Context: an optimization exercise on an open-source flow, tuned for small area and a short achievable clock period. The choices shown serve that exercise and are no tape-out recipe. Where RTL was checked, it was by simulation tests only, not by an equivalence proof against the original. Some runs may be left out. An edit can pass the tests and still lose a function that they never use. No functional check of the RTL was part of runs 2 to 8. Power and IR drop assume default switching activity.

**config.mk**
```make
export PLATFORM = sky130hd
export DESIGN_NAME = bist
export DESIGN_NICKNAME = bist
export VERILOG_FILES = /design/flow/design.v
export SDC_FILE = /design/flow/constraint.sdc
export NUM_CORES = 4
export LEC_CHECK = 0
export CAP_MARGIN = 20
export CORE_MARGIN = 2
export CORE_UTILIZATION = 40
export SLEW_MARGIN = 20
```
**constraint.sdc**
```tcl
create_clock -name core_clock -period 5.5 [get_ports {clk}]
set_input_delay 1.1000 -clock core_clock [delete_from_list [all_inputs] [get_ports {clk}]]
set_output_delay 1.1000 -clock core_clock [all_outputs]
set_load 0.01 [all_outputs]
```
**design.v**
```verilog
module decoder (
    input  logic [2:0] q,
    output logic [7:0] data_t
);
    always_comb begin
        case (q)
            3'b000: data_t = 8'b10101010;
            3'b001: data_t = 8'b01010101;
            3'b010: data_t = 8'b11110000;
            3'b011: data_t = 8'b00001111;
            3'b100: data_t = 8'b00000000;
            3'b101: data_t = 8'b11111111;
            3'b110: data_t = 8'b11001100;
            default: data_t = 8'b00110011;
        endcase
    end
endmodule
module multiplexer #(parameter WIDTH = 8) (
    input  logic [WIDTH-1:0] normal_in,
    input  logic [WIDTH-1:0] bist_in,
    input  logic             NbarT,
    output logic [WIDTH-1:0] out
);
    assign out = NbarT ? bist_in : normal_in;
endmodule
module sram (
    input  logic [5:0] ramaddr,
    input  logic [7:0] ramin,
    input  logic       rwbar,
    input  logic       clk,
    input  logic       cs,
    output logic [7:0] ramout
);
    logic [7:0] ram [0:63];
    logic [5:0] addr_reg;
    always_ff @(posedge clk) begin
        if (cs) begin
            addr_reg <= ramaddr;
            if (!rwbar)
                ram[ramaddr] <= ramin;
        end
    end
    assign ramout = (cs && rwbar) ? ram[addr_reg] : 8'h00;
endmodule
module controller (
    input  logic clk,
    input  logic rst,
    input  logic start,
    input  logic cout,
    output logic NbarT,
    output logic ld
);
    typedef enum logic {RESET = 1'b0, TEST = 1'b1} state_t;
    state_t state;
    always_ff @(posedge clk) begin
        if (rst)
            state <= RESET;
        else begin
            case (state)
                RESET: state <= start ? TEST : RESET;
                TEST:  state <= cout  ? RESET : TEST;
            endcase
        end
    end
    assign NbarT = (state == TEST);
    assign ld    = (state == RESET);
endmodule
module comparator (
    input  logic [7:0] data_t,
    input  logic [7:0] ramout,
    output logic       gt,
    output logic       eq,
    output logic       lt
);
    assign gt = (data_t > ramout);
    assign eq = (data_t == ramout);
    assign lt = (data_t < ramout);
endmodule
module counter #(parameter length = 10) (
    input  logic              clk,
    input  logic              cen,
    input  logic              ld,
    input  logic              u_d,
    input  logic [length-1:0] d_in,
    output logic [length-1:0] q,
    output logic              cout
);
    always_ff @(posedge clk) begin
        if (cen) begin
            if (ld)
                q <= d_in;
            else if (u_d)
                q <= q + 1;
            else
                q <= q - 1;
        end
    end
    assign cout = (u_d) ? (&q) : (~|q);
endmodule
module bist #(
    parameter size   = 6,
    parameter length = 8
) (
    input  logic             clk,
    input  logic             rst,
    input  logic             start,
    input  logic             csin,
    input  logic             rwbarin,
    input  logic             opr,
    input  logic [size-1:0]  address,
    input  logic [length-1:0] datain,
    output logic [length-1:0] dataout,
    output logic              fail
);
    logic       cen;    
    logic       u_d;    
    logic [9:0] d_in;   
    assign cen  = 1'b1;
    assign u_d  = 1'b1;
    assign d_in = 10'b0;
    logic [9:0] q;
    logic       cout;
    logic       NbarT;
    logic       ld;
    logic [7:0] data_t;
    logic [5:0] addr_mux;
    logic [7:0] data_mux;
    logic [7:0] ramout;
    logic       eq, gt, lt;
    logic rwbar_temp;  
    logic cs_wire;     
    assign rwbar_temp = NbarT ? q[6] : rwbarin;
    assign cs_wire    = NbarT ? 1'b1 : csin;
    controller ctrl (
        .clk   (clk),
        .rst   (rst),
        .start (start),
        .cout  (cout),
        .NbarT (NbarT),
        .ld    (ld)
    );
    counter #(.length(10)) cnt (
        .clk  (clk),
        .cen  (cen),
        .ld   (ld),
        .u_d  (u_d),
        .d_in (d_in),
        .q    (q),
        .cout (cout)
    );
    decoder dec (
        .q      (q[9:7]),
        .data_t (data_t)
    );
    multiplexer #(.WIDTH(size)) mux_a (
        .normal_in (address),
        .bist_in   (q[5:0]),
        .NbarT     (NbarT),
        .out       (addr_mux)
    );
    multiplexer #(.WIDTH(length)) mux_d (
        .normal_in (datain),
        .bist_in   (data_t),
        .NbarT     (NbarT),
        .out       (data_mux)
    );
    sram mem (
        .clk     (clk),
        .cs      (cs_wire),
        .rwbar   (rwbar_temp),
        .ramaddr (addr_mux),
        .ramin   (data_mux),
        .ramout  (ramout)
    );
    comparator cmp (
        .data_t (data_t),
        .ramout (ramout),
        .gt     (gt),
        .eq     (eq),
        .lt     (lt)
    );
    always_ff @(posedge clk) begin
        if (NbarT && rwbar_temp && ~eq && opr)
            fail <= 1'b1;
        else
            fail <= 1'b0;
    end
    assign dataout = ramout;
endmodule
```
**run.sh**
```bash
#!/bin/bash
# synth_recipe.tcl (not shown) runs the flow's synth.tcl, then flattens the netlist and writes it again
# the make line also repeats each setting of config.mk as NAME=value (left out here)
make -C /OpenROAD-flow-scripts/flow DESIGN_CONFIG=/design/flow/config.mk WORK_HOME=/design/flow/orfs CLKGATE_MAP_FILE= SYNTH_SCRIPT=/design/flow/synth_recipe.tcl finish
```
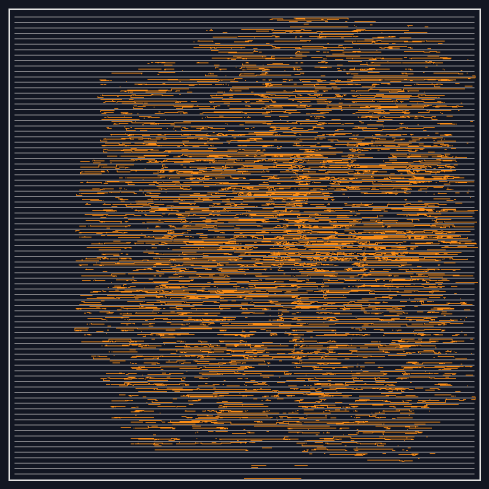
run_1/layer_met1.png
Drawn at 2 px/um. Supply wires on this layer in gray.
nets with wire on the layer: 1109
main direction: horizontal
share of all routed wire: 43%
routing usage on met1: 26.0%
routed wire length: 49800 um
vias: 10418

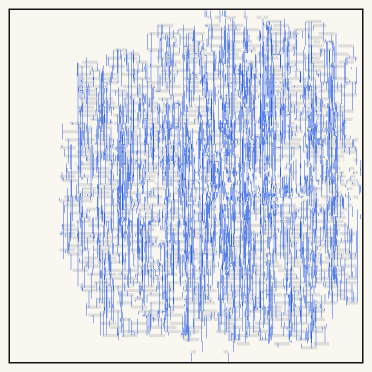
run_1/layer_met2.png
Drawn at 1.5 px/um.
main direction: vertical
wire length on this layer: 24.0 mm
met2 Use GR: 28.8%

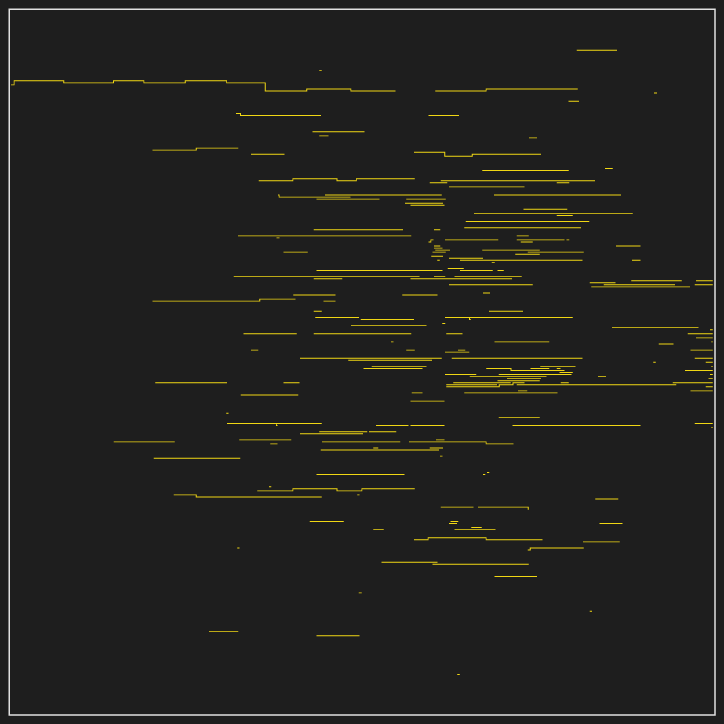
run_1/layer_met3.png
Drawn at 3 px/um.
wire length on this layer: 3000 um
longest straight run: 61.6 um
nets with wire on the layer: 118
share of all routed wire: 6.0%
main direction: horizontal
met3 GRT Util: 3.22%

==> flow_summary_export.csv, run 1 <==
group,metric,value,unit
run_status,status,"timing/DRC/antenna clean",
worst_setup_path,crit_fanout,40,
cts,cts_setup_buffers,0,
cts,cts_tree,"yes",
synth,synthCells,1066,
power,p_seq_share,52.0,%
worst_setup_path,worst_ep_required_time,4.40,ns
sta,holdWs,0.491,ns
synth,avgSynthCellArea,20.0,sq um
drt,drc,0,
synth,syn_area,21300,sq um
worst_setup_path,crit_family,"buffers and inverters",
cts,worstSkewPairLatency,0.59,ns
global_routing,groute.usage.overall,18.2,%
final_layout,drive_gt1_share,20.9,%
sta,fin_skew,0.00898,ns
cts,clock_sinks,536,
synth,synth-seq-cells,536,
worst_setup_path,crit_arrival,3.99,ns
sta,fin_crit_sh,92.5,%
synth,synth_top_area_cell,"edfxtp_1",
sta,slew_headroom,27.3,%
hold_path,hp-start,"mem.addr_reg[2]",
global_routing,grt_antenna_before_repair,0,
final_layout,nets,1143,
synth,synth_area_leaders,"edfxtp_1 (73%), mux4_2 (14%), mux2i_1 (1.9%)",
sta,setup_viol,0,
worst_setup_path,crit_type,"flop to output pin",
sta,min_period,5.09,ns
power,intPower,6.90,mW
worst_setup_path,cp_num_buf_inv,3,
cts,cts_buffers,54,
cts,cts_root_buf,"clkbuf_16",
placed_design,portBuffers,28,
sta,rsz0062_at_grt,"false",
synth,ys.warnings.count,5,
synth,syn_nets,1087,
synth,async_reset_ff_share,0,%
floorplan,start_util,40.5,%
cts,htreeDepth,2,
floorplan,die-area,55100,sq um
power,p_per_area,369,nW/um^2
final_layout,area_delta_synth_final,13.2,%
global_routing,grt_start_max_net_pins,65,
placed_design,gp_congestion,0.835,
power,switching_share,22.6,%
power,p_comb_share,9.0,%
floorplan,std_cell_rows,84,
synth,netlist-cell-type-count,54,
drt,antenna_left,0,
sta,slew_violations,0,
==> run 1: cells by family (layout without fill, tap and decap cells) <==
kind of cell / Yosys count / count (layout) / synth area share, %
AOI/OAI and AO/OA: 81 / 81 / 2.60
buffers and inverters: 61 / 157 / 1.53
muxes: 177 / 177 / 16.1
xor gates and xnor gates: 18 / 18 / 0.740
and+or+nand+nor: 192 / 192 / 4.22
adders and majority gates: 1 / 1 / 0.0587
DFF: 536 / 536 / 74.7
==> run 1: layout by cell type, fill, tap and decap left out, types with 4 or more instances in the layout <==
cell type,instances
buf_4,19
clkbuf_1,15
nand3_1,19
nand2_1,32
and2_1,12
mux2i_1,40
clkbuf_16,57
edfxtp_1,518
clkdlybuf4s50_1,28
a21oi_1,16
mux2_2,4
inv_1,10
clkinv_2,6
nor2b_1,9
mux4_2,131
a22oi_1,21
buf_12,4
o22ai_1,9
xnor2_1,15
nor2_1,89
and3_1,4
a21oi_4,5
a211oi_1,7
dfxtp_1,14
clkinv_1,11
nand3b_1,4
==> run 1: worst reg2reg max path, delay by kind of cell, from the launching register on <==
family | cells | cell delay (ns)
AO/OA/AOI/OAI | 4 | 0.66
buffers and inverters | 1 | 0.50
flip-flops | 1 | 0.89
multiplexers | 2 | 1.11
AND/OR/NAND/NOR | 1 | 0.63
==> run 1: area by class of cell <==
type	count	area (sq um)	area share (%)
flip-flops and latches	536	15900	66.0
clock buffers	75	1520	6.32
inverters	10	37.5	0.156
well taps	688	861	3.57
multi-input cells	469	5120	21.2
clock inverters	21	146	0.607
repair buffers	51	503	2.09
==> run 1: power by group through the flow <==
stage	Sequential (mW)	Combinational (mW)	Clock [mW]
2_1_floorplan	4.64	0.567	0
3_3_place_gp	4.72	0.799	0
3_5_place_dp	4.72	0.807	0
4_1_cts	4.63	0.810	3.55
5_1_grt	4.64	0.847	3.71
6_report	4.63	0.798	3.48
==> run 1: routing by layer <==
layer	wire length, um	vias to the layer above	GRT usage (%)
li1	-	4503	-
met1	21700	5508	26.0
met2	24000	343	28.8
met3	3000	64	3.22
met4	1180	0	5.10
met5	0	-	0
==> run 1: final timing paths <==
path	endpoint	slack [ns]	cells past startpoint
worst min register to register	flop	0.49	2
worst max register to register	fail	1.58	8
worst min-delay path	flop	0.49	2
worst max-delay path	dataout[7]	0.41	7
==> run 1: through the flow <==
| step | std cells | utilization [%] | setup slack, ns | area [sq um] | power [mW] |
|---|---|---|---|---|---|
| final | 1850 | 45.9 | 0.413 | 24100 | 8.90 |
| after global routing | 1850 | 45.9 | 0.0866 | 24100 | 9.19 |
| after CTS | 1850 | 45.9 | 0.257 | 24100 | 8.99 |
| after detailed placement | 1754 | 42.7 | 0.832 | 22400 | 5.53 |
| after global placement | 1754 | 42.7 | 0.870 | 22400 | 5.51 |
| after floorplan | 1066 | - | 1.88 | 21300 | 5.21 |
run_1/layer_met4.png
Drawn at 3 px/um. Supply wires on this layer in gray.
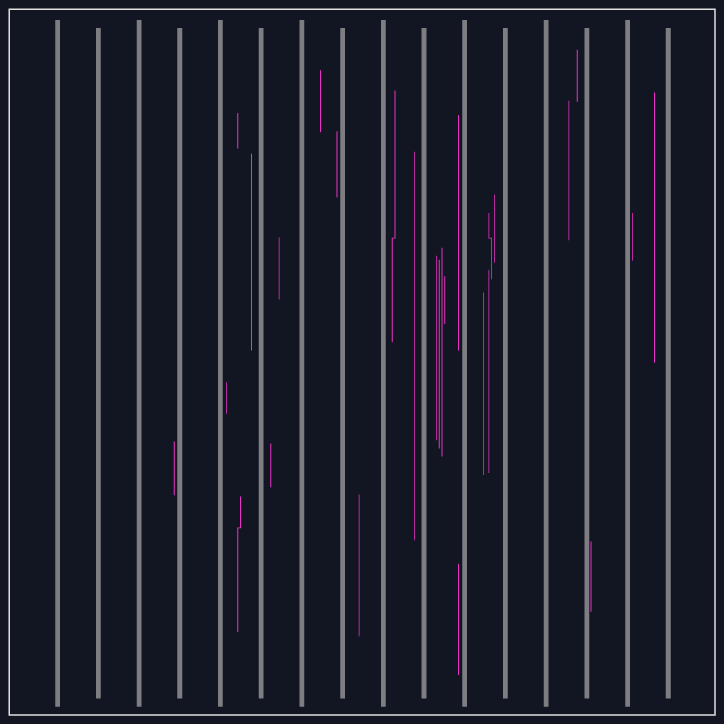

==> inputs of run 2 (changes only) <==
==> design.v (replaced) <==
module bist #(
    parameter size   = 6,
    parameter length = 8
) (
    input  logic             clk,
    input  logic             rst,
    input  logic             start,
    input  logic             csin,
    input  logic             rwbarin,
    input  logic             opr,
    input  logic [size-1:0]  address,
    input  logic [length-1:0] datain,
    output logic [length-1:0] dataout,
    output logic              fail
);
    logic       test;
    logic [9:0] k;
    always_ff @(posedge clk) begin
        if (rst)
            test <= 1'b0;
        else if (!test)
            test <= start;
        else if (&k)
            test <= 1'b0;
        k <= test ? k + 10'd1 : 10'd0;
    end
    logic [7:0] pat;
    always_comb begin
        case (k[9:7])
            3'd0: pat = 8'hAA;
            3'd1: pat = 8'h55;
            3'd2: pat = 8'hF0;
            3'd3: pat = 8'h0F;
            3'd4: pat = 8'h00;
            3'd5: pat = 8'hFF;
            3'd6: pat = 8'hCC;
            default: pat = 8'h33;
        endcase
    end
    logic       cs, rw;
    logic [5:0] addr;
    logic [7:0] din;
    assign cs   = test | csin;
    assign rw   = test ? k[6] : rwbarin;
    assign addr = test ? k[5:0] : address;
    assign din  = test ? pat : datain;
    logic [63:0] sel;
    always_comb
        for (int w = 0; w < 64; w++)
            sel[w] = (addr == w[5:0]);
    logic [7:0] mem [0:63];
    always_ff @(posedge clk)
        for (int w = 0; w < 64; w++)
            if (cs && !rw && sel[w])
                mem[w] <= din;
    logic [7:0] rd;
    always_comb begin
        rd = 8'h00;
        for (int w = 0; w < 64; w++)
            rd = rd | (mem[w] & {8{sel[w]}});
    end
    logic [7:0] rdata;
    always_ff @(posedge clk)
        if (cs)
            rdata <= rw ? rd : din;
    assign dataout = (cs && rw) ? rdata : 8'h00;
    always_ff @(posedge clk)
        fail <= test && k[6] && opr && (rdata != pat);
endmodule
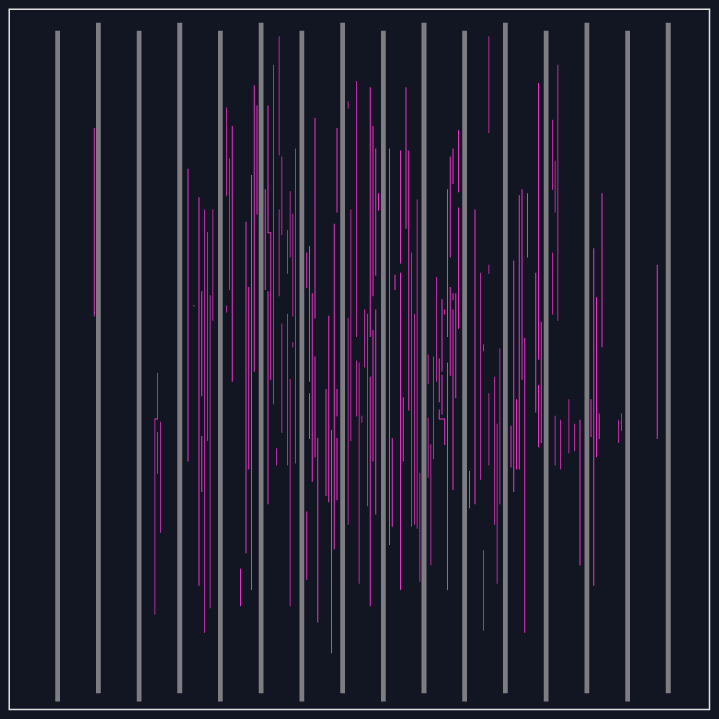
run_2/layer_met4.png
Drawn at 3 px/um. Supply wires on this layer in gray.
wire length on this layer: 6520 um
longest straight run: 141 um
vias: 14826
routed wire length: 84600 um

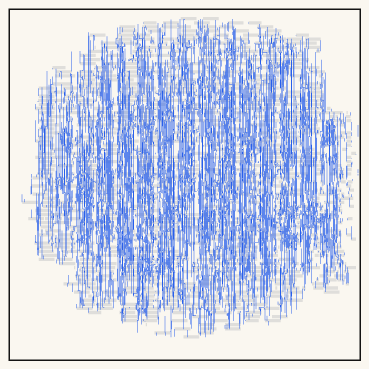
run_2/layer_met2.png
Drawn at 1.5 px/um.
wire length on this layer: 35.2 mm
longest straight run: 92.5 um
share of all routed wire: 42%
met2 Use GR: 44.3%

==> flow_summary_export.csv, run 2 <==
group,metric,value,unit
worst_setup_path,crit_type,"input port to flop",
sta,min_period,4.31,ns
sta,slew_violations,0,
final_layout,most-common-layout-cells,"edfxtp_1 (520), buf_4 (133), a22oi_1 (112), nand2_1 (68), nor2_1 (61)",
power,p_seq_share,51.3,%
drt,drc,0,
sta,fin_skew,0.0277,ns
final_layout,nets,1468,
drt,wl_met1,30100,um
global_routing,grt_antenna_before_repair,4,
drt,antenna_left,0,
placed_design,portBuffers,28,
placed_design,dp_hpwl,58100,um
drt,dr_wl_met2,35200,um
synth,avgSynthCellArea,16.0,sq um
power,p_per_area,359,nW/um^2
final_layout,final_common_cell,"edfxtp_1",
synth,synthCells,1311,
final_layout,area_delta_synth_final,17.7,%
synth,syn_nets,1333,
final_layout,instances_no_fill,2171,
cts,cts_buffers,54,
cts,clock_sinks,532,
cts,cts_tree,"yes",
placed_design,gp_congestion,1.04,
drt,drt-initial-drc-count,3419,
floorplan,die-area,54300,sq um
run_status,status,"timing/DRC/antenna clean",
synth,synth_area_leaders,"edfxtp_1 (74%), a22oi_1 (4.0%), a22o_1 (1.9%)",
sta,fin_crit_sh,78.4,%
drt,highest_layer,"met5",
floorplan,std_cell_rows,83,
synth,synth-seq-cells,532,
synth,synth_top_area_share,74.5,%
synth,synth_top_area_cell,"edfxtp_1",
sta,holdWs,0.568,ns
floorplan,start_util,40.6,%
cts,htreeDepth,2,
power,switching_share,22.6,%
synth,netlist-cell-type-count,61,
placed_design,placed_cells,2070,
synth,syn_area,21000,sq um
global_routing,grt_start_max_net_pins,66,
worst_setup_path,crit_arrival,4.69,ns
sta,setup_viol,0,
power,intPower,6.86,mW
sta,slew_headroom,22.8,%
final_layout,drive_gt1_share,15.9,%
synth,ys.warnings.count,2,
worst_setup_path,crit_fanout,11,
sta,rsz0062_at_grt,"false",
cts,cts_setup_buffers,0,
worst_setup_path,worst_ep_required_time,5.87,ns
synth,async_reset_ff_share,0,%
drt,first_pass_iters,11,
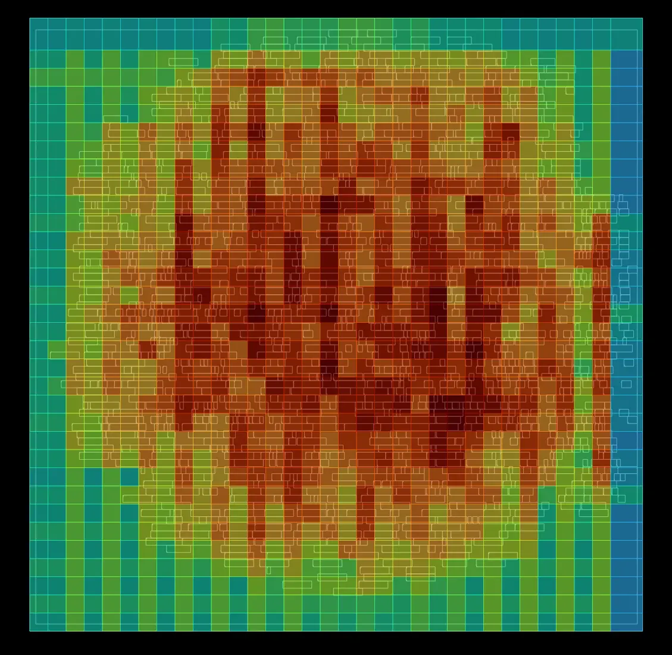
run_2/congestion.png
Finished Core Util: 47.8%
layer with the highest usage: met2
routing usage on met1: 41.7%
met3 GRT Util: 10.5%
Global Route Usage Sum: 31.4%

-- run 2: cell count changes in the layout (fill, tap and decap cells not counted), moves of 28 or more --
cell / previous run / this run
a221oi_1: 2 / 43
a222oi_1: 0 / 34
a22o_1: 0 / 45
a22oi_1: 21 / 112
buf_4: 19 / 133
mux2i_1: 40 / 1
mux4_2: 131 / 0
nand2_1: 32 / 68
nand4_1: 2 / 36
nor2_1: 89 / 61
-- run 2: cells by family (layout without fill, tap and decap cells) --
logic type,Yosys count,count (layout),share of synthesized area (%)
flip-flops,532,532,75.6
AO/OA/AOI/OAI,345,345,13.4
AND/OR/NAND/NOR,319,319,7.97
buffers and inverters,93,273,1.99
XOR/XNOR,15,15,0.627
multiplexers,5,5,0.257
adder cells (fa/ha/maj),2,2,0.119
-- run 2: stage by stage --
stage                     worst slack, ns  util [%]  area (sq um)  power, mW
final                                1.19      47.8         24700       8.86
after global routing                 1.18      47.8         24700       9.03
after CTS                            1.09      47.8         24700       8.83
after detailed placement            0.689      44.3         22900       5.13
after global placement              0.622      44.2         22800       5.12
after floorplan                      1.80         -         21000       4.85
-- run 2: final timing paths --
| kind | startpoint | endpoint | slack (ns) | cells after the start |
|---|---|---|---|---|
| worst min register to register | k[0] | k[0] | 0.57 | 1 |
| worst max register to register | test | rdata[0] | 1.31 | 8 |
| worst min-delay path | k[0] | k[0] | 0.57 | 1 |
| worst max-delay path | address[4] | rdata[0] | 1.19 | 9 |
-- run 2: cell type report --
cell class,instances,area (sq um)
clock buffer,68,1430
clock inverter,33,370
fill,4371,26900
inverter,7,26.3
multi-input combinational,686,4770
sequential,532,15900
tap,680,851
timing repair buffer,165,1360
-- run 2: power groups by stage --
stage	combinational, mW	sequential [mW]	clock, mW
after global routing	0.534	4.55	3.95
after CTS	0.502	4.55	3.79
after floorplan	0.237	4.62	0
final	0.529	4.55	3.78
after detailed placement	0.501	4.63	0
after global placement	0.492	4.63	0
-- run 2: worst max-delay path, stage by stage --
cell             delay, ns
clkdlybuf4s50_1       0.45
nand3b_1              0.42
nand2_1               0.55
buf_4                 0.39
a22o_1                0.26
a32oi_1               0.34
nand4_1               0.29
or4_1                 0.58
o32a_1                0.29
-- run 2: layer usage --
layer / track usage (%) / vias to the layer above
met1: 41.7 / 7389
met5: 0 / -
met3: 10.5 / 312
li1: - / 5745
met2: 44.3 / 1374
met4: 20.0 / 6
run_2/layer_met3.png
Drawn at 3 px/um.
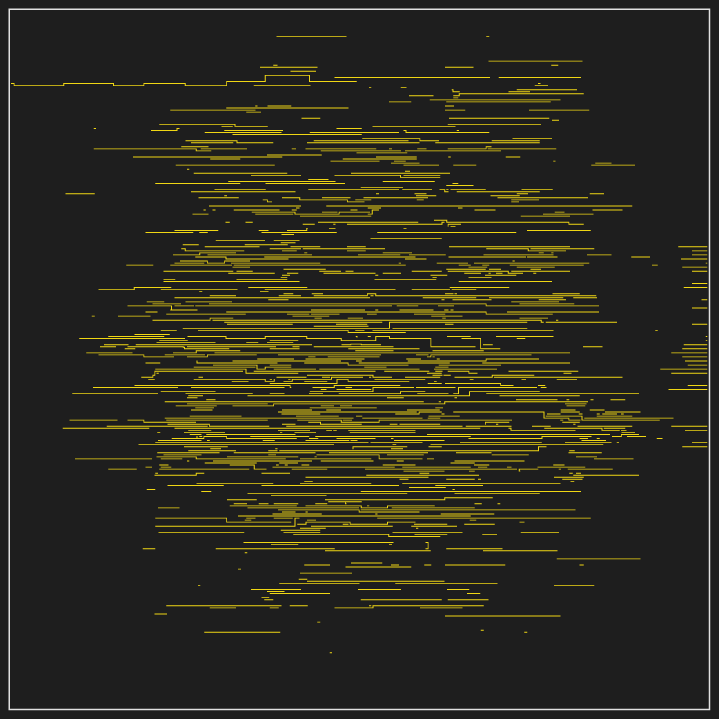

==> inputs of run 3 (changes only) <==
--- a/design.v
+++ b/design.v
@@ -1 +1,16 @@
+module decoder (
+    input  logic [5:0]  addr,
+    output logic [63:0] sel
+);
+    always_comb
+        for (int w = 0; w < 64; w++)
+            sel[w] = (addr == w[5:0]);
+endmodule
+module multiplexer (
+    input  logic [63:0] d,
+    input  logic [63:0] sel,
+    output logic        out
+);
+    assign out = |(d & sel);
+endmodule
 module bist #(
@@ -47,5 +62,3 @@
     logic [63:0] sel;
-    always_comb
-        for (int w = 0; w < 64; w++)
-            sel[w] = (addr == w[5:0]);
+    decoder dec (.addr(addr), .sel(sel));
     logic [7:0] mem [0:63];
@@ -56,6 +69,8 @@
     logic [7:0] rd;
-    always_comb begin
-        rd = 8'h00;
-        for (int w = 0; w < 64; w++)
-            rd = rd | (mem[w] & {8{sel[w]}});
+    for (genvar b = 0; b < 8; b++) begin : g_rd
+        logic [63:0] col;
+        for (genvar w = 0; w < 64; w++) begin : g_w
+            assign col[w] = mem[w][b];
+        end
+        multiplexer mux (.d(col), .sel(sel), .out(rd[b]));
     end
--- a/config.mk
+++ b/config.mk
@@ -10,2 +10,5 @@
 export CORE_UTILIZATION = 40
+export CTS_BUF_LIST = sky130_fd_sc_hd__clkbuf_4 sky130_fd_sc_hd__clkbuf_8
+export SETUP_SLACK_MARGIN = 2.5
 export SLEW_MARGIN = 20
+export SYNTH_HIERARCHICAL = 1
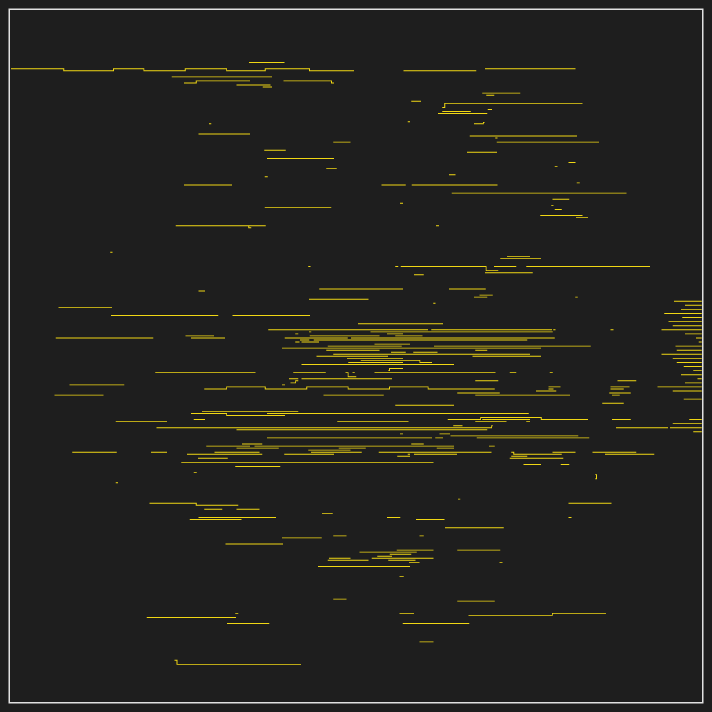
run_3/layer_met3.png
Drawn at 3 px/um.
wire length on this layer: 4050 um
longest straight run: 112 um
main direction: horizontal
vias: 11595
met3 GRT Util: 5.61%
routed wire length: 52700 um

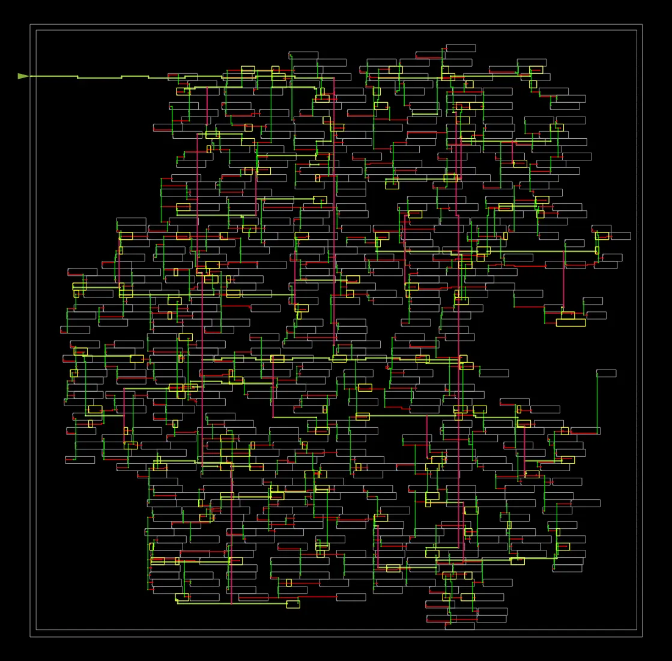
run_3/clocks.png
Clock Buffer Count: 111
TritonCTS Buffers: 87
Seq Cell Count: 532

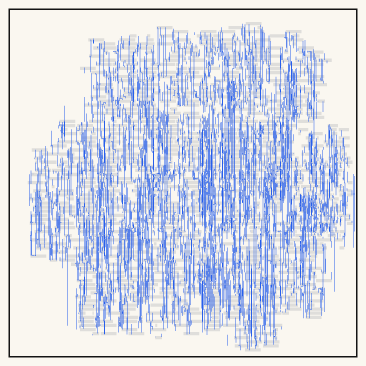
run_3/layer_met2.png
Drawn at 1.5 px/um.
main direction: vertical
wire length on this layer: 24.3 mm
nets with wire on the layer: 1138
met2 Use GR: 29.9%

==> flow_summary_export.csv, run 3 <==
group,metric,value,unit
run_status,status,"timing/DRC/antenna clean",
drt,highest_layer,"met4",
worst_setup_path,cp-startpoint,"address[5]",
synth,ys.warnings.count,9,
cts,cts_tree,"yes",
cts,clock_sinks,532,
final_layout,instances_no_fill,2020,
synth,synth-seq-cells,532,
hold_path,hp-start,"k[0]",
floorplan,die-area,53200,sq um
final_layout,area_delta_synth_final,20.4,%
sta,min_period,3.32,ns
global_routing,grt_antenna_before_repair,0,
power,intPower,6.46,mW
drt,drt-initial-drc-count,970,
placed_design,portBuffers,28,
synth,synthCells,1117,
placed_design,dp_hpwl,31000,um
drt,first_pass_iters,5,
sta,fin_skew,0.0198,ns
synth,syn_nets,1139,
worst_setup_path,slowest_delay,0.61,ns
final_layout,final_common_cell,"edfxtp_1",
final_layout,drive_gt1_share,32.2,%
synth,synth_top_area_cell,"edfxtp_1",
synth,async_reset_ff_share,0,%
worst_setup_path,crit_fanout,5,
power,finalPower,8.34,mW
placed_design,dpl_cell_area,21900,sq um
sta,rsz0062_at_grt,"true",
global_routing,groute.usage.overall,19.5,%
final_layout,design_area,24800,sq um
final_layout,most-common-layout-cells,"edfxtp_1 (520), a22o_1 (128), a221oi_2 (102), clkbuf_8 (91), and2_1 (72)",
power,p_seq_share,54.6,%
synth,netlist-cell-type-count,47,
floorplan,start_util,40.2,%
power,switching_share,22.5,%
synth,avgSynthCellArea,18.4,sq um
worst_setup_path,crit_arrival,3.72,ns
drt,wl_met1,23000,um
worst_setup_path,crit_type,"input port to flop",
synth,synth_area_leaders,"edfxtp_1 (76%), a22o_1 (5.5%), a221oi_2 (4.7%)",
sta,holdWs,0.492,ns
drt,dr_wl_met2,24300,um
worst_setup_path,rr_startpoint,"test",
cts,htreeDepth,3,
floorplan,std_cell_rows,83,
placed_design,placed_cells,1816,
synth,syn_area,20600,sq um
sta,fin_ws,2.18,ns
sta,setup_viol,0,
## run 3: worst max-delay path, delay by kind of cell
kind	cells	cell delay, ns
compound gates	2	0.52
buf+inv	1	0.10
simple gates	4	1.39
mux	2	0.59
## run 3: kinds of logic after synthesis
| kind of cell | count (synthesis) | share of synthesized area [%] |
|---|---|---|
| flip-flops | 532 | 77.1 |
| AO/OA/AOI/OAI | 276 | 13.6 |
| AND/OR/NAND/NOR | 241 | 6.84 |
| buffers and inverters | 32 | 0.669 |
| XOR/XNOR | 17 | 0.724 |
| multiplexers | 17 | 0.937 |
| adder cells (fa/ha/maj) | 2 | 0.122 |
## run 3: final cells by class
cell class	instances	area (sq um)
antenna	1	2.50
clock buffer	111	1400
clock inverter	38	216
fill	4311	26300
inverter	5	18.8
multi-input combinational	563	5490
sequential	532	15900
tap	680	851
timing repair buffer	90	906
## run 3: Yosys stat by module, one instance, submodules excluded
| module | area [sq um] | cells | flip-flops and latches |
|---|---|---|---|
| multiplexer | 363 | 37 | 0 |
| decoder | 465 | 95 | 0 |
| bist | 17200 | 726 | 532 |
## run 3: what timing repair did
| action | in CTS | in global routing |
|---|---|---|
| gates cloned | 8 | 3 |
| setup buffers | 36 | 7 |
| pin swaps | 43 | 27 |
| gates resized for setup | 188 | 43 |
| endpoints found under the setup margin | 528 | 113 |
## run 3: power groups by stage
stage / logic [mW] / registers, mW / clock network, mW
after floorplan: 0.226 / 4.63 / 0
after global placement: 0.401 / 4.64 / 0
after detailed placement: 0.406 / 4.64 / 0
after CTS: 0.496 / 4.55 / 3.33
after global routing: 0.553 / 4.55 / 3.50
final: 0.527 / 4.55 / 3.25
## run 3: worst paths after layout
kind                                  to  slack (ns)  depth (start not counted)
worst max register to register  rdata[7]        2.25                         10
worst max-delay path            rdata[7]        2.18                          9
worst min register to register      k[0]        0.49                          1
worst min-delay path                k[0]        0.49                          1
## run 3: routing by layer
| layer | up-vias | global-route usage (%) |
|---|---|---|
| li1 | 5116 | - |
| met1 | 5965 | 26.4 |
| met2 | 435 | 29.9 |
| met3 | 79 | 5.61 |
| met4 | 0 | 7.14 |
| met5 | - | 0 |
run_3/layer_met1.png
Drawn at 2 px/um. Supply wires on this layer in gray.
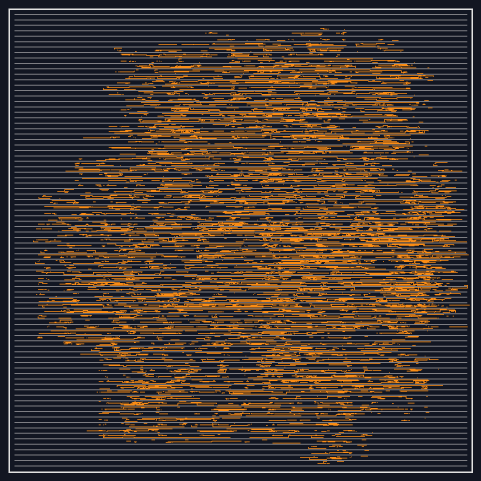

==> inputs of run 4 (changes only) <==
--- a/config.mk
+++ b/config.mk
@@ -10,4 +10,3 @@
 export CORE_UTILIZATION = 40
-export CTS_BUF_LIST = sky130_fd_sc_hd__clkbuf_4 sky130_fd_sc_hd__clkbuf_8
-export SETUP_SLACK_MARGIN = 2.5
+export SETUP_SLACK_MARGIN = 1.5
 export SLEW_MARGIN = 20
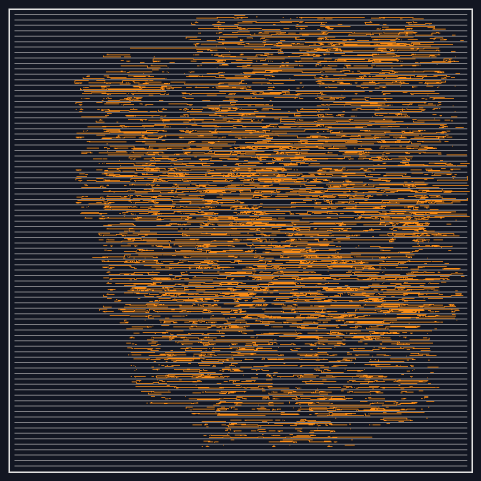
run_4/layer_met1.png
Drawn at 2 px/um. Supply wires on this layer in gray.
longest straight run: 81.4 um
nets with wire on the layer: 1170
main direction: horizontal
routed wire length: 49600 um
routing usage on met1: 26.8%
vias: 11049

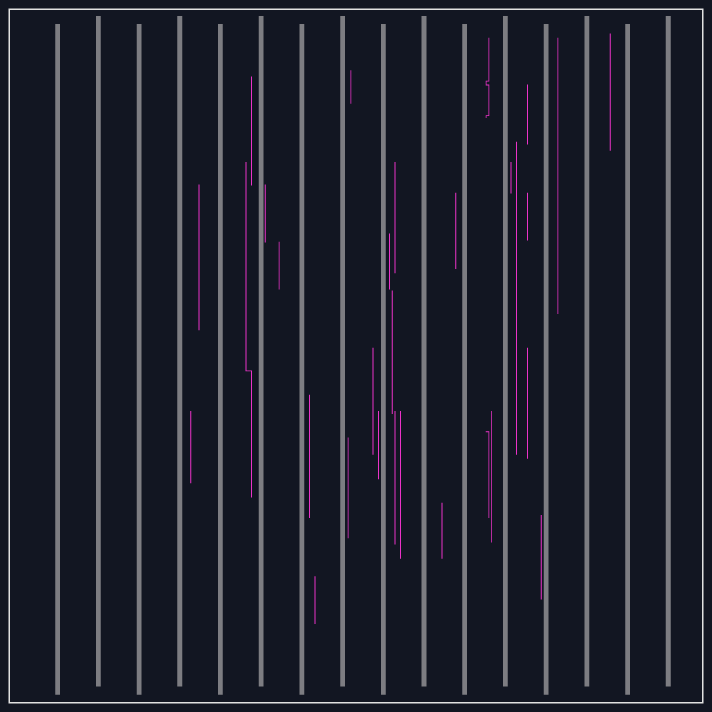
run_4/layer_met4.png
Drawn at 3 px/um. Supply wires on this layer in gray.
wire length on this layer: 1090 um
nets with wire on the layer: 16
main direction: vertical

==> flow_summary_export.csv, run 4 <==
group,metric,value,unit
run_status,status,"timing/DRC/antenna clean",
power,switching_share,21.3,%
cts,clock_sinks,532,
synth,synth_area_leaders,"edfxtp_1 (76%), a22o_1 (5.5%), a221oi_2 (4.7%)",
global_routing,groute.usage.overall,18.7,%
hold_path,hold_depth,1,
final_layout,seq_area,15900,sq um
sta,min_period,3.97,ns
synth,synthCells,1117,
power,intPower,6.60,mW
worst_setup_path,r2r-end,"rdata[3]",
final_layout,drive_gt1_share,16.6,%
floorplan,std_cell_rows,83,
sta,holdWs,0.465,ns
synth,async_reset_ff_share,0,%
floorplan,die-area,53200,sq um
final_layout,multi_input_area,4740,sq um
worst_setup_path,crit_type,"input port to flop",
final_layout,final_common_cell,"edfxtp_1",
synth,synth-seq-cells,532,
global_routing,grt_antenna_before_repair,1,
hold_path,hp-start,"k[0]",
cts,cts_buffers,51,
cts,htreeDepth,2,
floorplan,start_util,40.2,%
worst_setup_path,reg2reg_depth,8,
worst_setup_path,regToRegSetupSlack,1.75,ns
worst_setup_path,cp-startpoint,"address[4]",
synth,synth_top_area_cell,"edfxtp_1",
final_layout,diodes,0,
sta,fin_ws,1.53,ns
worst_setup_path,crit_fanout,16,
power,finalPower,8.39,mW
final_layout,most-common-layout-cells,"edfxtp_1 (520), a22o_1 (128), and2_1 (81), a221oi_2 (71), nor2_1 (70)",
sta,setup_viol,0,
synth,ys.warnings.count,9,
final_layout,nFillCells,4306,
power,p_seq_share,54.3,%
sta,rsz0062_at_grt,"true",
drt,first_pass_iters,5,
sta,fin_skew,0.0235,ns
worst_setup_path,rr_startpoint,"test",
placed_design,portBuffers,28,
synth,syn_nets,1139,
synth,netlist-cell-type-count,47,
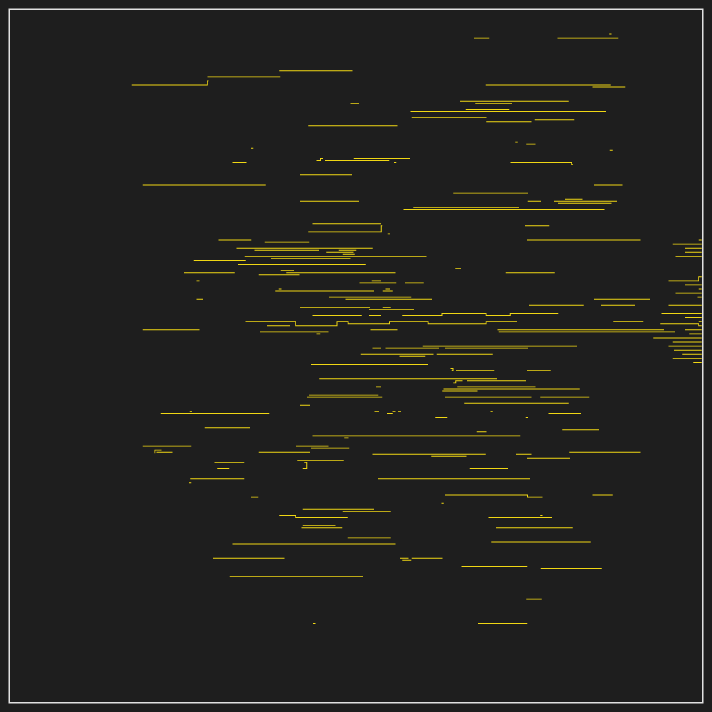
run_4/layer_met3.png
Drawn at 3 px/um.
main direction: horizontal
nets with wire on the layer: 122
share of all routed wire: 6.5%
longest straight run: 69.0 um
met3 GRT Util: 3.73%

## run 4: cell counts after synthesis
No cell type changed its count.
## run 4: cell families (layout without fill, tap and decap cells)
group,after synthesis,count (layout),share of synthesized area [%]
flops,532,532,77.1
compound gates,276,276,13.6
xor+xnor,17,17,0.724
simple gates,241,241,6.84
buf+inv,32,150,0.669
mux,17,17,0.937
fa+ha+maj,2,2,0.122
## run 4: worst max-delay path, cell delays in order
cell and delay (ns):
clkdlybuf4s50_1 0.53, mux2_2 0.35, or4b_1 0.32, nor2_1 0.21
a22o_1 0.30, a221oi_2 0.32, nand4_1 0.32, or4_1 0.59
mux2_2 0.27
## run 4: power groups by stage
stage	clock network [mW]	logic (mW)	registers (mW)
2_1_floorplan	0	0.208	4.63
3_3_place_gp	0	0.392	4.64
3_5_place_dp	0	0.398	4.64
4_1_cts	3.48	0.401	4.55
5_1_grt	3.63	0.431	4.56
6_report	3.42	0.405	4.56
## run 4: worst max-delay path by stage
stage	slack, ns	to
2_1_floorplan	1.89	rdata[5]
6_report	1.53	rdata[3]
4_1_cts	1.50	rdata[7]
3_3_place_gp	0.75	rdata[3]
5_1_grt	1.50	rdata[3]
3_5_place_dp	0.76	rdata[3]
## run 4: layout make-up
| type | instances | share of cell area (%) |
|---|---|---|
| sequential | 532 | 67.3 |
| clock inverter | 27 | 1.17 |
| multi-input combinational | 553 | 20.1 |
| tap | 680 | 3.61 |
| timing repair buffer | 52 | 2.09 |
| clock buffer | 66 | 5.65 |
| inverter | 5 | 0.0796 |
## run 4: metal layers
layer	GRT usage [%]	up-vias	routed length, um
li1	-	4921	-
met1	26.8	5720	22200
met2	28.8	335	23100
met3	3.73	73	3210
met4	5.75	0	1090
met5	0	-	0
## run 4: repair_timing
item	CTS	global route
cloned	0	0
resized for setup	6	13
buffers inserted	1	0
pin swaps	2	1
hold endpoints to repair	0	0
endpoints found under the setup margin	8	12
## run 4: modules after synthesis, one instance, submodules excluded
module,cells inside,area (sq um)
bist,726,17200
decoder,95,465
multiplexer,37,363
## run 4: stage by stage
stage	cells	utilization (%)	instance area [sq um]
6_report	1915	46.1	23600
5_1_grt	1915	46.1	23600
4_1_cts	1913	45.9	23500
3_5_place_dp	1819	42.7	21800
3_3_place_gp	1819	42.7	21800
2_1_floorplan	1117	-	20600
run_4/clocks.png
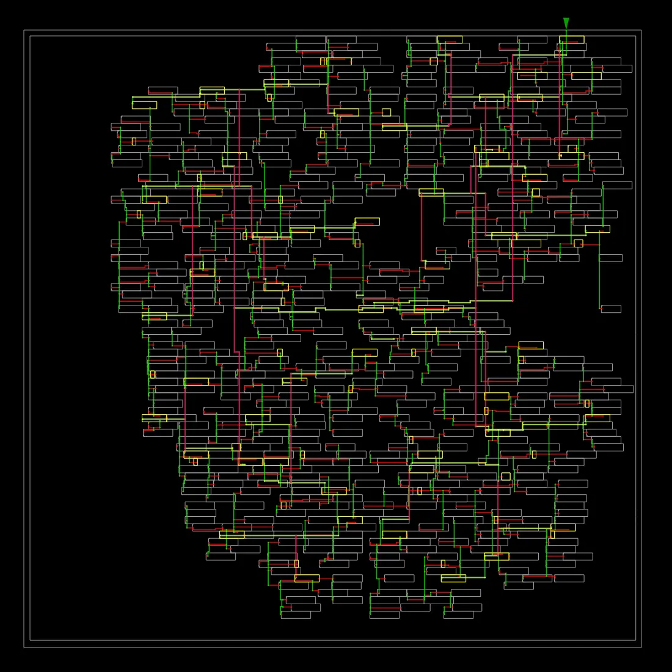

## Run 5: files that changed since run 4, shown whole
==> design.v <==
module mux2i_gate (
    input  logic s,
    input  logic a0,
    input  logic a1,
    output logic y
);
    assign y = ~(s ? a1 : a0);
endmodule
module inv_gate (
    input  logic a,
    output logic y
);
    assign y = ~a;
endmodule
module predecoder (
    input  logic       test,
    input  logic [6:0] k,          
    input  logic       csin,
    input  logic       rwbarin,
    input  logic [5:0] address,
    output logic       wr,         
    output logic       idle,       
    output logic [7:0] lo_n,       
    output logic [7:0] hir_n,      
    output logic [7:0] hiw_n       
);
    logic       rd;
    logic [5:0] a, a_n;
    for (genvar i = 0; i < 6; i++) begin : g_a
        mux2i_gate m (.s(test), .a0(address[i]), .a1(k[i]), .y(a_n[i]));
        inv_gate   n (.a(a_n[i]), .y(a[i]));
    end
    rdwr rw (.test(test), .k6(k[6]), .csin(csin), .rwbarin(rwbarin),
             .rd(rd), .wr(wr), .idle(idle));
    for (genvar i = 0; i < 8; i++) begin : g_l
        nand3_gate l (
            .a(i[0] ? a[0] : a_n[0]),
            .b(i[1] ? a[1] : a_n[1]),
            .c(i[2] ? a[2] : a_n[2]),
            .y(lo_n[i])
        );
        nand4_gate r (
            .a(rd),
            .b(i[0] ? a[3] : a_n[3]),
            .c(i[1] ? a[4] : a_n[4]),
            .d(i[2] ? a[5] : a_n[5]),
            .y(hir_n[i])
        );
        nand4_gate w (
            .a(wr),
            .b(i[0] ? a[3] : a_n[3]),
            .c(i[1] ? a[4] : a_n[4]),
            .d(i[2] ? a[5] : a_n[5]),
            .y(hiw_n[i])
        );
    end
endmodule
module rdwr (
    input  logic test,
    input  logic k6,
    input  logic csin,
    input  logic rwbarin,
    output logic rd,
    output logic wr,
    output logic idle
);
    logic cs, rw;
    assign cs   = test | csin;
    assign rw   = test ? k6 : rwbarin;
    assign rd   = cs & rw;
    assign wr   = cs & ~rw;
    assign idle = ~cs;
endmodule
module decoder (
    input  logic [7:0]  lo_n,
    input  logic [7:0]  hir_n,
    input  logic [7:0]  hiw_n,
    output logic [63:0] rsel,      
    output logic [63:0] we         
);
    for (genvar w = 0; w < 64; w++) begin : g_w
        nor2_gate u_r (.a(hir_n[w / 8]), .b(lo_n[w % 8]), .y(rsel[w]));
        nor2_gate u_w (.a(hiw_n[w / 8]), .b(lo_n[w % 8]), .y(we[w]));
    end
endmodule
module aoi222_gate (
    input  logic a1, a2, b1, b2, c1, c2,
    output logic y
);
    assign y = ~((a1 & a2) | (b1 & b2) | (c1 & c2));
endmodule
module nand4_gate (
    input  logic a, b, c, d,
    output logic y
);
    assign y = ~(a & b & c & d);
endmodule
module nand2_gate (
    input  logic a, b,
    output logic y
);
    assign y = ~(a & b);
endmodule
module nand3_gate (
    input  logic a, b, c,
    output logic y
);
    assign y = ~(a & b & c);
endmodule
module nor2_gate (
    input  logic a,
    input  logic b,
    output logic y
);
    assign y = ~(a | b);
endmodule
module multiplexer (
    input  logic [63:0] d,
    input  logic [63:0] rsel,
    input  logic        din,
    input  logic        wr,
    input  logic        q,
    input  logic        idle,
    output logic        out
);
    logic [65:0] s, v;
    assign s = {idle, wr, rsel};
    assign v = {q, din, d};
    logic [21:0] t;      
    for (genvar i = 0; i < 22; i++) begin : g_t
        aoi222_gate u (
            .a1(s[3*i]),   .a2(v[3*i]),
            .b1(s[3*i+1]), .b2(v[3*i+1]),
            .c1(s[3*i+2]), .c2(v[3*i+2]),
            .y(t[i])
        );
    end
    logic [5:0] u;       
    for (genvar i = 0; i < 5; i++) begin : g_u
        nand4_gate g (.a(t[4*i]), .b(t[4*i+1]), .c(t[4*i+2]), .d(t[4*i+3]), .y(u[i]));
    end
    nand2_gate g_u5 (.a(t[20]), .b(t[21]), .y(u[5]));
    logic [2:0] x;       
    for (genvar i = 0; i < 3; i++) begin : g_x
        nor2_gate g (.a(u[2*i]), .b(u[2*i+1]), .y(x[i]));
    end
    nand3_gate g_out (.a(x[0]), .b(x[1]), .c(x[2]), .y(out));
endmodule
module bist #(
    parameter size   = 6,
    parameter length = 8
) (
    input  logic             clk,
    input  logic             rst,
    input  logic             start,
    input  logic             csin,
    input  logic             rwbarin,
    input  logic             opr,
    input  logic [size-1:0]  address,
    input  logic [length-1:0] datain,
    output logic [length-1:0] dataout,
    output logic              fail
);
    logic       test;
    logic [9:0] k;
    always_ff @(posedge clk) begin
        if (rst)
            test <= 1'b0;
        else if (!test)
            test <= start;
        else if (&k)
            test <= 1'b0;
        k <= test ? k + 10'd1 : 10'd0;
    end
    logic [7:0] pat;
    always_comb begin
        case (k[9:7])
            3'd0: pat = 8'hAA;
            3'd1: pat = 8'h55;
            3'd2: pat = 8'hF0;
            3'd3: pat = 8'h0F;
            3'd4: pat = 8'h00;
            3'd5: pat = 8'hFF;
            3'd6: pat = 8'hCC;
            default: pat = 8'h33;
        endcase
    end
    logic        wr, idle;
    logic [7:0]  lo_n, hir_n, hiw_n;
    logic [63:0] rsel, we;
    logic [7:0]  din;
    predecoder pdec (
        .test    (test),
        .k       (k[6:0]),
        .csin    (csin),
        .rwbarin (rwbarin),
        .address (address),
        .wr      (wr),
        .idle    (idle),
        .lo_n    (lo_n),
        .hir_n   (hir_n),
        .hiw_n   (hiw_n)
    );
    decoder dec (
        .lo_n  (lo_n),
        .hir_n (hir_n),
        .hiw_n (hiw_n),
        .rsel  (rsel),
        .we    (we)
    );
    assign din = test ? pat : datain;
    logic [7:0] mem [0:63];
    always_ff @(posedge clk)
        for (int w = 0; w < 64; w++)
            if (we[w])
                mem[w] <= din;
    logic [7:0] rdata, rdata_nx;
    for (genvar b = 0; b < 8; b++) begin : g_rd
        logic [63:0] col;
        for (genvar w = 0; w < 64; w++) begin : g_w
            assign col[w] = mem[w][b];
        end
        multiplexer mux (
            .d    (col),
            .rsel (rsel),
            .din  (din[b]),
            .wr   (wr),
            .q    (rdata[b]),
            .idle (idle),
            .out  (rdata_nx[b])
        );
    end
    always_ff @(posedge clk)
        rdata <= rdata_nx;
    logic rd;
    assign rd = test ? k[6] : (csin & rwbarin);
    assign dataout = rd ? rdata : 8'h00;
    always_ff @(posedge clk)
        fail <= test && k[6] && opr && (rdata != pat);
endmodule
==> config.mk <==
export PLATFORM = sky130hd
export DESIGN_NAME = bist
export DESIGN_NICKNAME = bist
export VERILOG_FILES = /design/flow/design.v
export SDC_FILE = /design/flow/constraint.sdc
export NUM_CORES = 4
export LEC_CHECK = 0
export CAP_MARGIN = 20
export CORE_MARGIN = 2
export CORE_UTILIZATION = 40
export CTS_CLUSTER_DIAMETER = 100
export CTS_CLUSTER_SIZE = 30
export SETUP_SLACK_MARGIN = 2.5
export SLEW_MARGIN = 20
export SYNTH_HIERARCHICAL = 1
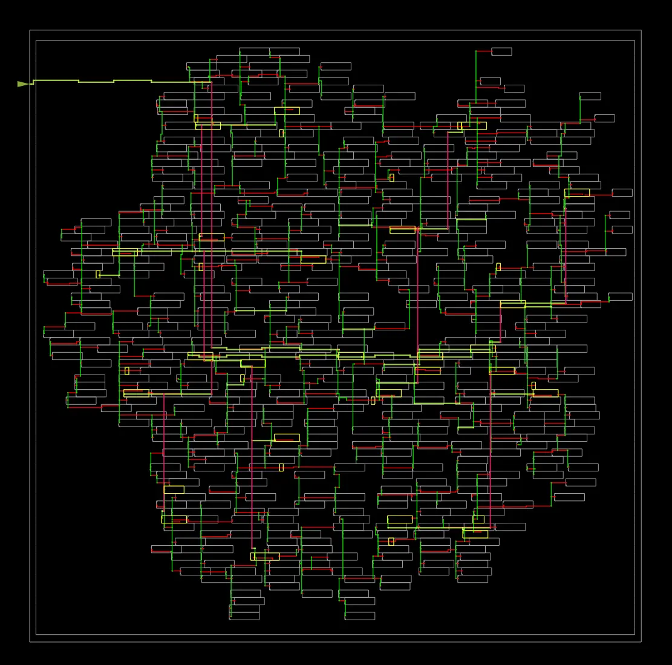
run_5/clocks.png
Clock Latency Late Sink: 0.57 ns
Clk. pwr: 2.05 mW
Clock Buffer Count: 37

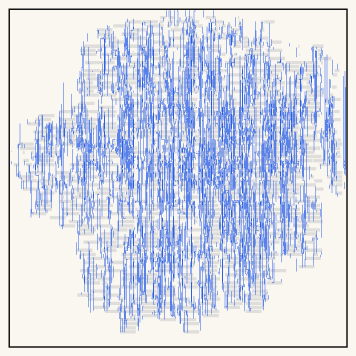
run_5/layer_met2.png
Drawn at 1.5 px/um.
longest straight run: 77.3 um
nets with wire on the layer: 1151
wire length on this layer: 25.1 mm
routed wire length: 54000 um
met2 Use GR: 32.2%

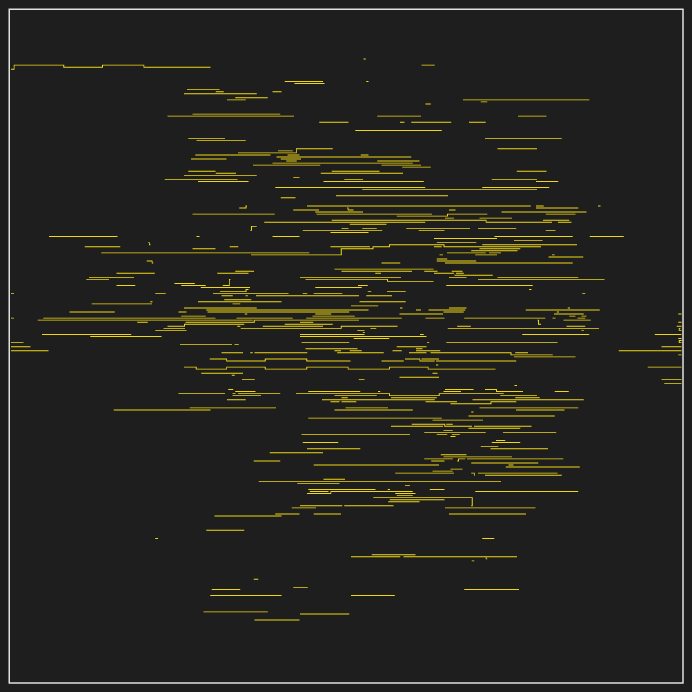
run_5/layer_met3.png
Drawn at 3 px/um.
nets with wire on the layer: 252
longest straight run: 80.5 um
wire length on this layer: 5710 um
met3 GRT Util: 3.50%
vias: 11941

==> flow_summary_export.csv, run 5 <==
group,metric,value,unit
worst_setup_path,endpoint,"dataout[2]",
synth,netlist-cell-type-count,36,
worst_setup_path,cp_common_cell,"buf_6",
final_layout,instances_no_fill,1867,
final_layout,multi_input_area,4190,sq um
placed_design,dpl_cell_area,20700,sq um
synth,async_reset_ff_share,0,%
sta,hold_violations,0,
drt,wl_met1,21800,um
final_layout,drive_gt1_share,26.8,%
placed_design,portBuffers,28,
worst_setup_path,crit_type,"input port to output pin",
synth,ys.warnings.count,8,
synth,synth-seq-cells,532,
power,p_per_area,306,nW/um^2
floorplan,std_cell_rows,80,
placed_design,placed_cells,1728,
worst_setup_path,reg2reg_depth,11,
final_layout,most-common-layout-cells,"edfxtp_1 (512), a222oi_1 (176), nor2_2 (114), buf_4 (93), nand4_1 (57)",
worst_setup_path,crit_fanout,3,
drt,first_pass_iters,9,
worst_setup_path,path_cells,"buf_8 -> nand2_4 -> o21ai_2 -> buf_6 -> buf_6 -> buf_12 -> and2_4 -> buf_6",
floorplan,die-area,50200,sq um
final_layout,final_common_cell,"edfxtp_1",
worst_setup_path,slowest_delay,0.15,ns
final_layout,largest_reg_flops,512,
worst_setup_path,cp-startpoint,"rwbarin",
sta,min_period,3.06,ns
floorplan,fp.dieW,224,um
final_layout,design_area,23100,sq um
global_routing,groute.usage.overall,20.3,%
floorplan,start_util,40.6,%
cts,htreeDepth,1,
drt,dr_wl_met2,25100,um
drt,highest_layer,"met5",
sta,rsz0062_at_grt,"true",
drt,wl_met3,5710,um
final_layout,seq_area,15800,sq um
synth,synth_top_area_cell,"edfxtp_1",
global_routing,gr-total-overflow,0,
worst_setup_path,r2r-end,"rdata[5]",
run_status,status,"timing/DRC/antenna clean",
synth,synth_area_leaders,"edfxtp_1 (79%), a222oi_1 (9.1%), nor2_1 (3.1%)",
synth,syn_nets,1086,
final_layout,nFillCells,3882,
global_routing,grt_antenna_before_repair,1,
cts,clock_sinks,532,
sta,holdWs,0.541,ns
worst_setup_path,regToRegSetupSlack,2.56,ns
synth,seq_area_frac_synth,81.4,%
sta,fin_skew,0.0316,ns
final_layout,diodes,0,
worst_setup_path,crit_path_top_delay_cell,"and2_4",
synth,synthCells,1061,
sta,setup_viol,0,
[run 5: how the worst min path moves through the flow]
stage	from	endpoint	slack, ns	depth (start not counted)
floorplan	k[0]	k[0]	0.44	1
finish	k[0]	k[0]	0.54	1
global route	k[0]	k[0]	0.58	1
global placement	k[0]	k[0]	0.45	1
detailed placement	k[0]	k[0]	0.49	1
CTS	k[0]	k[0]	0.55	1
[run 5: cells by family after synthesis]
logic type / synth area share [%]
adder cells (fa/ha/maj): 0.323
XOR/XNOR: 0.588
buffers and inverters: 0.368
multiplexers: 0.588
flip-flops: 81.4
AO/OA/AOI/OAI: 9.86
AND/OR/NAND/NOR: 6.86
[run 5: modules after synthesis, one instance, submodules excluded, excerpt]
module,flops+latches,area (sq um),times used
bist,532,16500,1
inv_gate,0,3.75,6
rdwr,0,32.5,1
nand3_gate,0,5.00,16
aoi222_gate,0,10.0,176
mux2i_gate,0,10.0,6
[run 5: report_power, final]
part	internal, mW	switching, mW	leakage, nW
logic	0.166	0.302	1.97
clock network	0.838	1.21	0.331
registers	4.50	0.0427	4.76
total	5.51	1.56	7.06
[run 5: layout make-up]
type / count / area share, %
clock buffer: 37 / 2.81
sequential: 532 / 68.3
inverter: 10 / 0.211
tap: 615 / 3.33
clock inverter: 3 / 0.157
multi-input combinational: 515 / 18.1
timing repair buffer: 155 / 7.01
[run 5: metrics by stage]
stage | setup WS (ns) | total power [mW] | utilization (%)
finish | 2.44 | 7.06 | 48.4
global route | 2.42 | 7.24 | 48.4
CTS | 2.31 | 7.00 | 46.8
detailed placement | 0.966 | 4.95 | 43.3
global placement | 1.06 | 4.94 | 43.3
floorplan | 2.55 | 4.76 | -
[run 5: timing repair]
item / CTS / global route
gates cloned: 2 / 2
setup endpoints to repair: 545 / 275
pin swaps: 43 / 49
buffers inserted: 52 / 42
gates resized for setup: 177 / 94
[run 5: routing by layer]
| layer | up-vias | GRT usage (%) |
|---|---|---|
| li1 | 4984 | - |
| met1 | 6134 | 29.6 |
| met2 | 737 | 32.2 |
| met3 | 84 | 3.50 |
| met4 | 2 | 4.45 |
| met5 | - | 0 |
[run 5: worst max-delay path, delay by kind of cell]
kind / cells / cell delay (ns)
AND/OR/NAND/NOR: 2 / 0.21
buffers and inverters: 5 / 0.59
AO/OA/AOI/OAI: 1 / 0.06
run_5/layer_met1.png
Drawn at 2 px/um. Supply wires on this layer in gray.
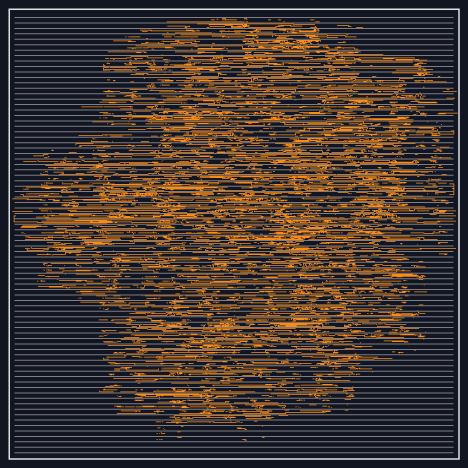

==> inputs of run 6 (changes only) <==
--- a/design.v
+++ b/design.v
@@ -147,2 +147,11 @@
     nand3_gate g_out (.a(x[0]), .b(x[1]), .c(x[2]), .y(out));
+endmodule
+module dout_gate (
+    input  logic t,
+    input  logic n,
+    input  logic csin,
+    input  logic rwbarin,
+    output logic y
+);
+    assign y = t | (n & csin & rwbarin);
 endmodule
@@ -234,5 +243,9 @@
         rdata <= rdata_nx;
-    logic rd;
-    assign rd = test ? k[6] : (csin & rwbarin);
-    assign dataout = rd ? rdata : 8'h00;
+    logic [7:0] rdata_t, rdata_n;
+    assign rdata_t = rdata & {8{test & k[6]}};
+    assign rdata_n = rdata & {8{~test}};
+    for (genvar b = 0; b < 8; b++) begin : g_out
+        dout_gate u (.t(rdata_t[b]), .n(rdata_n[b]), .csin(csin), .rwbarin(rwbarin),
+                     .y(dataout[b]));
+    end
     always_ff @(posedge clk)
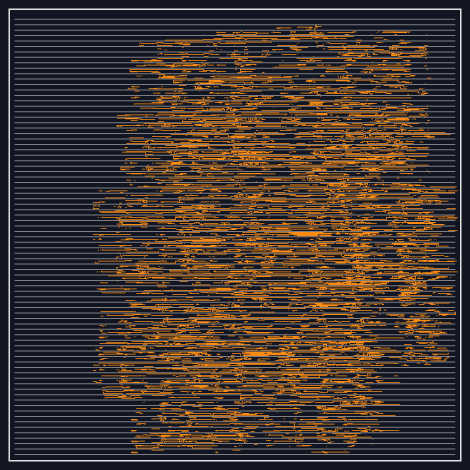
run_6/layer_met1.png
Drawn at 2 px/um. Supply wires on this layer in gray.
main direction: horizontal
longest straight run: 59.3 um
vias: 11600
routed wire length: 50900 um
routing usage on met1: 28.1%

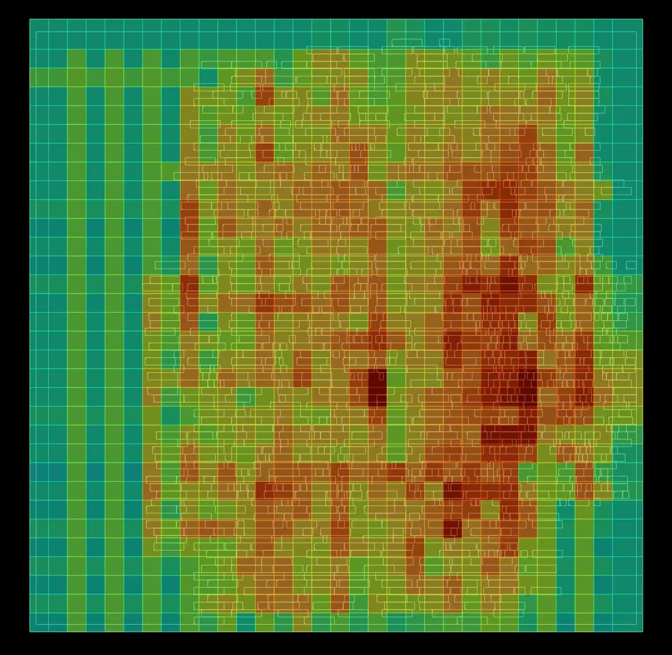
run_6/congestion.png
met3 GRT Util: 2.10%
Global Route Usage Sum: 19.6%
Finished Core Util: 47.2%
met2 Use GR: 32.2%
Routed WL per cell: 27.5 um

==> flow_summary_export.csv, run 6 <==
group,metric,value,unit
run_status,status,"timing/DRC/antenna clean",
synth,ys.warnings.count,8,
power,p_comb_share,6.3,%
global_routing,gr-total-overflow,0,
floorplan,start_util,40.7,%
synth,synthCells,1084,
worst_setup_path,crit_fanout,44,
sta,hold_violations,0,
placed_design,pre_cts_ws,0.813,ns
synth,netlist-cell-type-count,43,
sta,rsz0062_at_grt,"true",
worst_setup_path,end_kind,"flop",
final_layout,diodes,0,
power,switching_share,21.3,%
synth,async_reset_ff_share,0,%
cts,clk_pin_slew,0.11,ns
worst_setup_path,crit_path_top_delay_cell,"ha_1",
floorplan,std_cell_rows,80,
power,p_seq_share,66.4,%
synth,synth-seq-cells,532,
worst_setup_path,path_cells,"inv_1 -> ha_1 -> nor2_4 -> a221oi_2 -> a21oi_4 -> buf_4 -> a222oi_1 -> nand2_1 -> nor2_1 -> nand3_1",
power,switching_power,1.45,mW
drt,drc,0,
cts,cts_tree,"yes",
power,intPower,5.38,mW
sta,fmax,338,MHz
global_routing,grt_pass1_wl,73200,um
sta,fin_ws,2.54,ns
worst_setup_path,cp-start-kind,"flop",
drt,first_pass_iters,8,
floorplan,die-area,50600,sq um
floorplan,fp.dieW,225,um
synth,synth_top_area_share,78.7,%
cts,clock_sinks,532,
drt,antenna_left,0,
power,clkPwrFrac,27.3,%
worst_setup_path,crit_type,"flop to flop",
final_layout,most-common-layout-cells,"edfxtp_1 (512), a222oi_1 (176), nor2_2 (98), buf_4 (67), nand4_1 (58)",
worst_setup_path,crit_arrival,3.40,ns
final_layout,drive_gt1_share,21.4,%
sta,fin_skew,0.0148,ns
sta,setup_viol,0,
cts,worstSkewPairLatency,0.56,ns
cts,cts_buffers,21,
sta,min_period,2.96,ns
sta,slew_violations,0,
global_routing,grt_antenna_before_repair,0,
placed_design,portBuffers,28,
cts,htreeDepth,1,
synth,seq_area_frac_synth,80.8,%
drt,avgViaCountPerCell,6.28,
final_layout,largest-register,"mem",
synth,synth_area_leaders,"edfxtp_1 (79%), a222oi_1 (9.0%), nor2_1 (3.1%)",
power,p_per_area,302,nW/um^2
final_layout,largest_reg_flops,512,
synth,synth_top_area_cell,"edfxtp_1",
worst_setup_path,slowest_delay,0.42,ns
final_layout,final_common_cell,"edfxtp_1",
synth,syn_nets,1109,
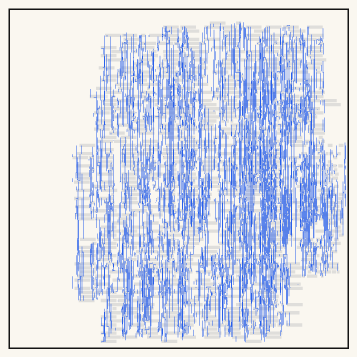
run_6/layer_met2.png
Drawn at 1.5 px/um.
wire length on this layer: 24.9 mm
share of all routed wire: 49%

==> run 6: cell count changes after synthesis, moves of 3 or more <==
cell      change
and2_1        -8
nand2_1       -6
and3_1       +10
a31o_1        +8
nor2b_1      +11
clkbuf_1      +3
==> run 6: routing by layer <==
metal,part of all wire (%),GRT usage (%)
met1,41,28.1
met2,49,32.2
met3,8.1,2.10
met4,2.0,5.08
met5,0,0
==> run 6: final timing paths <==
| kind | cells past startpoint | slack [ns] | to | start |
|---|---|---|---|---|
| worst min-delay path | 1 | 0.53 | k[0] | k[0] |
| worst min register to register | 1 | 0.53 | k[0] | k[0] |
| worst max-delay path | 10 | 2.54 | rdata[4] | k[7] |
| worst max register to register | 10 | 2.54 | rdata[4] | k[7] |
==> run 6: power groups by stage <==
stage                     registers (mW)  logic [mW]  clock network, mW
after floorplan                     4.61       0.155                  0
after global placement              4.63       0.314                  0
after detailed placement            4.63       0.323                  0
after CTS                           4.54       0.395               1.90
after global routing                4.54       0.451               2.02
final                               4.54       0.432               1.86
==> run 6: critical path: cells and delay by family, from the launching register on <==
kind	cells	cell delay [ns]
compound gates	3	1.00
simple gates	4	0.56
fa+ha+maj	1	0.42
buf+inv	2	0.49
flops	1	0.36
==> run 6: cell families (layout without fill, tap and decap cells) <==
group                    Yosys count  in the layout  share of synthesized area, %
AND/OR/NAND/NOR                  295            296                          7.09
XOR/XNOR                          11             11                         0.493
buffers and inverters             20            168                         0.429
AO/OA/AOI/OAI                    209            209                          10.3
flip-flops                       532            532                          80.8
multiplexers                      12             12                         0.634
adder cells (fa/ha/maj)            5              5                         0.320
==> run 6: through the flow <==
stage                     util, %  cell area, sq um  total power [mW]  hold WS [ns]  std cells
after CTS                    46.5             22300              6.83         0.541       1833
after floorplan                 -             19600              4.77         0.436       1084
after global placement       43.4             20800              4.94         0.478       1745
after detailed placement     43.4             20800              4.95         0.486       1746
after global routing         47.2             22600              7.01         0.554       1848
final                        47.2             22600              6.84         0.531       1848
==> run 6: repair_timing <==
| item | 4_1_cts | 5_1_grt |
|---|---|---|
| gates resized for setup | 169 | 53 |
| pin swaps | 52 | 28 |
| setup buffers | 48 | 14 |
| cloned | 2 | 1 |
| setup endpoints to repair | 528 | 78 |
==> run 6: per-module statistics from Yosys (local to each module, per instance), a selection <==
module	cell area, sq um	cells inside
nand4_gate	6.26	1
dout_gate	8.76	1
nand2_gate	3.75	1
rdwr	32.5	6
mux2i_gate	10.0	1
aoi222_gate	10.0	1
inv_gate	3.75	1
bist	16600	650
nand3_gate	5.00	1
nor2_gate	3.75	1
==> run 6: final cells by class <==
class,instances,area (sq um)
Multi-Input combinational cell,533,4250
Timing Repair Buffer,119,1180
Sequential cell,532,15800
Clock inverter,1,8.76
Tap cell,615,769
Fill cell,3983,25300
Inverter,12,52.6
Clock buffer,36,582
run_6/layer_met4.png
Drawn at 3 px/um. Supply wires on this layer in gray.
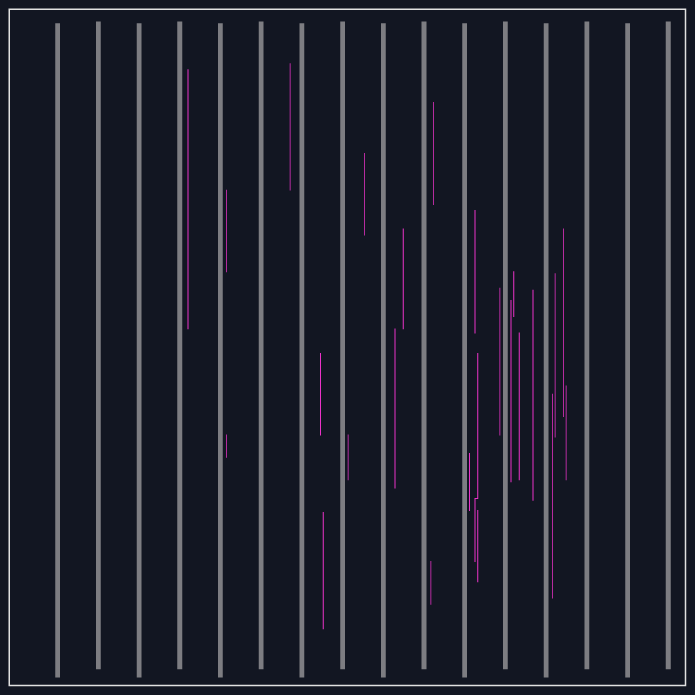

==> inputs of run 7 (changes only) <==
--- a/config.mk
+++ b/config.mk
@@ -9,6 +9,7 @@
 export CORE_MARGIN = 2
-export CORE_UTILIZATION = 40
-export CTS_CLUSTER_DIAMETER = 100
-export CTS_CLUSTER_SIZE = 30
-export SETUP_SLACK_MARGIN = 2.5
+export CORE_UTILIZATION = 50
+export CTS_BUF_LIST = sky130_fd_sc_hd__clkbuf_8
+export CTS_CLUSTER_DIAMETER = 60
+export CTS_CLUSTER_SIZE = 20
+export SETUP_SLACK_MARGIN = 2.8
 export SLEW_MARGIN = 20
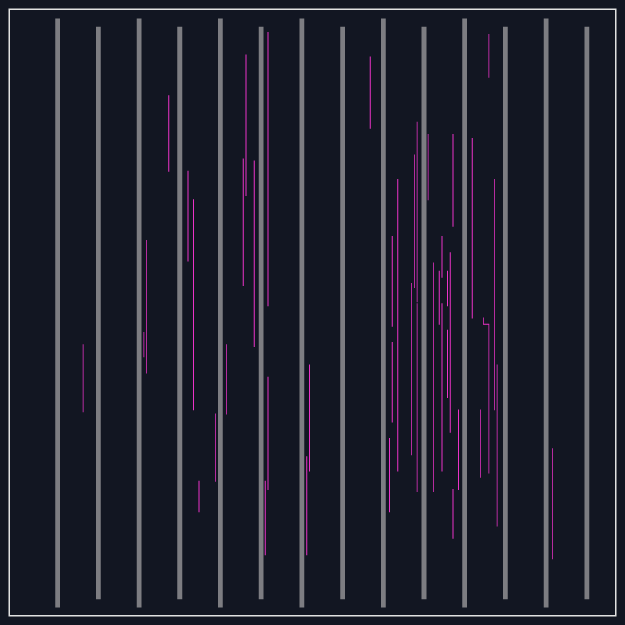
run_7/layer_met4.png
Drawn at 3 px/um. Supply wires on this layer in gray.
share of all routed wire: 3.3%
nets with wire on the layer: 30
main direction: vertical
wire length on this layer: 1720 um
vias: 12059
routed wire length: 51600 um

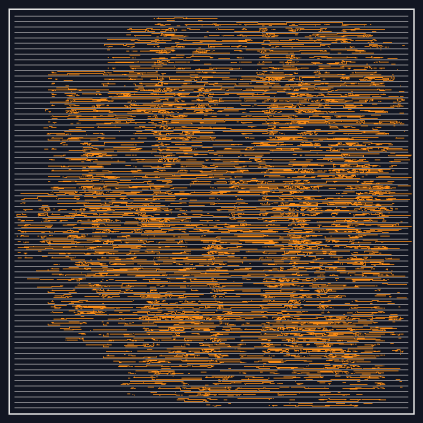
run_7/layer_met1.png
Drawn at 2 px/um. Supply wires on this layer in gray.
wire length on this layer: 20.8 mm
main direction: horizontal
share of all routed wire: 40%
nets with wire on the layer: 1240
longest straight run: 73.1 um
routing usage on met1: 35.8%

==> flow_summary_export.csv, run 7 <==
group,metric,value,unit
run_status,status,"timing/DRC/antenna clean",
drt,antenna_left,0,
floorplan,std_cell_rows,72,
final_layout,most-common-layout-cells,"edfxtp_1 (512), a222oi_1 (176), nor2_2 (76), buf_4 (76), nor2_1 (59)",
cts,cts_tree,"yes",
sta,fmax,349,MHz
drt,drc,0,
cts,worstSkewPairLatency,0.62,ns
hold_path,hp-class,"flop to flop",
synth,ys.warnings.count,8,
worst_setup_path,end_kind,"flop",
final_layout,seq_area,15800,sq um
final_layout,nFillCells,2884,
power,switching_power,1.57,mW
drt,avgViaCountPerCell,6.69,
synth,synth-seq-cells,532,
global_routing,grt_antenna_before_repair,0,
sta,holdWs,0.520,ns
drt,first_pass_iters,7,
synth,syn_nets,1109,
power,p_seq_share,64.7,%
synth,synthCells,1084,
sta,fin_skew,0.0159,ns
floorplan,fp.dieW,202,um
worst_setup_path,crit_fanout,7,
power,intPower,5.44,mW
global_routing,grt_pass1_wl,73600,um
cts,clk_pin_slew,0.11,ns
final_layout,drive_gt1_share,26.2,%
global_routing,gr-total-overflow,0,
final_layout,diodes,0,
power,switching_share,22.4,%
synth,syn_area,19500,sq um
synth,netlist-cell-type-count,43,
sta,min_period,2.86,ns
final_layout,final_common_cell,"edfxtp_1",
sta,slew_violations,0,
floorplan,die-area,40700,sq um
synth,async_reset_ff_share,0,%
synth,synth_area_leaders,"edfxtp_1 (79%), a222oi_1 (9.0%), nor2_1 (3.1%)",
power,p_comb_share,6.8,%
sta,hold_violations,0,
cts,htreeDepth,2,
worst_setup_path,crit_type,"input port to flop",
sta,rsz0062_at_grt,"true",
floorplan,start_util,50.6,%
power,p_per_area,303,nW/um^2
worst_setup_path,cp-start-kind,"input port",
synth,synth_top_area_share,78.7,%
sta,setup_viol,0,
final_layout,largest_reg_flops,512,
cts,cts_buffers,36,
synth,synth_top_area_cell,"edfxtp_1",
final_layout,multi_input_area,4380,sq um
placed_design,portBuffers,28,
cts,clock_sinks,532,
power,leakagePower,7.11,nW
power,clkPwrFrac,28.5,%
final_layout,largest-register,"mem",
worst_setup_path,crit_arrival,3.37,ns
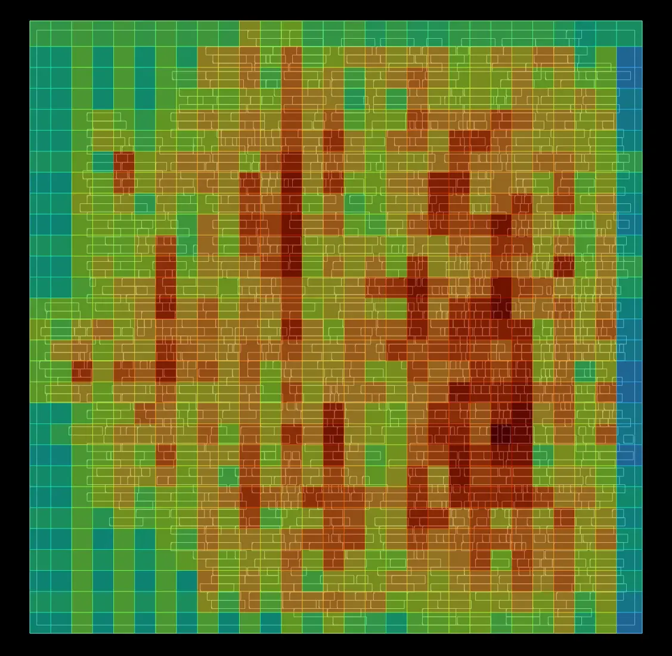
run_7/congestion.png
Routed WL per cell: 28.6 um
met2 Use GR: 37.3%
Finished Core Util: 60.0%
met3 GRT Util: 4.60%
Global Route Usage Sum: 24.6%

run 7: what timing repair did:
item | in CTS | in global routing
setup buffers | 71 | 25
gates cloned | 4 | 1
resized for setup | 185 | 80
setup endpoints to repair | 606 | 322
pin swaps | 61 | 76
hold endpoints to repair | 0 | 0
run 7: power by group through the flow:
stage / Sequential, mW / Combinational [mW] / Clock, mW
floorplan: 4.61 / 0.162 / 0
finish: 4.54 / 0.475 / 2.00
global placement: 4.63 / 0.323 / 0
CTS: 4.54 / 0.428 / 2.04
global route: 4.54 / 0.496 / 2.19
detailed placement: 4.63 / 0.326 / 0
run 7: cells by family after synthesis:
logic type                 count (synthesis)  synth area share, %
muxes                                     12                0.634
xor gates and xnor gates                  11                0.493
buffers and inverters                     20                0.429
adders and majority gates                  5                0.320
and+or+nand+nor                          295                 7.09
DFF                                      532                 80.8
AOI/OAI and AO/OA                        209                 10.3
run 7: per-stage QoR:
step	instance area, sq um	power, mW	instances	worst slack (ns)	util [%]
3_5_place_dp	20700	4.96	1643	1.08	53.8
4_1_cts	22600	7.01	1776	2.51	58.6
3_3_place_gp	20700	4.95	1643	1.12	53.8
5_1_grt	23100	7.22	1803	2.60	60.0
2_1_floorplan	19600	4.78	1084	2.61	-
6_report	23100	7.01	1803	2.64	60.0
run 7: per-module statistics from Yosys (local to each module, per instance), a selection:
module	flip-flops and latches	cells	area, sq um
mux2i_gate	0	1	10.0
bist	532	650	16600
dout_gate	0	1	8.76
aoi222_gate	0	1	10.0
rdwr	0	6	32.5
nand3_gate	0	1	5.00
nor2_gate	0	1	3.75
nand4_gate	0	1	6.26
inv_gate	0	1	3.75
nand2_gate	0	1	3.75
run 7: cell type report:
class | instances | share of cell area (%)
clock buffer | 38 | 2.26
clock inverter | 20 | 0.812
inverter | 12 | 0.254
multi-input combinational | 534 | 19.0
sequential | 532 | 68.3
tap | 518 | 2.80
timing repair buffer | 149 | 6.64
run 7: metal layers:
metal | vias to the layer above | GRT usage, % | part of all wire, %
li1 | 5090 | - | -
met3 | 98 | 4.60 | 11
met4 | 0 | 9.64 | 3.3
met5 | - | 0 | 0
met2 | 774 | 37.3 | 46
met1 | 6097 | 35.8 | 40
run 7: critical path, cell delays in order:
cell and delay, ns:
buf_2 0.11, mux2i_2 0.16, buf_4 0.17, clkinvlp_4 0.16, nand4_1 0.16, buf_12 0.16, nor2_4 0.07, a222oi_1 0.61
nand4_1 0.32, nor2_4 0.25, nand3_2 0.08
run 7: worst paths after layout:
path,from,end,slack (ns),depth (start not counted)
min,k[0],k[0],0.52,1
max reg2reg,test,rdata[2],2.64,11
max,address[3],rdata[2],2.64,11
min reg2reg,k[0],k[0],0.52,1
run_7/clocks.png
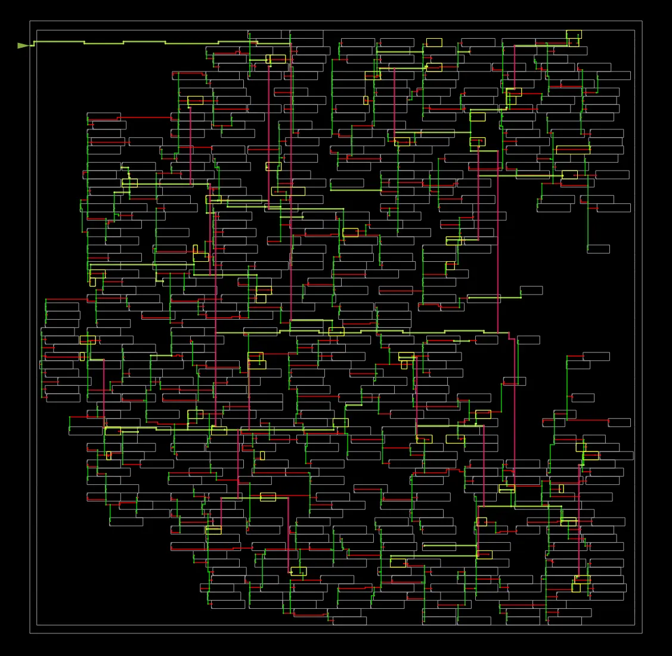

--- run 8 (changed files replaced; the others as in run 7) ---
==> design.v <==
module mux2i_gate (
    input  logic s,
    input  logic a0,
    input  logic a1,
    output logic y
);
    assign y = ~(s ? a1 : a0);
endmodule
module inv_gate (
    input  logic a,
    output logic y
);
    assign y = ~a;
endmodule
module predecoder (
    input  logic       test,
    input  logic [6:0] k,          
    input  logic       csin,
    input  logic       rwbarin,
    input  logic [5:0] address,
    output logic       wrt,        
    output logic       wrn,        
    output logic       idle,       
    output logic [7:0] lo_n,       
    output logic [7:0] hir_n,      
    output logic [7:0] hiw_n       
);
    logic       rd, wr;
    logic [5:0] a, a_n;
    for (genvar i = 0; i < 6; i++) begin : g_a
        mux2i_gate m (.s(test), .a0(address[i]), .a1(k[i]), .y(a_n[i]));
        inv_gate   n (.a(a_n[i]), .y(a[i]));
    end
    rdwr rw (.test(test), .k6(k[6]), .csin(csin), .rwbarin(rwbarin),
             .rd(rd), .wr(wr), .wrt(wrt), .wrn(wrn), .idle(idle));
    for (genvar i = 0; i < 8; i++) begin : g_l
        nand3_gate l (
            .a(i[0] ? a[0] : a_n[0]),
            .b(i[1] ? a[1] : a_n[1]),
            .c(i[2] ? a[2] : a_n[2]),
            .y(lo_n[i])
        );
        nand4_gate r (
            .a(rd),
            .b(i[0] ? a[3] : a_n[3]),
            .c(i[1] ? a[4] : a_n[4]),
            .d(i[2] ? a[5] : a_n[5]),
            .y(hir_n[i])
        );
        nand4_gate w (
            .a(wr),
            .b(i[0] ? a[3] : a_n[3]),
            .c(i[1] ? a[4] : a_n[4]),
            .d(i[2] ? a[5] : a_n[5]),
            .y(hiw_n[i])
        );
    end
endmodule
module rdwr (
    input  logic test,
    input  logic k6,
    input  logic csin,
    input  logic rwbarin,
    output logic rd,
    output logic wr,
    output logic wrt,      
    output logic wrn,      
    output logic idle      
);
    assign rd   = test ? k6 : (csin & rwbarin);
    assign wrt  = test & ~k6;
    assign wrn  = ~test & csin & ~rwbarin;
    assign wr   = test ? ~k6 : (csin & ~rwbarin);
    assign idle = ~test & ~csin;
endmodule
module pattern (
    input  logic [2:0] k,
    output logic [7:0] pat
);
    always_comb begin
        case (k)
            3'd0: pat = 8'hAA;
            3'd1: pat = 8'h55;
            3'd2: pat = 8'hF0;
            3'd3: pat = 8'h0F;
            3'd4: pat = 8'h00;
            3'd5: pat = 8'hFF;
            3'd6: pat = 8'hCC;
            default: pat = 8'h33;
        endcase
    end
endmodule
module dinmux (
    input  logic       test,
    input  logic [7:0] pat,
    input  logic [7:0] datain,
    output logic [7:0] din
);
    assign din = test ? pat : datain;
endmodule
module decoder (
    input  logic [7:0]  lo_n,
    input  logic [7:0]  hir_n,
    input  logic [7:0]  hiw_n,
    output logic [63:0] rsel,      
    output logic [63:0] we         
);
    for (genvar w = 0; w < 64; w++) begin : g_w
        nor2_gate u_r (.a(hir_n[w / 8]), .b(lo_n[w % 8]), .y(rsel[w]));
        nor2_gate u_w (.a(hiw_n[w / 8]), .b(lo_n[w % 8]), .y(we[w]));
    end
endmodule
module aoi222_gate (
    input  logic a1, a2, b1, b2, c1, c2,
    output logic y
);
    assign y = ~((a1 & a2) | (b1 & b2) | (c1 & c2));
endmodule
module aoi22_gate (
    input  logic a1, a2, b1, b2,
    output logic y
);
    assign y = ~((a1 & a2) | (b1 & b2));
endmodule
module nand4_gate (
    input  logic a, b, c, d,
    output logic y
);
    assign y = ~(a & b & c & d);
endmodule
module nand3_gate (
    input  logic a, b, c,
    output logic y
);
    assign y = ~(a & b & c);
endmodule
module nand2_gate (
    input  logic a, b,
    output logic y
);
    assign y = ~(a & b);
endmodule
module nor3_gate (
    input  logic a, b, c,
    output logic y
);
    assign y = ~(a | b | c);
endmodule
module nor2_gate (
    input  logic a,
    input  logic b,
    output logic y
);
    assign y = ~(a | b);
endmodule
module multiplexer #(
    parameter AOI3 = 1
) (
    input  logic [63:0] d,
    input  logic [63:0] rsel,
    input  logic        pat,
    input  logic        wrt,
    input  logic        datain,
    input  logic        wrn,
    input  logic        q,
    input  logic        idle,
    output logic        out
);
    logic [66:0] s, v;
    assign s = {idle, wrn, wrt, rsel};
    assign v = {q, datain, pat, d};
    if (AOI3) begin : g_aoi3
        logic [22:0] t;      
        for (genvar i = 0; i < 22; i++) begin : g_t
            aoi222_gate u (
                .a1(s[3*i]),   .a2(v[3*i]),
                .b1(s[3*i+1]), .b2(v[3*i+1]),
                .c1(s[3*i+2]), .c2(v[3*i+2]),
                .y(t[i])
            );
        end
        nand2_gate g_t22 (.a(s[66]), .b(v[66]), .y(t[22]));
        logic [5:0] u;       
        for (genvar i = 0; i < 5; i++) begin : g_u
            nand4_gate g (.a(t[4*i]), .b(t[4*i+1]), .c(t[4*i+2]), .d(t[4*i+3]), .y(u[i]));
        end
        nand3_gate g_u5 (.a(t[20]), .b(t[21]), .c(t[22]), .y(u[5]));
        logic [2:0] x;       
        for (genvar i = 0; i < 3; i++) begin : g_x
            nor2_gate g (.a(u[2*i]), .b(u[2*i+1]), .y(x[i]));
        end
        nand3_gate g_out (.a(x[0]), .b(x[1]), .c(x[2]), .y(out));
    end else begin : g_aoi2
        logic [33:0] t;      
        for (genvar i = 0; i < 33; i++) begin : g_t
            aoi22_gate u (
                .a1(s[2*i]),   .a2(v[2*i]),
                .b1(s[2*i+1]), .b2(v[2*i+1]),
                .y(t[i])
            );
        end
        nand2_gate g_t33 (.a(s[66]), .b(v[66]), .y(t[33]));
        logic [8:0] u;       
        for (genvar i = 0; i < 8; i++) begin : g_u
            nand4_gate g (.a(t[4*i]), .b(t[4*i+1]), .c(t[4*i+2]), .d(t[4*i+3]), .y(u[i]));
        end
        nand2_gate g_u8 (.a(t[32]), .b(t[33]), .y(u[8]));
        logic [2:0] x;       
        for (genvar i = 0; i < 3; i++) begin : g_x
            nor3_gate g (.a(u[3*i]), .b(u[3*i+1]), .c(u[3*i+2]), .y(x[i]));
        end
        nand3_gate g_out (.a(x[0]), .b(x[1]), .c(x[2]), .y(out));
    end
endmodule
module dout_gate (
    input  logic t,
    input  logic n,
    input  logic csin,
    input  logic rwbarin,
    output logic y
);
    assign y = t | (n & csin & rwbarin);
endmodule
module bist #(
    parameter size   = 6,
    parameter length = 8,
    parameter AOI3   = 0       
) (
    input  logic             clk,
    input  logic             rst,
    input  logic             start,
    input  logic             csin,
    input  logic             rwbarin,
    input  logic             opr,
    input  logic [size-1:0]  address,
    input  logic [length-1:0] datain,
    output logic [length-1:0] dataout,
    output logic              fail
);
    logic       test;
    logic [9:0] k;
    always_ff @(posedge clk) begin
        if (rst)
            test <= 1'b0;
        else if (!test)
            test <= start;
        else if (&k)
            test <= 1'b0;
        k <= test ? k + 10'd1 : 10'd0;
    end
    logic [7:0] pat;
    pattern pgen (.k(k[9:7]), .pat(pat));
    logic        wrt, wrn, idle;
    logic [7:0]  lo_n, hir_n, hiw_n;
    logic [63:0] rsel, we;
    logic [7:0]  din;
    predecoder pdec (
        .test    (test),
        .k       (k[6:0]),
        .csin    (csin),
        .rwbarin (rwbarin),
        .address (address),
        .wrt     (wrt),
        .wrn     (wrn),
        .idle    (idle),
        .lo_n    (lo_n),
        .hir_n   (hir_n),
        .hiw_n   (hiw_n)
    );
    decoder dec (
        .lo_n  (lo_n),
        .hir_n (hir_n),
        .hiw_n (hiw_n),
        .rsel  (rsel),
        .we    (we)
    );
    dinmux dmux (.test(test), .pat(pat), .datain(datain), .din(din));
    logic [7:0] mem [0:63];
    always_ff @(posedge clk)
        for (int w = 0; w < 64; w++)
            if (we[w])
                mem[w] <= din;
    logic [7:0] rdata, rdata_nx;
    for (genvar b = 0; b < 8; b++) begin : g_rd
        logic [63:0] col;
        for (genvar w = 0; w < 64; w++) begin : g_w
            assign col[w] = mem[w][b];
        end
        multiplexer #(.AOI3(AOI3)) mux (
            .d    (col),
            .rsel (rsel),
            .pat    (pat[b]),
            .wrt    (wrt),
            .datain (datain[b]),
            .wrn    (wrn),
            .q    (rdata[b]),
            .idle (idle),
            .out  (rdata_nx[b])
        );
    end
    always_ff @(posedge clk)
        rdata <= rdata_nx;
    logic [7:0] rdata_t, rdata_n;
    assign rdata_t = rdata & {8{test & k[6]}};
    assign rdata_n = rdata & {8{~test}};
    for (genvar b = 0; b < 8; b++) begin : g_out
        dout_gate u (.t(rdata_t[b]), .n(rdata_n[b]), .csin(csin), .rwbarin(rwbarin),
                     .y(dataout[b]));
    end
    always_ff @(posedge clk)
        fail <= test && k[6] && opr && (rdata != pat);
endmodule
==> config.mk <==
export PLATFORM = sky130hd
export DESIGN_NAME = bist
export DESIGN_NICKNAME = bist
export VERILOG_FILES = /design/flow/design.v
export SDC_FILE = /design/flow/constraint.sdc
export NUM_CORES = 4
export LEC_CHECK = 0
export CAP_MARGIN = 20
export CORE_MARGIN = 2
export CORE_UTILIZATION = 40
export CTS_CLUSTER_DIAMETER = 100
export CTS_CLUSTER_SIZE = 30
export SETUP_SLACK_MARGIN = 2.5
export SLEW_MARGIN = 20
export SYNTH_HIERARCHICAL = 1
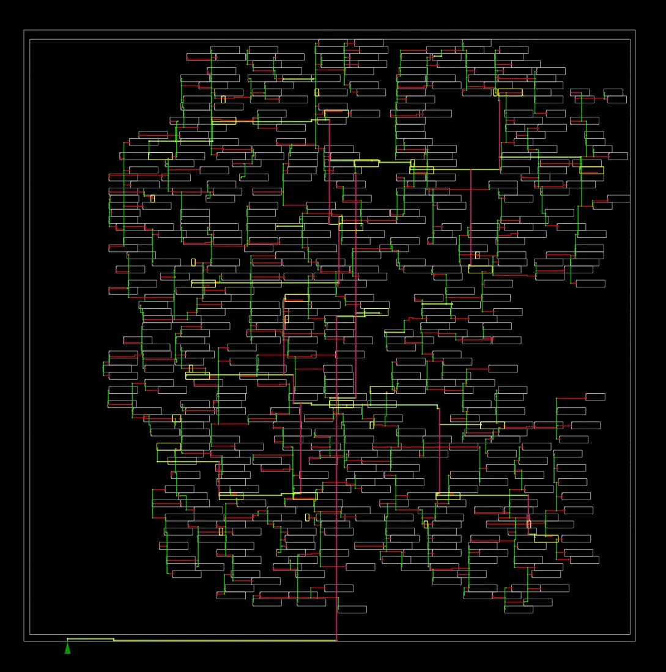
run_8/clocks.png
Clock Skews: 0.0206 ns
clk sinks: 532

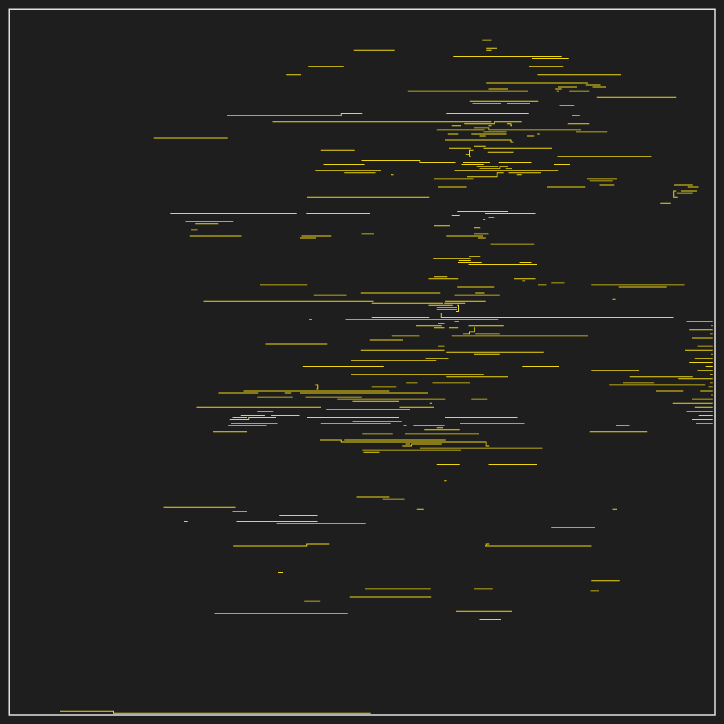
run_8/layer_met3.png
Drawn at 3 px/um.
nets with wire on the layer: 183
share of all routed wire: 6.4%
longest straight run: 85.6 um
main direction: horizontal
wire length on this layer: 3470 um
routed wire length: 54000 um
vias: 11729

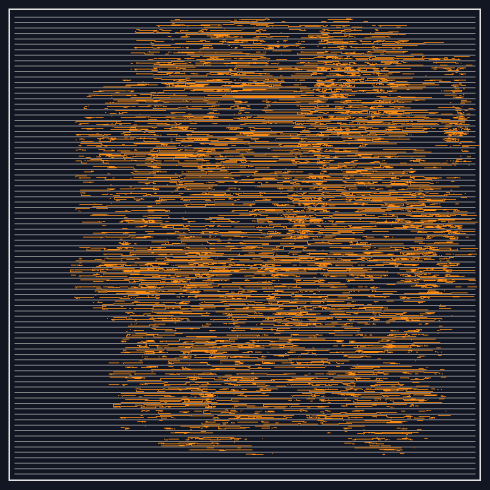
run_8/layer_met1.png
Drawn at 2 px/um. Supply wires on this layer in gray.
longest straight run: 66.7 um
wire length on this layer: 24.0 mm
share of all routed wire: 44%
nets with wire on the layer: 1246
main direction: horizontal
routing usage on met1: 28.3%

==> flow_summary_export.csv, run 8 <==
group,metric,value,unit
worst_setup_path,crit_arrival,3.54,ns
sta,min_period,3.11,ns
synth,synth-seq-cells,532,
synth,synth_top_area_share,72.2,%
worst_setup_path,regToRegSetupSlack,2.44,ns
cts,clk_pin_slew,0.11,ns
drt,antenna_left,0,
sta,setup_viol,0,
worst_setup_path,crit_fanout,8,
run_status,status,"timing/DRC/antenna clean",
synth,synth_top_area_cell,"edfxtp_1",
sta,rsz0062_at_grt,"true",
floorplan,fp.dieW,235,um
drt,wl_per_cell,27.3,um
worst_setup_path,crit_path_top_delay_cell,"clkdlybuf4s50_1",
synth,synthMuxAreaShare,0.893,%
power,p_per_area,281,nW/um^2
synth,async_reset_ff_share,0,%
sta,holdWs,0.582,ns
worst_setup_path,path_cells,"clkdlybuf4s50_1 -> mux2i_4 -> inv_4 -> nand3_4 -> buf_4 -> nor2_4 -> a22oi_2 -> nand4_1 -> nor3_2 -> nand3_1",
final_layout,largest_reg_flops,512,
floorplan,start_util,40.5,%
global_routing,gr-total-overflow,0,
global_routing,groute.usage.overall,19.1,%
worst_setup_path,crit_type,"input port to flop",
global_routing,grt_antenna_before_repair,0,
final_layout,largest-register,"mem",
synth,netlist-cell-type-count,33,
final_layout,final_common_cell,"edfxtp_1",
sta,fmax,322,MHz
synth,syn_nets,1199,
synth,synthCells,1178,
floorplan,std_cell_rows,84,
cts,worstSkewPairLatency,0.56,ns
final_layout,multi_input_area,6150,sq um
run 8: cell count changes after synthesis, moves of 4 or more:
cell / change
xor2_1: +9
mux2_4: +8
ha_1: -4
nor2_1: -28
nand4_1: +24
and2_1: -6
nor3_2: +24
nand2_1: +8
a222oi_1: -176
a22oi_2: +264
run 8: final timing paths:
kind	startpoint	end	depth (start not counted)
setup / recovery	address[0]	rdata[0]	10
hold / removal	k[6]	fail	2
setup reg to reg	test	mem[45][3]	5
hold reg to reg	k[6]	fail	2
run 8: power by group:
group | total (mW) | internal, mW | switching [mW]
combinational | 0.401 | 0.118 | 0.283
clock | 1.90 | 0.739 | 1.16
sequential | 4.53 | 4.49 | 0.0342
run 8: cells by family (layout without fill, tap and decap cells):
kind of cell,Yosys count,count (layout)
compound gates,282,282
fa+ha+maj,1,1
simple gates,315,315
buf+inv,15,129
flops,532,532
xor+xnor,18,18
mux,15,15
run 8: per-layer routing:
layer | share of wire (%) | up-vias | track usage, %
met2 | 47 | 467 | 30.7
met5 | 0 | - | 0
li1 | - | 5086 | -
met4 | 1.9 | 0 | 4.03
met1 | 44 | 6119 | 28.3
met3 | 6.4 | 57 | 2.09
run 8: worst max-delay path: cells and delay by family:
kind	cells	cell delay [ns]
multiplexers	1	0.28
AND/OR/NAND/NOR	5	1.08
AO/OA/AOI/OAI	1	0.25
buffers and inverters	3	0.81
run 8: cell type report:
class | count | area share (%)
clock buffer | 36 | 2.40
clock inverter | 1 | 0.0361
inverter | 9 | 0.170
multi-input combinational | 631 | 25.4
sequential | 532 | 65.0
tap | 688 | 3.55
timing repair buffer | 83 | 3.45
run 8: what timing repair did:
item | in CTS | in global routing
setup buffers | 36 | 7
endpoints found under the setup margin | 528 | 208
pin swaps | 23 | 16
resized for setup | 144 | 54
run 8: Yosys stat by module, one instance, submodules excluded, excerpt:
module,area (sq um),flops+latches
nor2_gate,3.75,0
bist,16200,532
pattern,104,0
nor3_gate,10.0,0
mux2i_gate,10.0,0
nand4_gate,6.26,0
rdwr,48.8,0
inv_gate,3.75,0
nand3_gate,5.00,0
dinmux,131,0
dout_gate,8.76,0
nand2_gate,3.75,0
aoi22_gate,12.5,0
run 8: through the flow:
step                      utilization [%]  instance area [sq um]  setup WS [ns]
after CTS                            45.6                  24000           2.42
after global placement               43.0                  22700          0.983
after global routing                 46.1                  24300           2.33
after detailed placement             43.0                  22700          0.939
after floorplan                         -                  21500           2.50
final                                46.1                  24300           2.39
run_8/layer_met2.png
Drawn at 1.5 px/um.
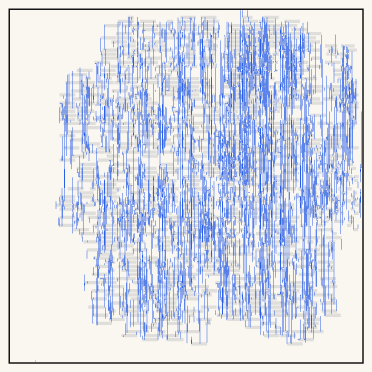

==> inputs of run 9 (changes only) <==
--- a/design.v
+++ b/design.v
@@ -226,3 +226,3 @@
     parameter length = 8,
-    parameter AOI3   = 0       
+    parameter AOI3   = 1       
 ) (
--- a/config.mk
+++ b/config.mk
@@ -9,5 +9,6 @@
 export CORE_MARGIN = 2
-export CORE_UTILIZATION = 40
+export CORE_UTILIZATION = 60
 export CTS_CLUSTER_DIAMETER = 100
 export CTS_CLUSTER_SIZE = 30
+export PLACE_DENSITY = 0.8
 export SETUP_SLACK_MARGIN = 2.5
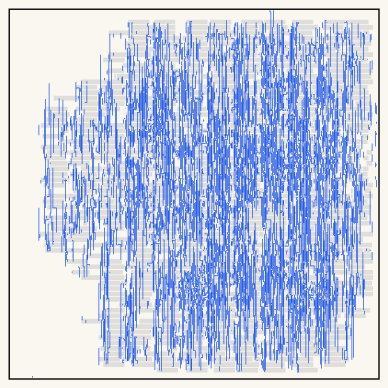
run_9/layer_met2.png
Drawn at 2 px/um.
longest straight run: 57.3 um
nets with wire on the layer: 1153
main direction: vertical
share of all routed wire: 45%
wire length on this layer: 23.8 mm
routed wire length: 53100 um
met2 Use GR: 44.2%
vias: 12760

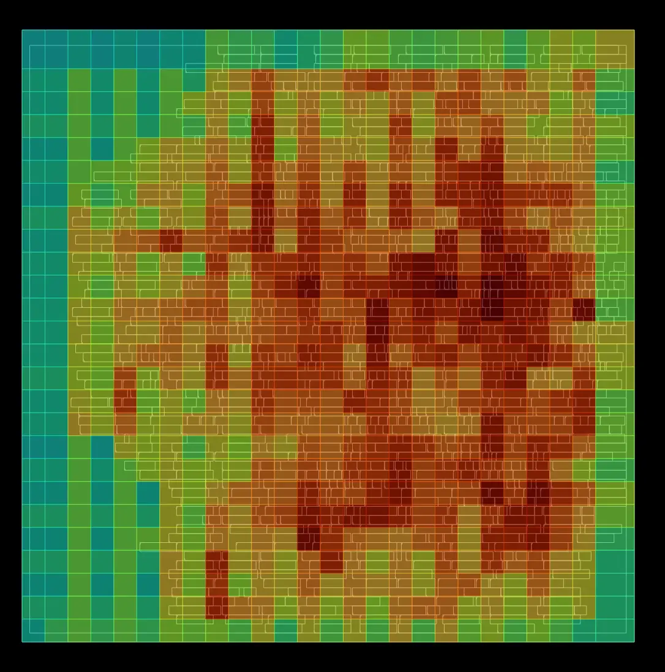
run_9/congestion.png
Routed WL per cell: 32.3 um
routing usage on met1: 41.0%
met3 GRT Util: 6.07%
Global Route Usage Sum: 28.7%

==> flow_summary_export.csv, run 9 <==
group,metric,value,unit
cts,clock_sinks,532,
placed_design,pre_cts_ws,0.827,ns
sta,fin_ws,2.36,ns
final_layout,nets,1251,
final_layout,largest-register,"mem",
run_status,status,"timing/DRC/antenna clean",
synth,syn_nets,1087,
sta,rsz0062_at_grt,"true",
sta,min_period,3.14,ns
synth,synthCells,1066,
final_layout,largest_reg_flops,512,
cts,worstSkewPairLatency,0.56,ns
power,p_per_area,301,nW/um^2
floorplan,fp.dieW,184,um
placed_design,dpl_cell_area,20300,sq um
final_layout,post-route-util,71.5,%
synth,netlist-cell-type-count,32,
worst_setup_path,crit_fanout,8,
global_routing,gr-total-overflow,0,
worst_setup_path,crit_type,"input port to flop",
synth,async_reset_ff_share,0,%
global_routing,grt_antenna_before_repair,0,
synth,synth_top_area_share,79.0,%
final_layout,design_area,22700,sq um
final_layout,multi_input_area,4310,sq um
sta,fmax,318,MHz
final_layout,final_common_cell,"edfxtp_1",
floorplan,start_util,61.4,%
cts,clk_pin_slew,0.12,ns
floorplan,std_cell_rows,65,
worst_setup_path,regToRegSetupSlack,2.48,ns
drt,antenna_left,0,
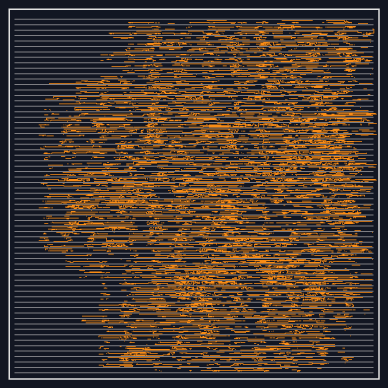
run_9/layer_met1.png
Drawn at 2 px/um. Supply wires on this layer in gray.
share of all routed wire: 33%
wire length on this layer: 17700 um
nets with wire on the layer: 1203
longest straight run: 47.8 um
main direction: horizontal

run 9: cell count changes in the layout (fill, tap and decap cells not counted), moves of 5 or more:
cell and delta:
buf_4 +54, nand4_1 -24, a22oi_2 -264, nor2_1 +13
nor3_4 -8, nor2_2 +13, buf_12 +11, a222oi_1 +176
clkdlybuf4s50_1 -5, nand2_1 -8, nor3_2 -16, nand3_1 +8
run 9: modules after synthesis, one instance, submodules excluded, excerpt:
module | cells inside | times used | area (sq um) | flops+latches
rdwr | 7 | 1 | 48.8 | 0
mux2i_gate | 1 | 6 | 10.0 | 0
aoi222_gate | 1 | 176 | 10.0 | 0
dout_gate | 1 | 8 | 8.76 | 0
nand3_gate | 1 | 24 | 5.00 | 0
inv_gate | 1 | 6 | 3.75 | 0
nor2_gate | 1 | 152 | 3.75 | 0
nand2_gate | 1 | 8 | 3.75 | 0
run 9: what timing repair did:
item	in CTS	in global routing
cloned	0	3
pin swaps	53	51
resized for setup	216	51
setup buffers	47	54
endpoints found under the setup margin	528	8
run 9: area by class of cell:
class / instances / share of cell area, %
clock buffer: 34 / 2.53
clock inverter: 2 / 0.0552
inverter: 9 / 0.232
multi-input combinational: 520 / 19.0
sequential: 532 / 69.6
tap: 402 / 2.22
timing repair buffer: 146 / 6.36
run 9: logic make-up (layout without fill, tap and decap cells):
| kind of cell | after synthesis | in the layout | synth area share, % |
|---|---|---|---|
| simple gates | 291 | 292 | 7.05 |
| mux | 15 | 15 | 0.977 |
| fa+ha+maj | 1 | 1 | 0.0642 |
| buf+inv | 15 | 191 | 0.366 |
| flops | 532 | 532 | 81.0 |
| xor+xnor | 18 | 18 | 0.848 |
| compound gates | 194 | 194 | 9.68 |
run 9: per-layer routing:
metal	global-route usage [%]	wire, um	vias to the layer above
met5	0	0	-
met4	11.0	3100	0
met3	6.07	8450	277
met2	44.2	23800	1336
met1	41.0	17700	6157
li1	-	-	4990
run 9: power by group:
group | internal, mW | switching (mW)
sequential | 4.49 | 0.0340
combinational | 0.151 | 0.299
clock | 0.732 | 1.13
total | 5.37 | 1.46
run 9: final timing paths:
path	endpoint	cells after the start	start
min reg2reg	k[0]	1	k[0]
max	rdata[1]	13	address[3]
max reg2reg	rdata[1]	13	test
min	k[0]	1	k[0]
run 9: critical path, cell delays in order:
cell and delay [ns]:
dlygate4sd2_1 0.23, mux2i_1 0.12, buf_4 0.18, clkinvlp_4 0.17
buf_4 0.18, nand4_1 0.06, buf_4 0.17, buf_4 0.14
nor2_1 0.13, a222oi_1 0.45, nand3_1 0.20, nor2_2 0.31
nand3_1 0.14
run_9/clocks.png
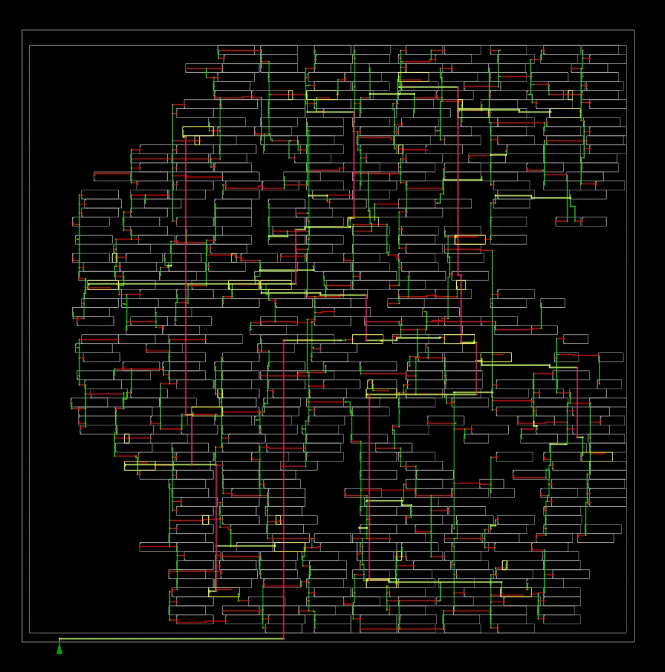

==> inputs of run 10 (changes only) <==
--- a/config.mk
+++ b/config.mk
@@ -13,3 +13,3 @@
 export PLACE_DENSITY = 0.8
-export SETUP_SLACK_MARGIN = 2.5
+export SETUP_SLACK_MARGIN = 2.7
 export SLEW_MARGIN = 20
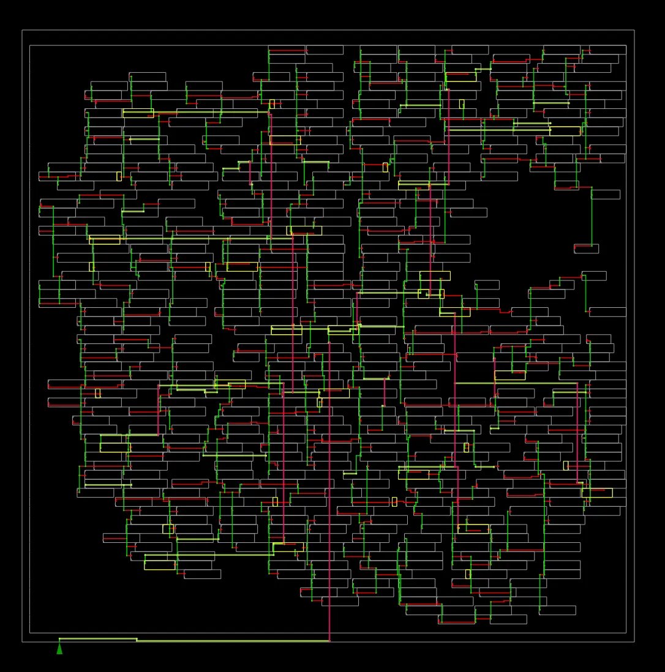
run_10/clocks.png
Clock Latency Late Sink: 0.56 ns
Clock Skews: 0.0191 ns
Clock Buffer Count: 36
TritonCTS Buffers: 21

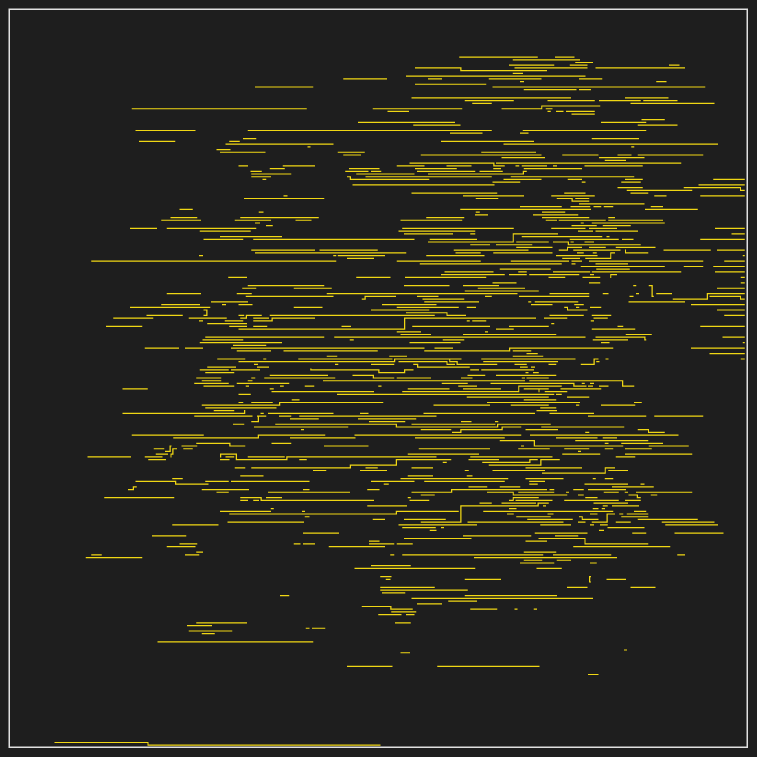
run_10/layer_met3.png
Drawn at 4 px/um.
wire length on this layer: 7280 um
main direction: horizontal
longest straight run: 62.6 um
share of all routed wire: 14%
vias: 12548
met3 GRT Util: 6.84%
routed wire length: 51500 um

==> flow_summary_export.csv, run 10 <==
group,metric,value,unit
run_status,status,"timing/DRC/antenna clean",
floorplan,fp.dieW,184,um
worst_setup_path,crit_family,"simple AND/OR/NAND/NOR gates",
floorplan,std_cell_rows,65,
drt,drc,0,
synth,ys.warnings.count,9,
power,p_per_area,304,nW/um^2
worst_setup_path,end_kind,"flop",
drt,drt-initial-drc-count,3026,
power,intPower,5.37,mW
global_routing,grt_pass1_wl,72500,um
global_routing,grt_start_max_net_pins,65,
synth,syn_nets,1087,
final_layout,largest_reg_flops,512,
worst_setup_path,slowest_delay,0.46,ns
final_layout,final_common_cell,"edfxtp_1",
final_layout,nets,1240,
final_layout,design_area,22400,sq um
worst_setup_path,crit_path_top_delay_cell,"a222oi_1",
worst_setup_path,crit_fanout,8,
drt,wl_per_cell,31.5,um
drt,first_pass_iters,9,
worst_setup_path,crit_arrival,3.49,ns
global_routing,groute.usage.overall,29.1,%
power,switching_share,21.2,%
final_layout,diodes,0,
floorplan,start_util,61.4,%
global_routing,gr-total-overflow,0,
power,clkPwrFrac,27.5,%
cts,clock_sinks,532,
floorplan,ios,29,
synth,netlist_top_cells_count,"edfxtp_1 (512), a222oi_1 (176), nor2_1 (159), nand4_1 (58), nand3_1 (28)",
synth,synthCells,1066,
worst_setup_path,cp_num_buf_inv,5,
global_routing,grt_antenna_before_repair,0,
power,p_comb_share,6.2,%
synth,async_reset_ff_share,0,%
cts,clock_path_buffers,3,
worst_setup_path,crit_type,"flop to flop",
synth,netlist-cell-type-count,32,
worst_setup_path,cp_common_cell,"buf_4",
worst_setup_path,path_cells,"buf_12 -> buf_16 -> mux2i_4 -> clkinvlp_4 -> buf_4 -> nand3_4 -> buf_4 -> nor2_2 -> a222oi_1 -> nand4_1 -> nor2_1 -> nand3_2",
drt,avgViaCountPerCell,7.67,
drt,antenna_left,0,
sta,setup_tns,0,ns
final_layout,largest-register,"mem",
final_layout,nFillCells,1778,
sta,fin_crit_sh,55.6,%
cts,htreeDepth,1,
power,p_seq_share,66.3,%
sta,fmax,327,MHz
synth,synth_top_area_share,79.0,%
sta,rsz0062_at_grt,"true",
final_layout,multi_input_area,4210,sq um
placed_design,dpl_cell_area,20300,sq um
cts,clk_pin_slew,0.12,ns
sta,min_period,3.06,ns
power,switching_power,1.44,mW
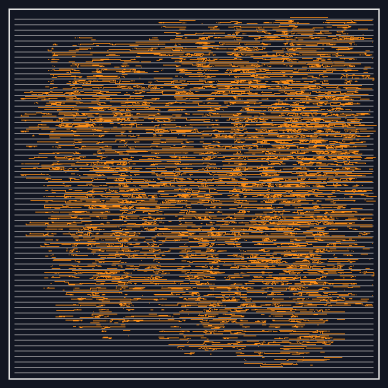
run_10/layer_met1.png
Drawn at 2 px/um. Supply wires on this layer in gray.
nets with wire on the layer: 1191
share of all routed wire: 34%
wire length on this layer: 17700 um
routing usage on met1: 40.8%

## run 10: logic make-up (layout without fill, tap and decap cells)
logic type	count (synthesis)	in the layout	share of synthesized area, %
flops	532	532	81.0
simple gates	291	292	7.05
compound gates	194	194	9.68
xor+xnor	18	18	0.848
mux	15	15	0.977
buf+inv	15	182	0.366
fa+ha+maj	1	1	0.0642
## run 10: layer usage
layer | GRT usage (%) | up-vias | share of wire (%)
met1 | 40.8 | 6099 | 34
met3 | 6.84 | 244 | 14
met4 | 9.92 | 0 | 5.5
met2 | 45.6 | 1230 | 46
met5 | 0 | - | 0
li1 | - | 4975 | -
## run 10: final cells by class
type / count / area share (%)
clock inverter: 2 / 0.0781
sequential: 532 / 70.4
clock buffer: 36 / 2.60
timing repair buffer: 135 / 5.70
multi-input combinational: 520 / 18.8
inverter: 9 / 0.184
tap: 402 / 2.24
## run 10: power by group through the flow
| stage | sequential, mW | combinational [mW] | clock [mW] |
|---|---|---|---|
| after detailed placement | 4.61 | 0.271 | 0 |
| after global routing | 4.52 | 0.434 | 2.01 |
| after global placement | 4.61 | 0.263 | 0 |
| after floorplan | 4.60 | 0.144 | 0 |
| after CTS | 4.52 | 0.368 | 1.88 |
| final | 4.52 | 0.423 | 1.87 |
## run 10: stage by stage
| stage | instances | hold slack (ns) | power (mW) | worst slack (ns) | utilization (%) |
|---|---|---|---|---|---|
| final | 1636 | 0.550 | 6.82 | 2.44 | 70.7 |
| after global routing | 1636 | 0.585 | 6.97 | 2.45 | 70.7 |
| after CTS | 1603 | 0.541 | 6.77 | 2.47 | 69.5 |
| after floorplan | 1066 | 0.451 | 4.74 | 2.72 | - |
| after detailed placement | 1505 | 0.489 | 4.89 | 1.07 | 64.1 |
| after global placement | 1505 | 0.471 | 4.88 | 1.19 | 64.1 |
## run 10: path summary, 6_finish.rpt
check | slack, ns | cells past startpoint | startpoint | to
max | 2.44 | 12 | test | rdata[1]
min | 0.55 | 1 | k[0] | k[0]
max reg2reg | 2.44 | 12 | test | rdata[1]
min reg2reg | 0.55 | 1 | k[0] | k[0]
## run 10: what timing repair did
item,in CTS,in global routing
buffers inserted,58,33
gates resized for setup,206,48
pin swaps,69,57
hold buffers,0,0
setup endpoints to repair,528,357
gates cloned,2,0
## run 10: modules after synthesis (local to each module, per instance), a selection
module,flip-flops and latches,area [sq um],cells inside,times used
dout_gate,0,8.76,1,8
dinmux,0,131,9,1
rdwr,0,48.8,7,1
nand3_gate,0,5.00,1,24
aoi222_gate,0,10.0,1,176
nand2_gate,0,3.75,1,8
nand4_gate,0,6.26,1,56
bist,532,16200,601,1
pattern,0,104,13,1
mux2i_gate,0,10.0,1,6
inv_gate,0,3.75,1,6
run_10/congestion.png
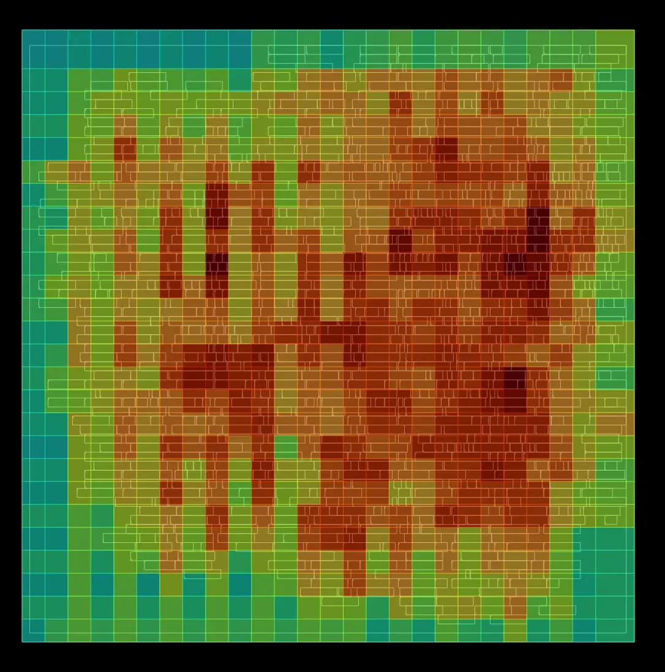

==> inputs of run 11 (changes only) <==
--- a/config.mk
+++ b/config.mk
@@ -9,6 +9,5 @@
 export CORE_MARGIN = 2
-export CORE_UTILIZATION = 60
+export CORE_UTILIZATION = 40
 export CTS_CLUSTER_DIAMETER = 100
 export CTS_CLUSTER_SIZE = 30
-export PLACE_DENSITY = 0.8
 export SETUP_SLACK_MARGIN = 2.7
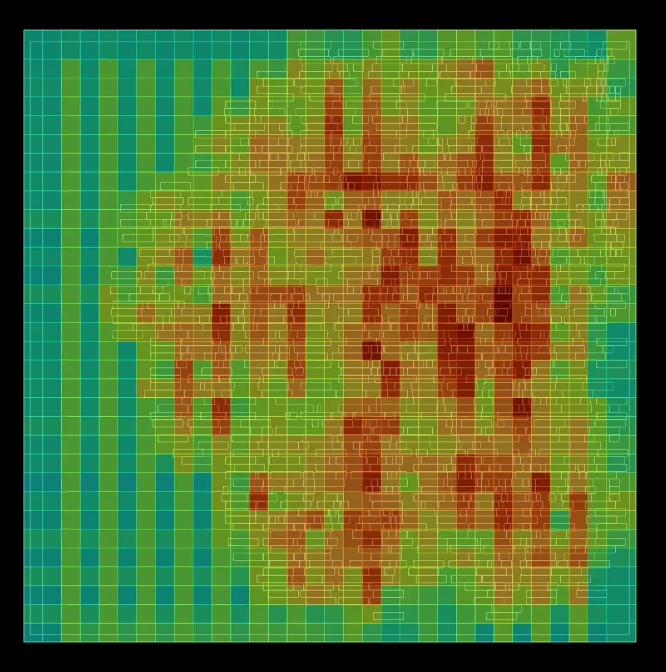
run_11/congestion.png
Global Route Usage Sum: 19.9%
Finished Core Util: 47.7%
met3 GRT Util: 2.72%
routing usage on met1: 28.9%
Routed WL per cell: 27.4 um

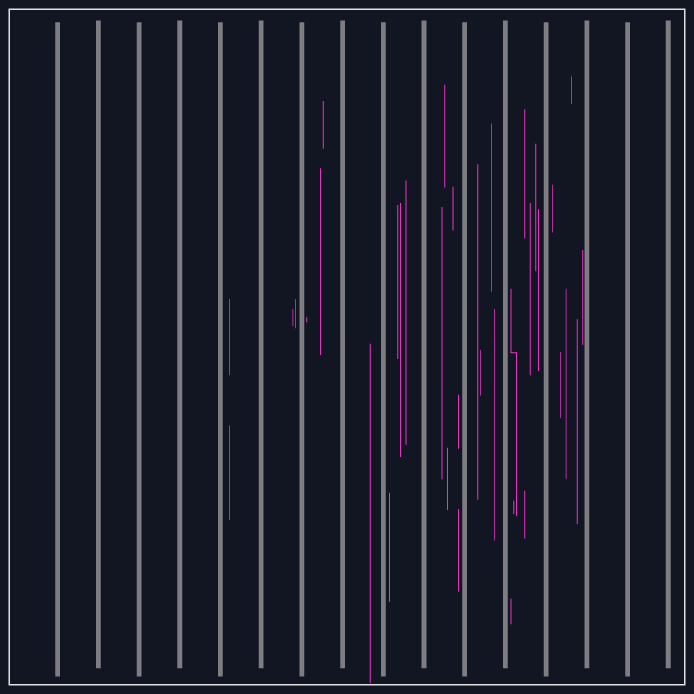
run_11/layer_met4.png
Drawn at 3 px/um. Supply wires on this layer in gray.
main direction: vertical
longest straight run: 113 um
nets with wire on the layer: 28
wire length on this layer: 1500 um
share of all routed wire: 2.9%
routed wire length: 50900 um
vias: 11786

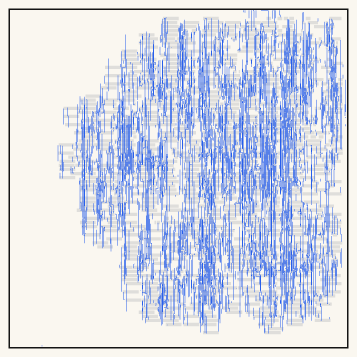
run_11/layer_met2.png
Drawn at 1.5 px/um.
nets with wire on the layer: 1127
share of all routed wire: 47%
main direction: vertical
wire length on this layer: 23.8 mm
longest straight run: 72.4 um
met2 Use GR: 31.2%

==> flow_summary_export.csv, run 11 <==
group,metric,value,unit
drt,first_pass_iters,9,
sta,holdWs,0.535,ns
placed_design,placed_cells,1719,
power,switching_power,1.45,mW
global_routing,busiest_layer,"met2",
synth,synthCells,1066,
power,clkPwrFrac,27.4,%
sta,fin_skew,0.0150,ns
worst_setup_path,regToRegSetupSlack,2.63,ns
final_layout,diodes,0,
cts,clock_path_buffers,3,
global_routing,grt_antenna_before_repair,0,
sta,fin_ws,2.63,ns
worst_setup_path,rr_startpoint,"test",
final_layout,instances_no_fill,1862,
sta,fmax,349,MHz
worst_setup_path,end_kind,"flop",
worst_setup_path,r2r-end,"rdata[7]",
hold_path,hold_depth,1,
final_layout,design_area,22800,sq um
power,switching_share,21.3,%
drt,drc,0,
sta,min_period,2.87,ns
power,intPower,5.37,mW
run_status,status,"timing/DRC/antenna clean",
power,finalPower,6.83,mW
synth,ys.warnings.count,9,
final_layout,final_common_cell,"edfxtp_1",
floorplan,start_util,40.7,%
cts,clk_pin_slew,0.11,ns
power,p_seq_share,66.2,%
final_layout,largest-register,"mem",
cts,cts_buffers,21,
worst_setup_path,reg2reg_depth,12,
hold_path,whs_endpoint,"k[0]",
sta,rsz0062_at_grt,"true",
final_layout,largest_reg_flops,512,
cts,htreeDepth,1,
placed_design,pre_cts_ws,0.946,ns
synth,async_reset_ff_share,0,%
global_routing,grt_start_max_net_pins,65,
final_layout,nets,1254,
synth,synth_top_area_share,79.0,%
cts,worstSkewPairLatency,0.57,ns
synth,netlist-cell-type-count,32,
floorplan,std_cell_rows,80,
worst_setup_path,crit_type,"flop to flop",
power,p_per_area,299,nW/um^2
drt,antenna_left,0,
synth,syn_nets,1087,
global_routing,gr-total-overflow,0,
cts,cts_hold_buf,0,
sta,fin_crit_sh,52.2,%
hold_path,hp-start,"k[0]",
synth,netlist_top_cells_count,"edfxtp_1 (512), a222oi_1 (176), nor2_1 (159), nand4_1 (58), nand3_1 (28)",
floorplan,ios,29,
## run 11: worst max-delay path by stage
stage	startpoint	end	slack [ns]	cells past startpoint
after floorplan	address[0]	rdata[0]	2.72	8
after global placement	csin	mem[8][0]	1.04	5
after detailed placement	csin	mem[8][0]	0.95	5
after CTS	rwbarin	dataout[7]	2.71	3
after global routing	test	rdata[7]	2.55	11
final	test	rdata[7]	2.63	12
## run 11: final cells by class
cell class,instances,area [sq um]
well taps,615,769
clock inverters,2,12.5
flip-flops and latches,532,15800
multi-input cells,519,4220
inverters,9,47.5
fillers,3982,25000
clock buffers,35,578
repair buffers,150,1410
## run 11: kinds of logic (layout without fill, tap and decap cells)
logic type | Yosys count | count (layout) | share of synthesized area (%)
and+or+nand+nor | 291 | 291 | 7.05
AOI/OAI and AO/OA | 194 | 194 | 9.68
muxes | 15 | 15 | 0.977
DFF | 532 | 532 | 81.0
adders and majority gates | 1 | 1 | 0.0642
xor gates and xnor gates | 18 | 18 | 0.848
buffers and inverters | 15 | 196 | 0.366
## run 11: timing repair
action / 4_1_cts / 5_1_grt
resized for setup: 244 / 32
setup buffers: 80 / 24
pin swaps: 74 / 53
cloned: 2 / 0
hold endpoints to repair: 0 / 0
endpoints found under the setup margin: 528 / 433
## run 11: critical path, cell delays in order, from the launching register on
cell and delay, ns:
dfxtp_4 0.38, buf_12 0.14, buf_6 0.13, mux2i_4 0.20, buf_4 0.16, buf_4 0.14
nand3_4 0.16, buf_8 0.17, nor2_2 0.09, a222oi_1 0.51, nand4_1 0.29, nor2_2 0.25
nand3_1 0.11
## run 11: Yosys stat by module (local to each module, per instance), excerpt
module | flip-flops and latches | area, sq um
rdwr | 0 | 48.8
nor2_gate | 0 | 3.75
nand2_gate | 0 | 3.75
mux2i_gate | 0 | 10.0
nand4_gate | 0 | 6.26
nand3_gate | 0 | 5.00
dout_gate | 0 | 8.76
aoi222_gate | 0 | 10.0
pattern | 0 | 104
inv_gate | 0 | 3.75
bist | 532 | 16200
## run 11: routing by layer
metal,up-vias,wire length (um)
li1,4998,-
met1,6039,20700
met2,671,23800
met3,78,4920
met4,0,1500
met5,-,0
## run 11: power groups by stage
stage          sequential (mW)  clock (mW)  combinational (mW)
6_report                  4.52        1.87               0.434
5_1_grt                   4.52        2.04               0.454
4_1_cts                   4.52        1.91               0.408
3_5_place_dp              4.62           0               0.290
3_3_place_gp              4.62           0               0.287
2_1_floorplan             4.60           0               0.144

==> what the ideal ports hide <==
How much do the figures lean on ideal ports? The routed layouts below were timed once more, with nothing changed but the port constraints. Step 1 sets driving cells, clkbuf_16 on the clock port and buf_2 on the other inputs (assumed; they add their load-dependent delay and slew). Step 2 moves the port delays by t, midway between the first and last clock arrival at a register: inputs arrive t later, outputs are due t later. That takes back most of the time a late clock gives input paths. a / b / c = ideal ports / drivers / drivers and shift; a / b = the first two.
run | shift t [ns] | setup WS [ns] | clock arrival spread, ns | cell pins on the clock port's net
run 1 | 0.645 | 0.413 / 0.356 / 0.820 | 0.013 / 0.013 | 1
run 2 | 0.666 | 1.186 / 1.219 / 0.553 | 0.030 / 0.030 | 1
run 3 | 0.699 | 2.176 / 2.189 / 1.490 | 0.022 / 0.022 | 1
run 4 | 0.646 | 1.531 / 1.556 / 0.910 | 0.024 / 0.024 | 1
run 5 | 0.617 | 2.435 / 2.374 / 1.928 | 0.036 / 0.036 | 1
run 6 | 0.609 | 2.545 / 2.545 / 2.126 | 0.022 / 0.023 | 1
run 7 | 0.665 | 2.638 / 2.630 / 1.997 | 0.022 / 0.022 | 1
run 8 | 0.610 | 2.392 / 2.421 / 1.811 | 0.022 / 0.022 | 1
run 9 | 0.600 | 2.356 / 2.383 / 1.783 | 0.022 / 0.022 | 1
run 10 | 0.599 | 2.443 / 2.443 / 1.881 | 0.020 / 0.019 | 1
run 11 | 0.611 | 2.631 / 2.600 / 2.040 | 0.021 / 0.021 | 1
After both steps every run listed still meets setup and hold. The setup slack of run 3, which loses most, moves by +0.013 ns with the drivers and by -0.686 ns with both steps.
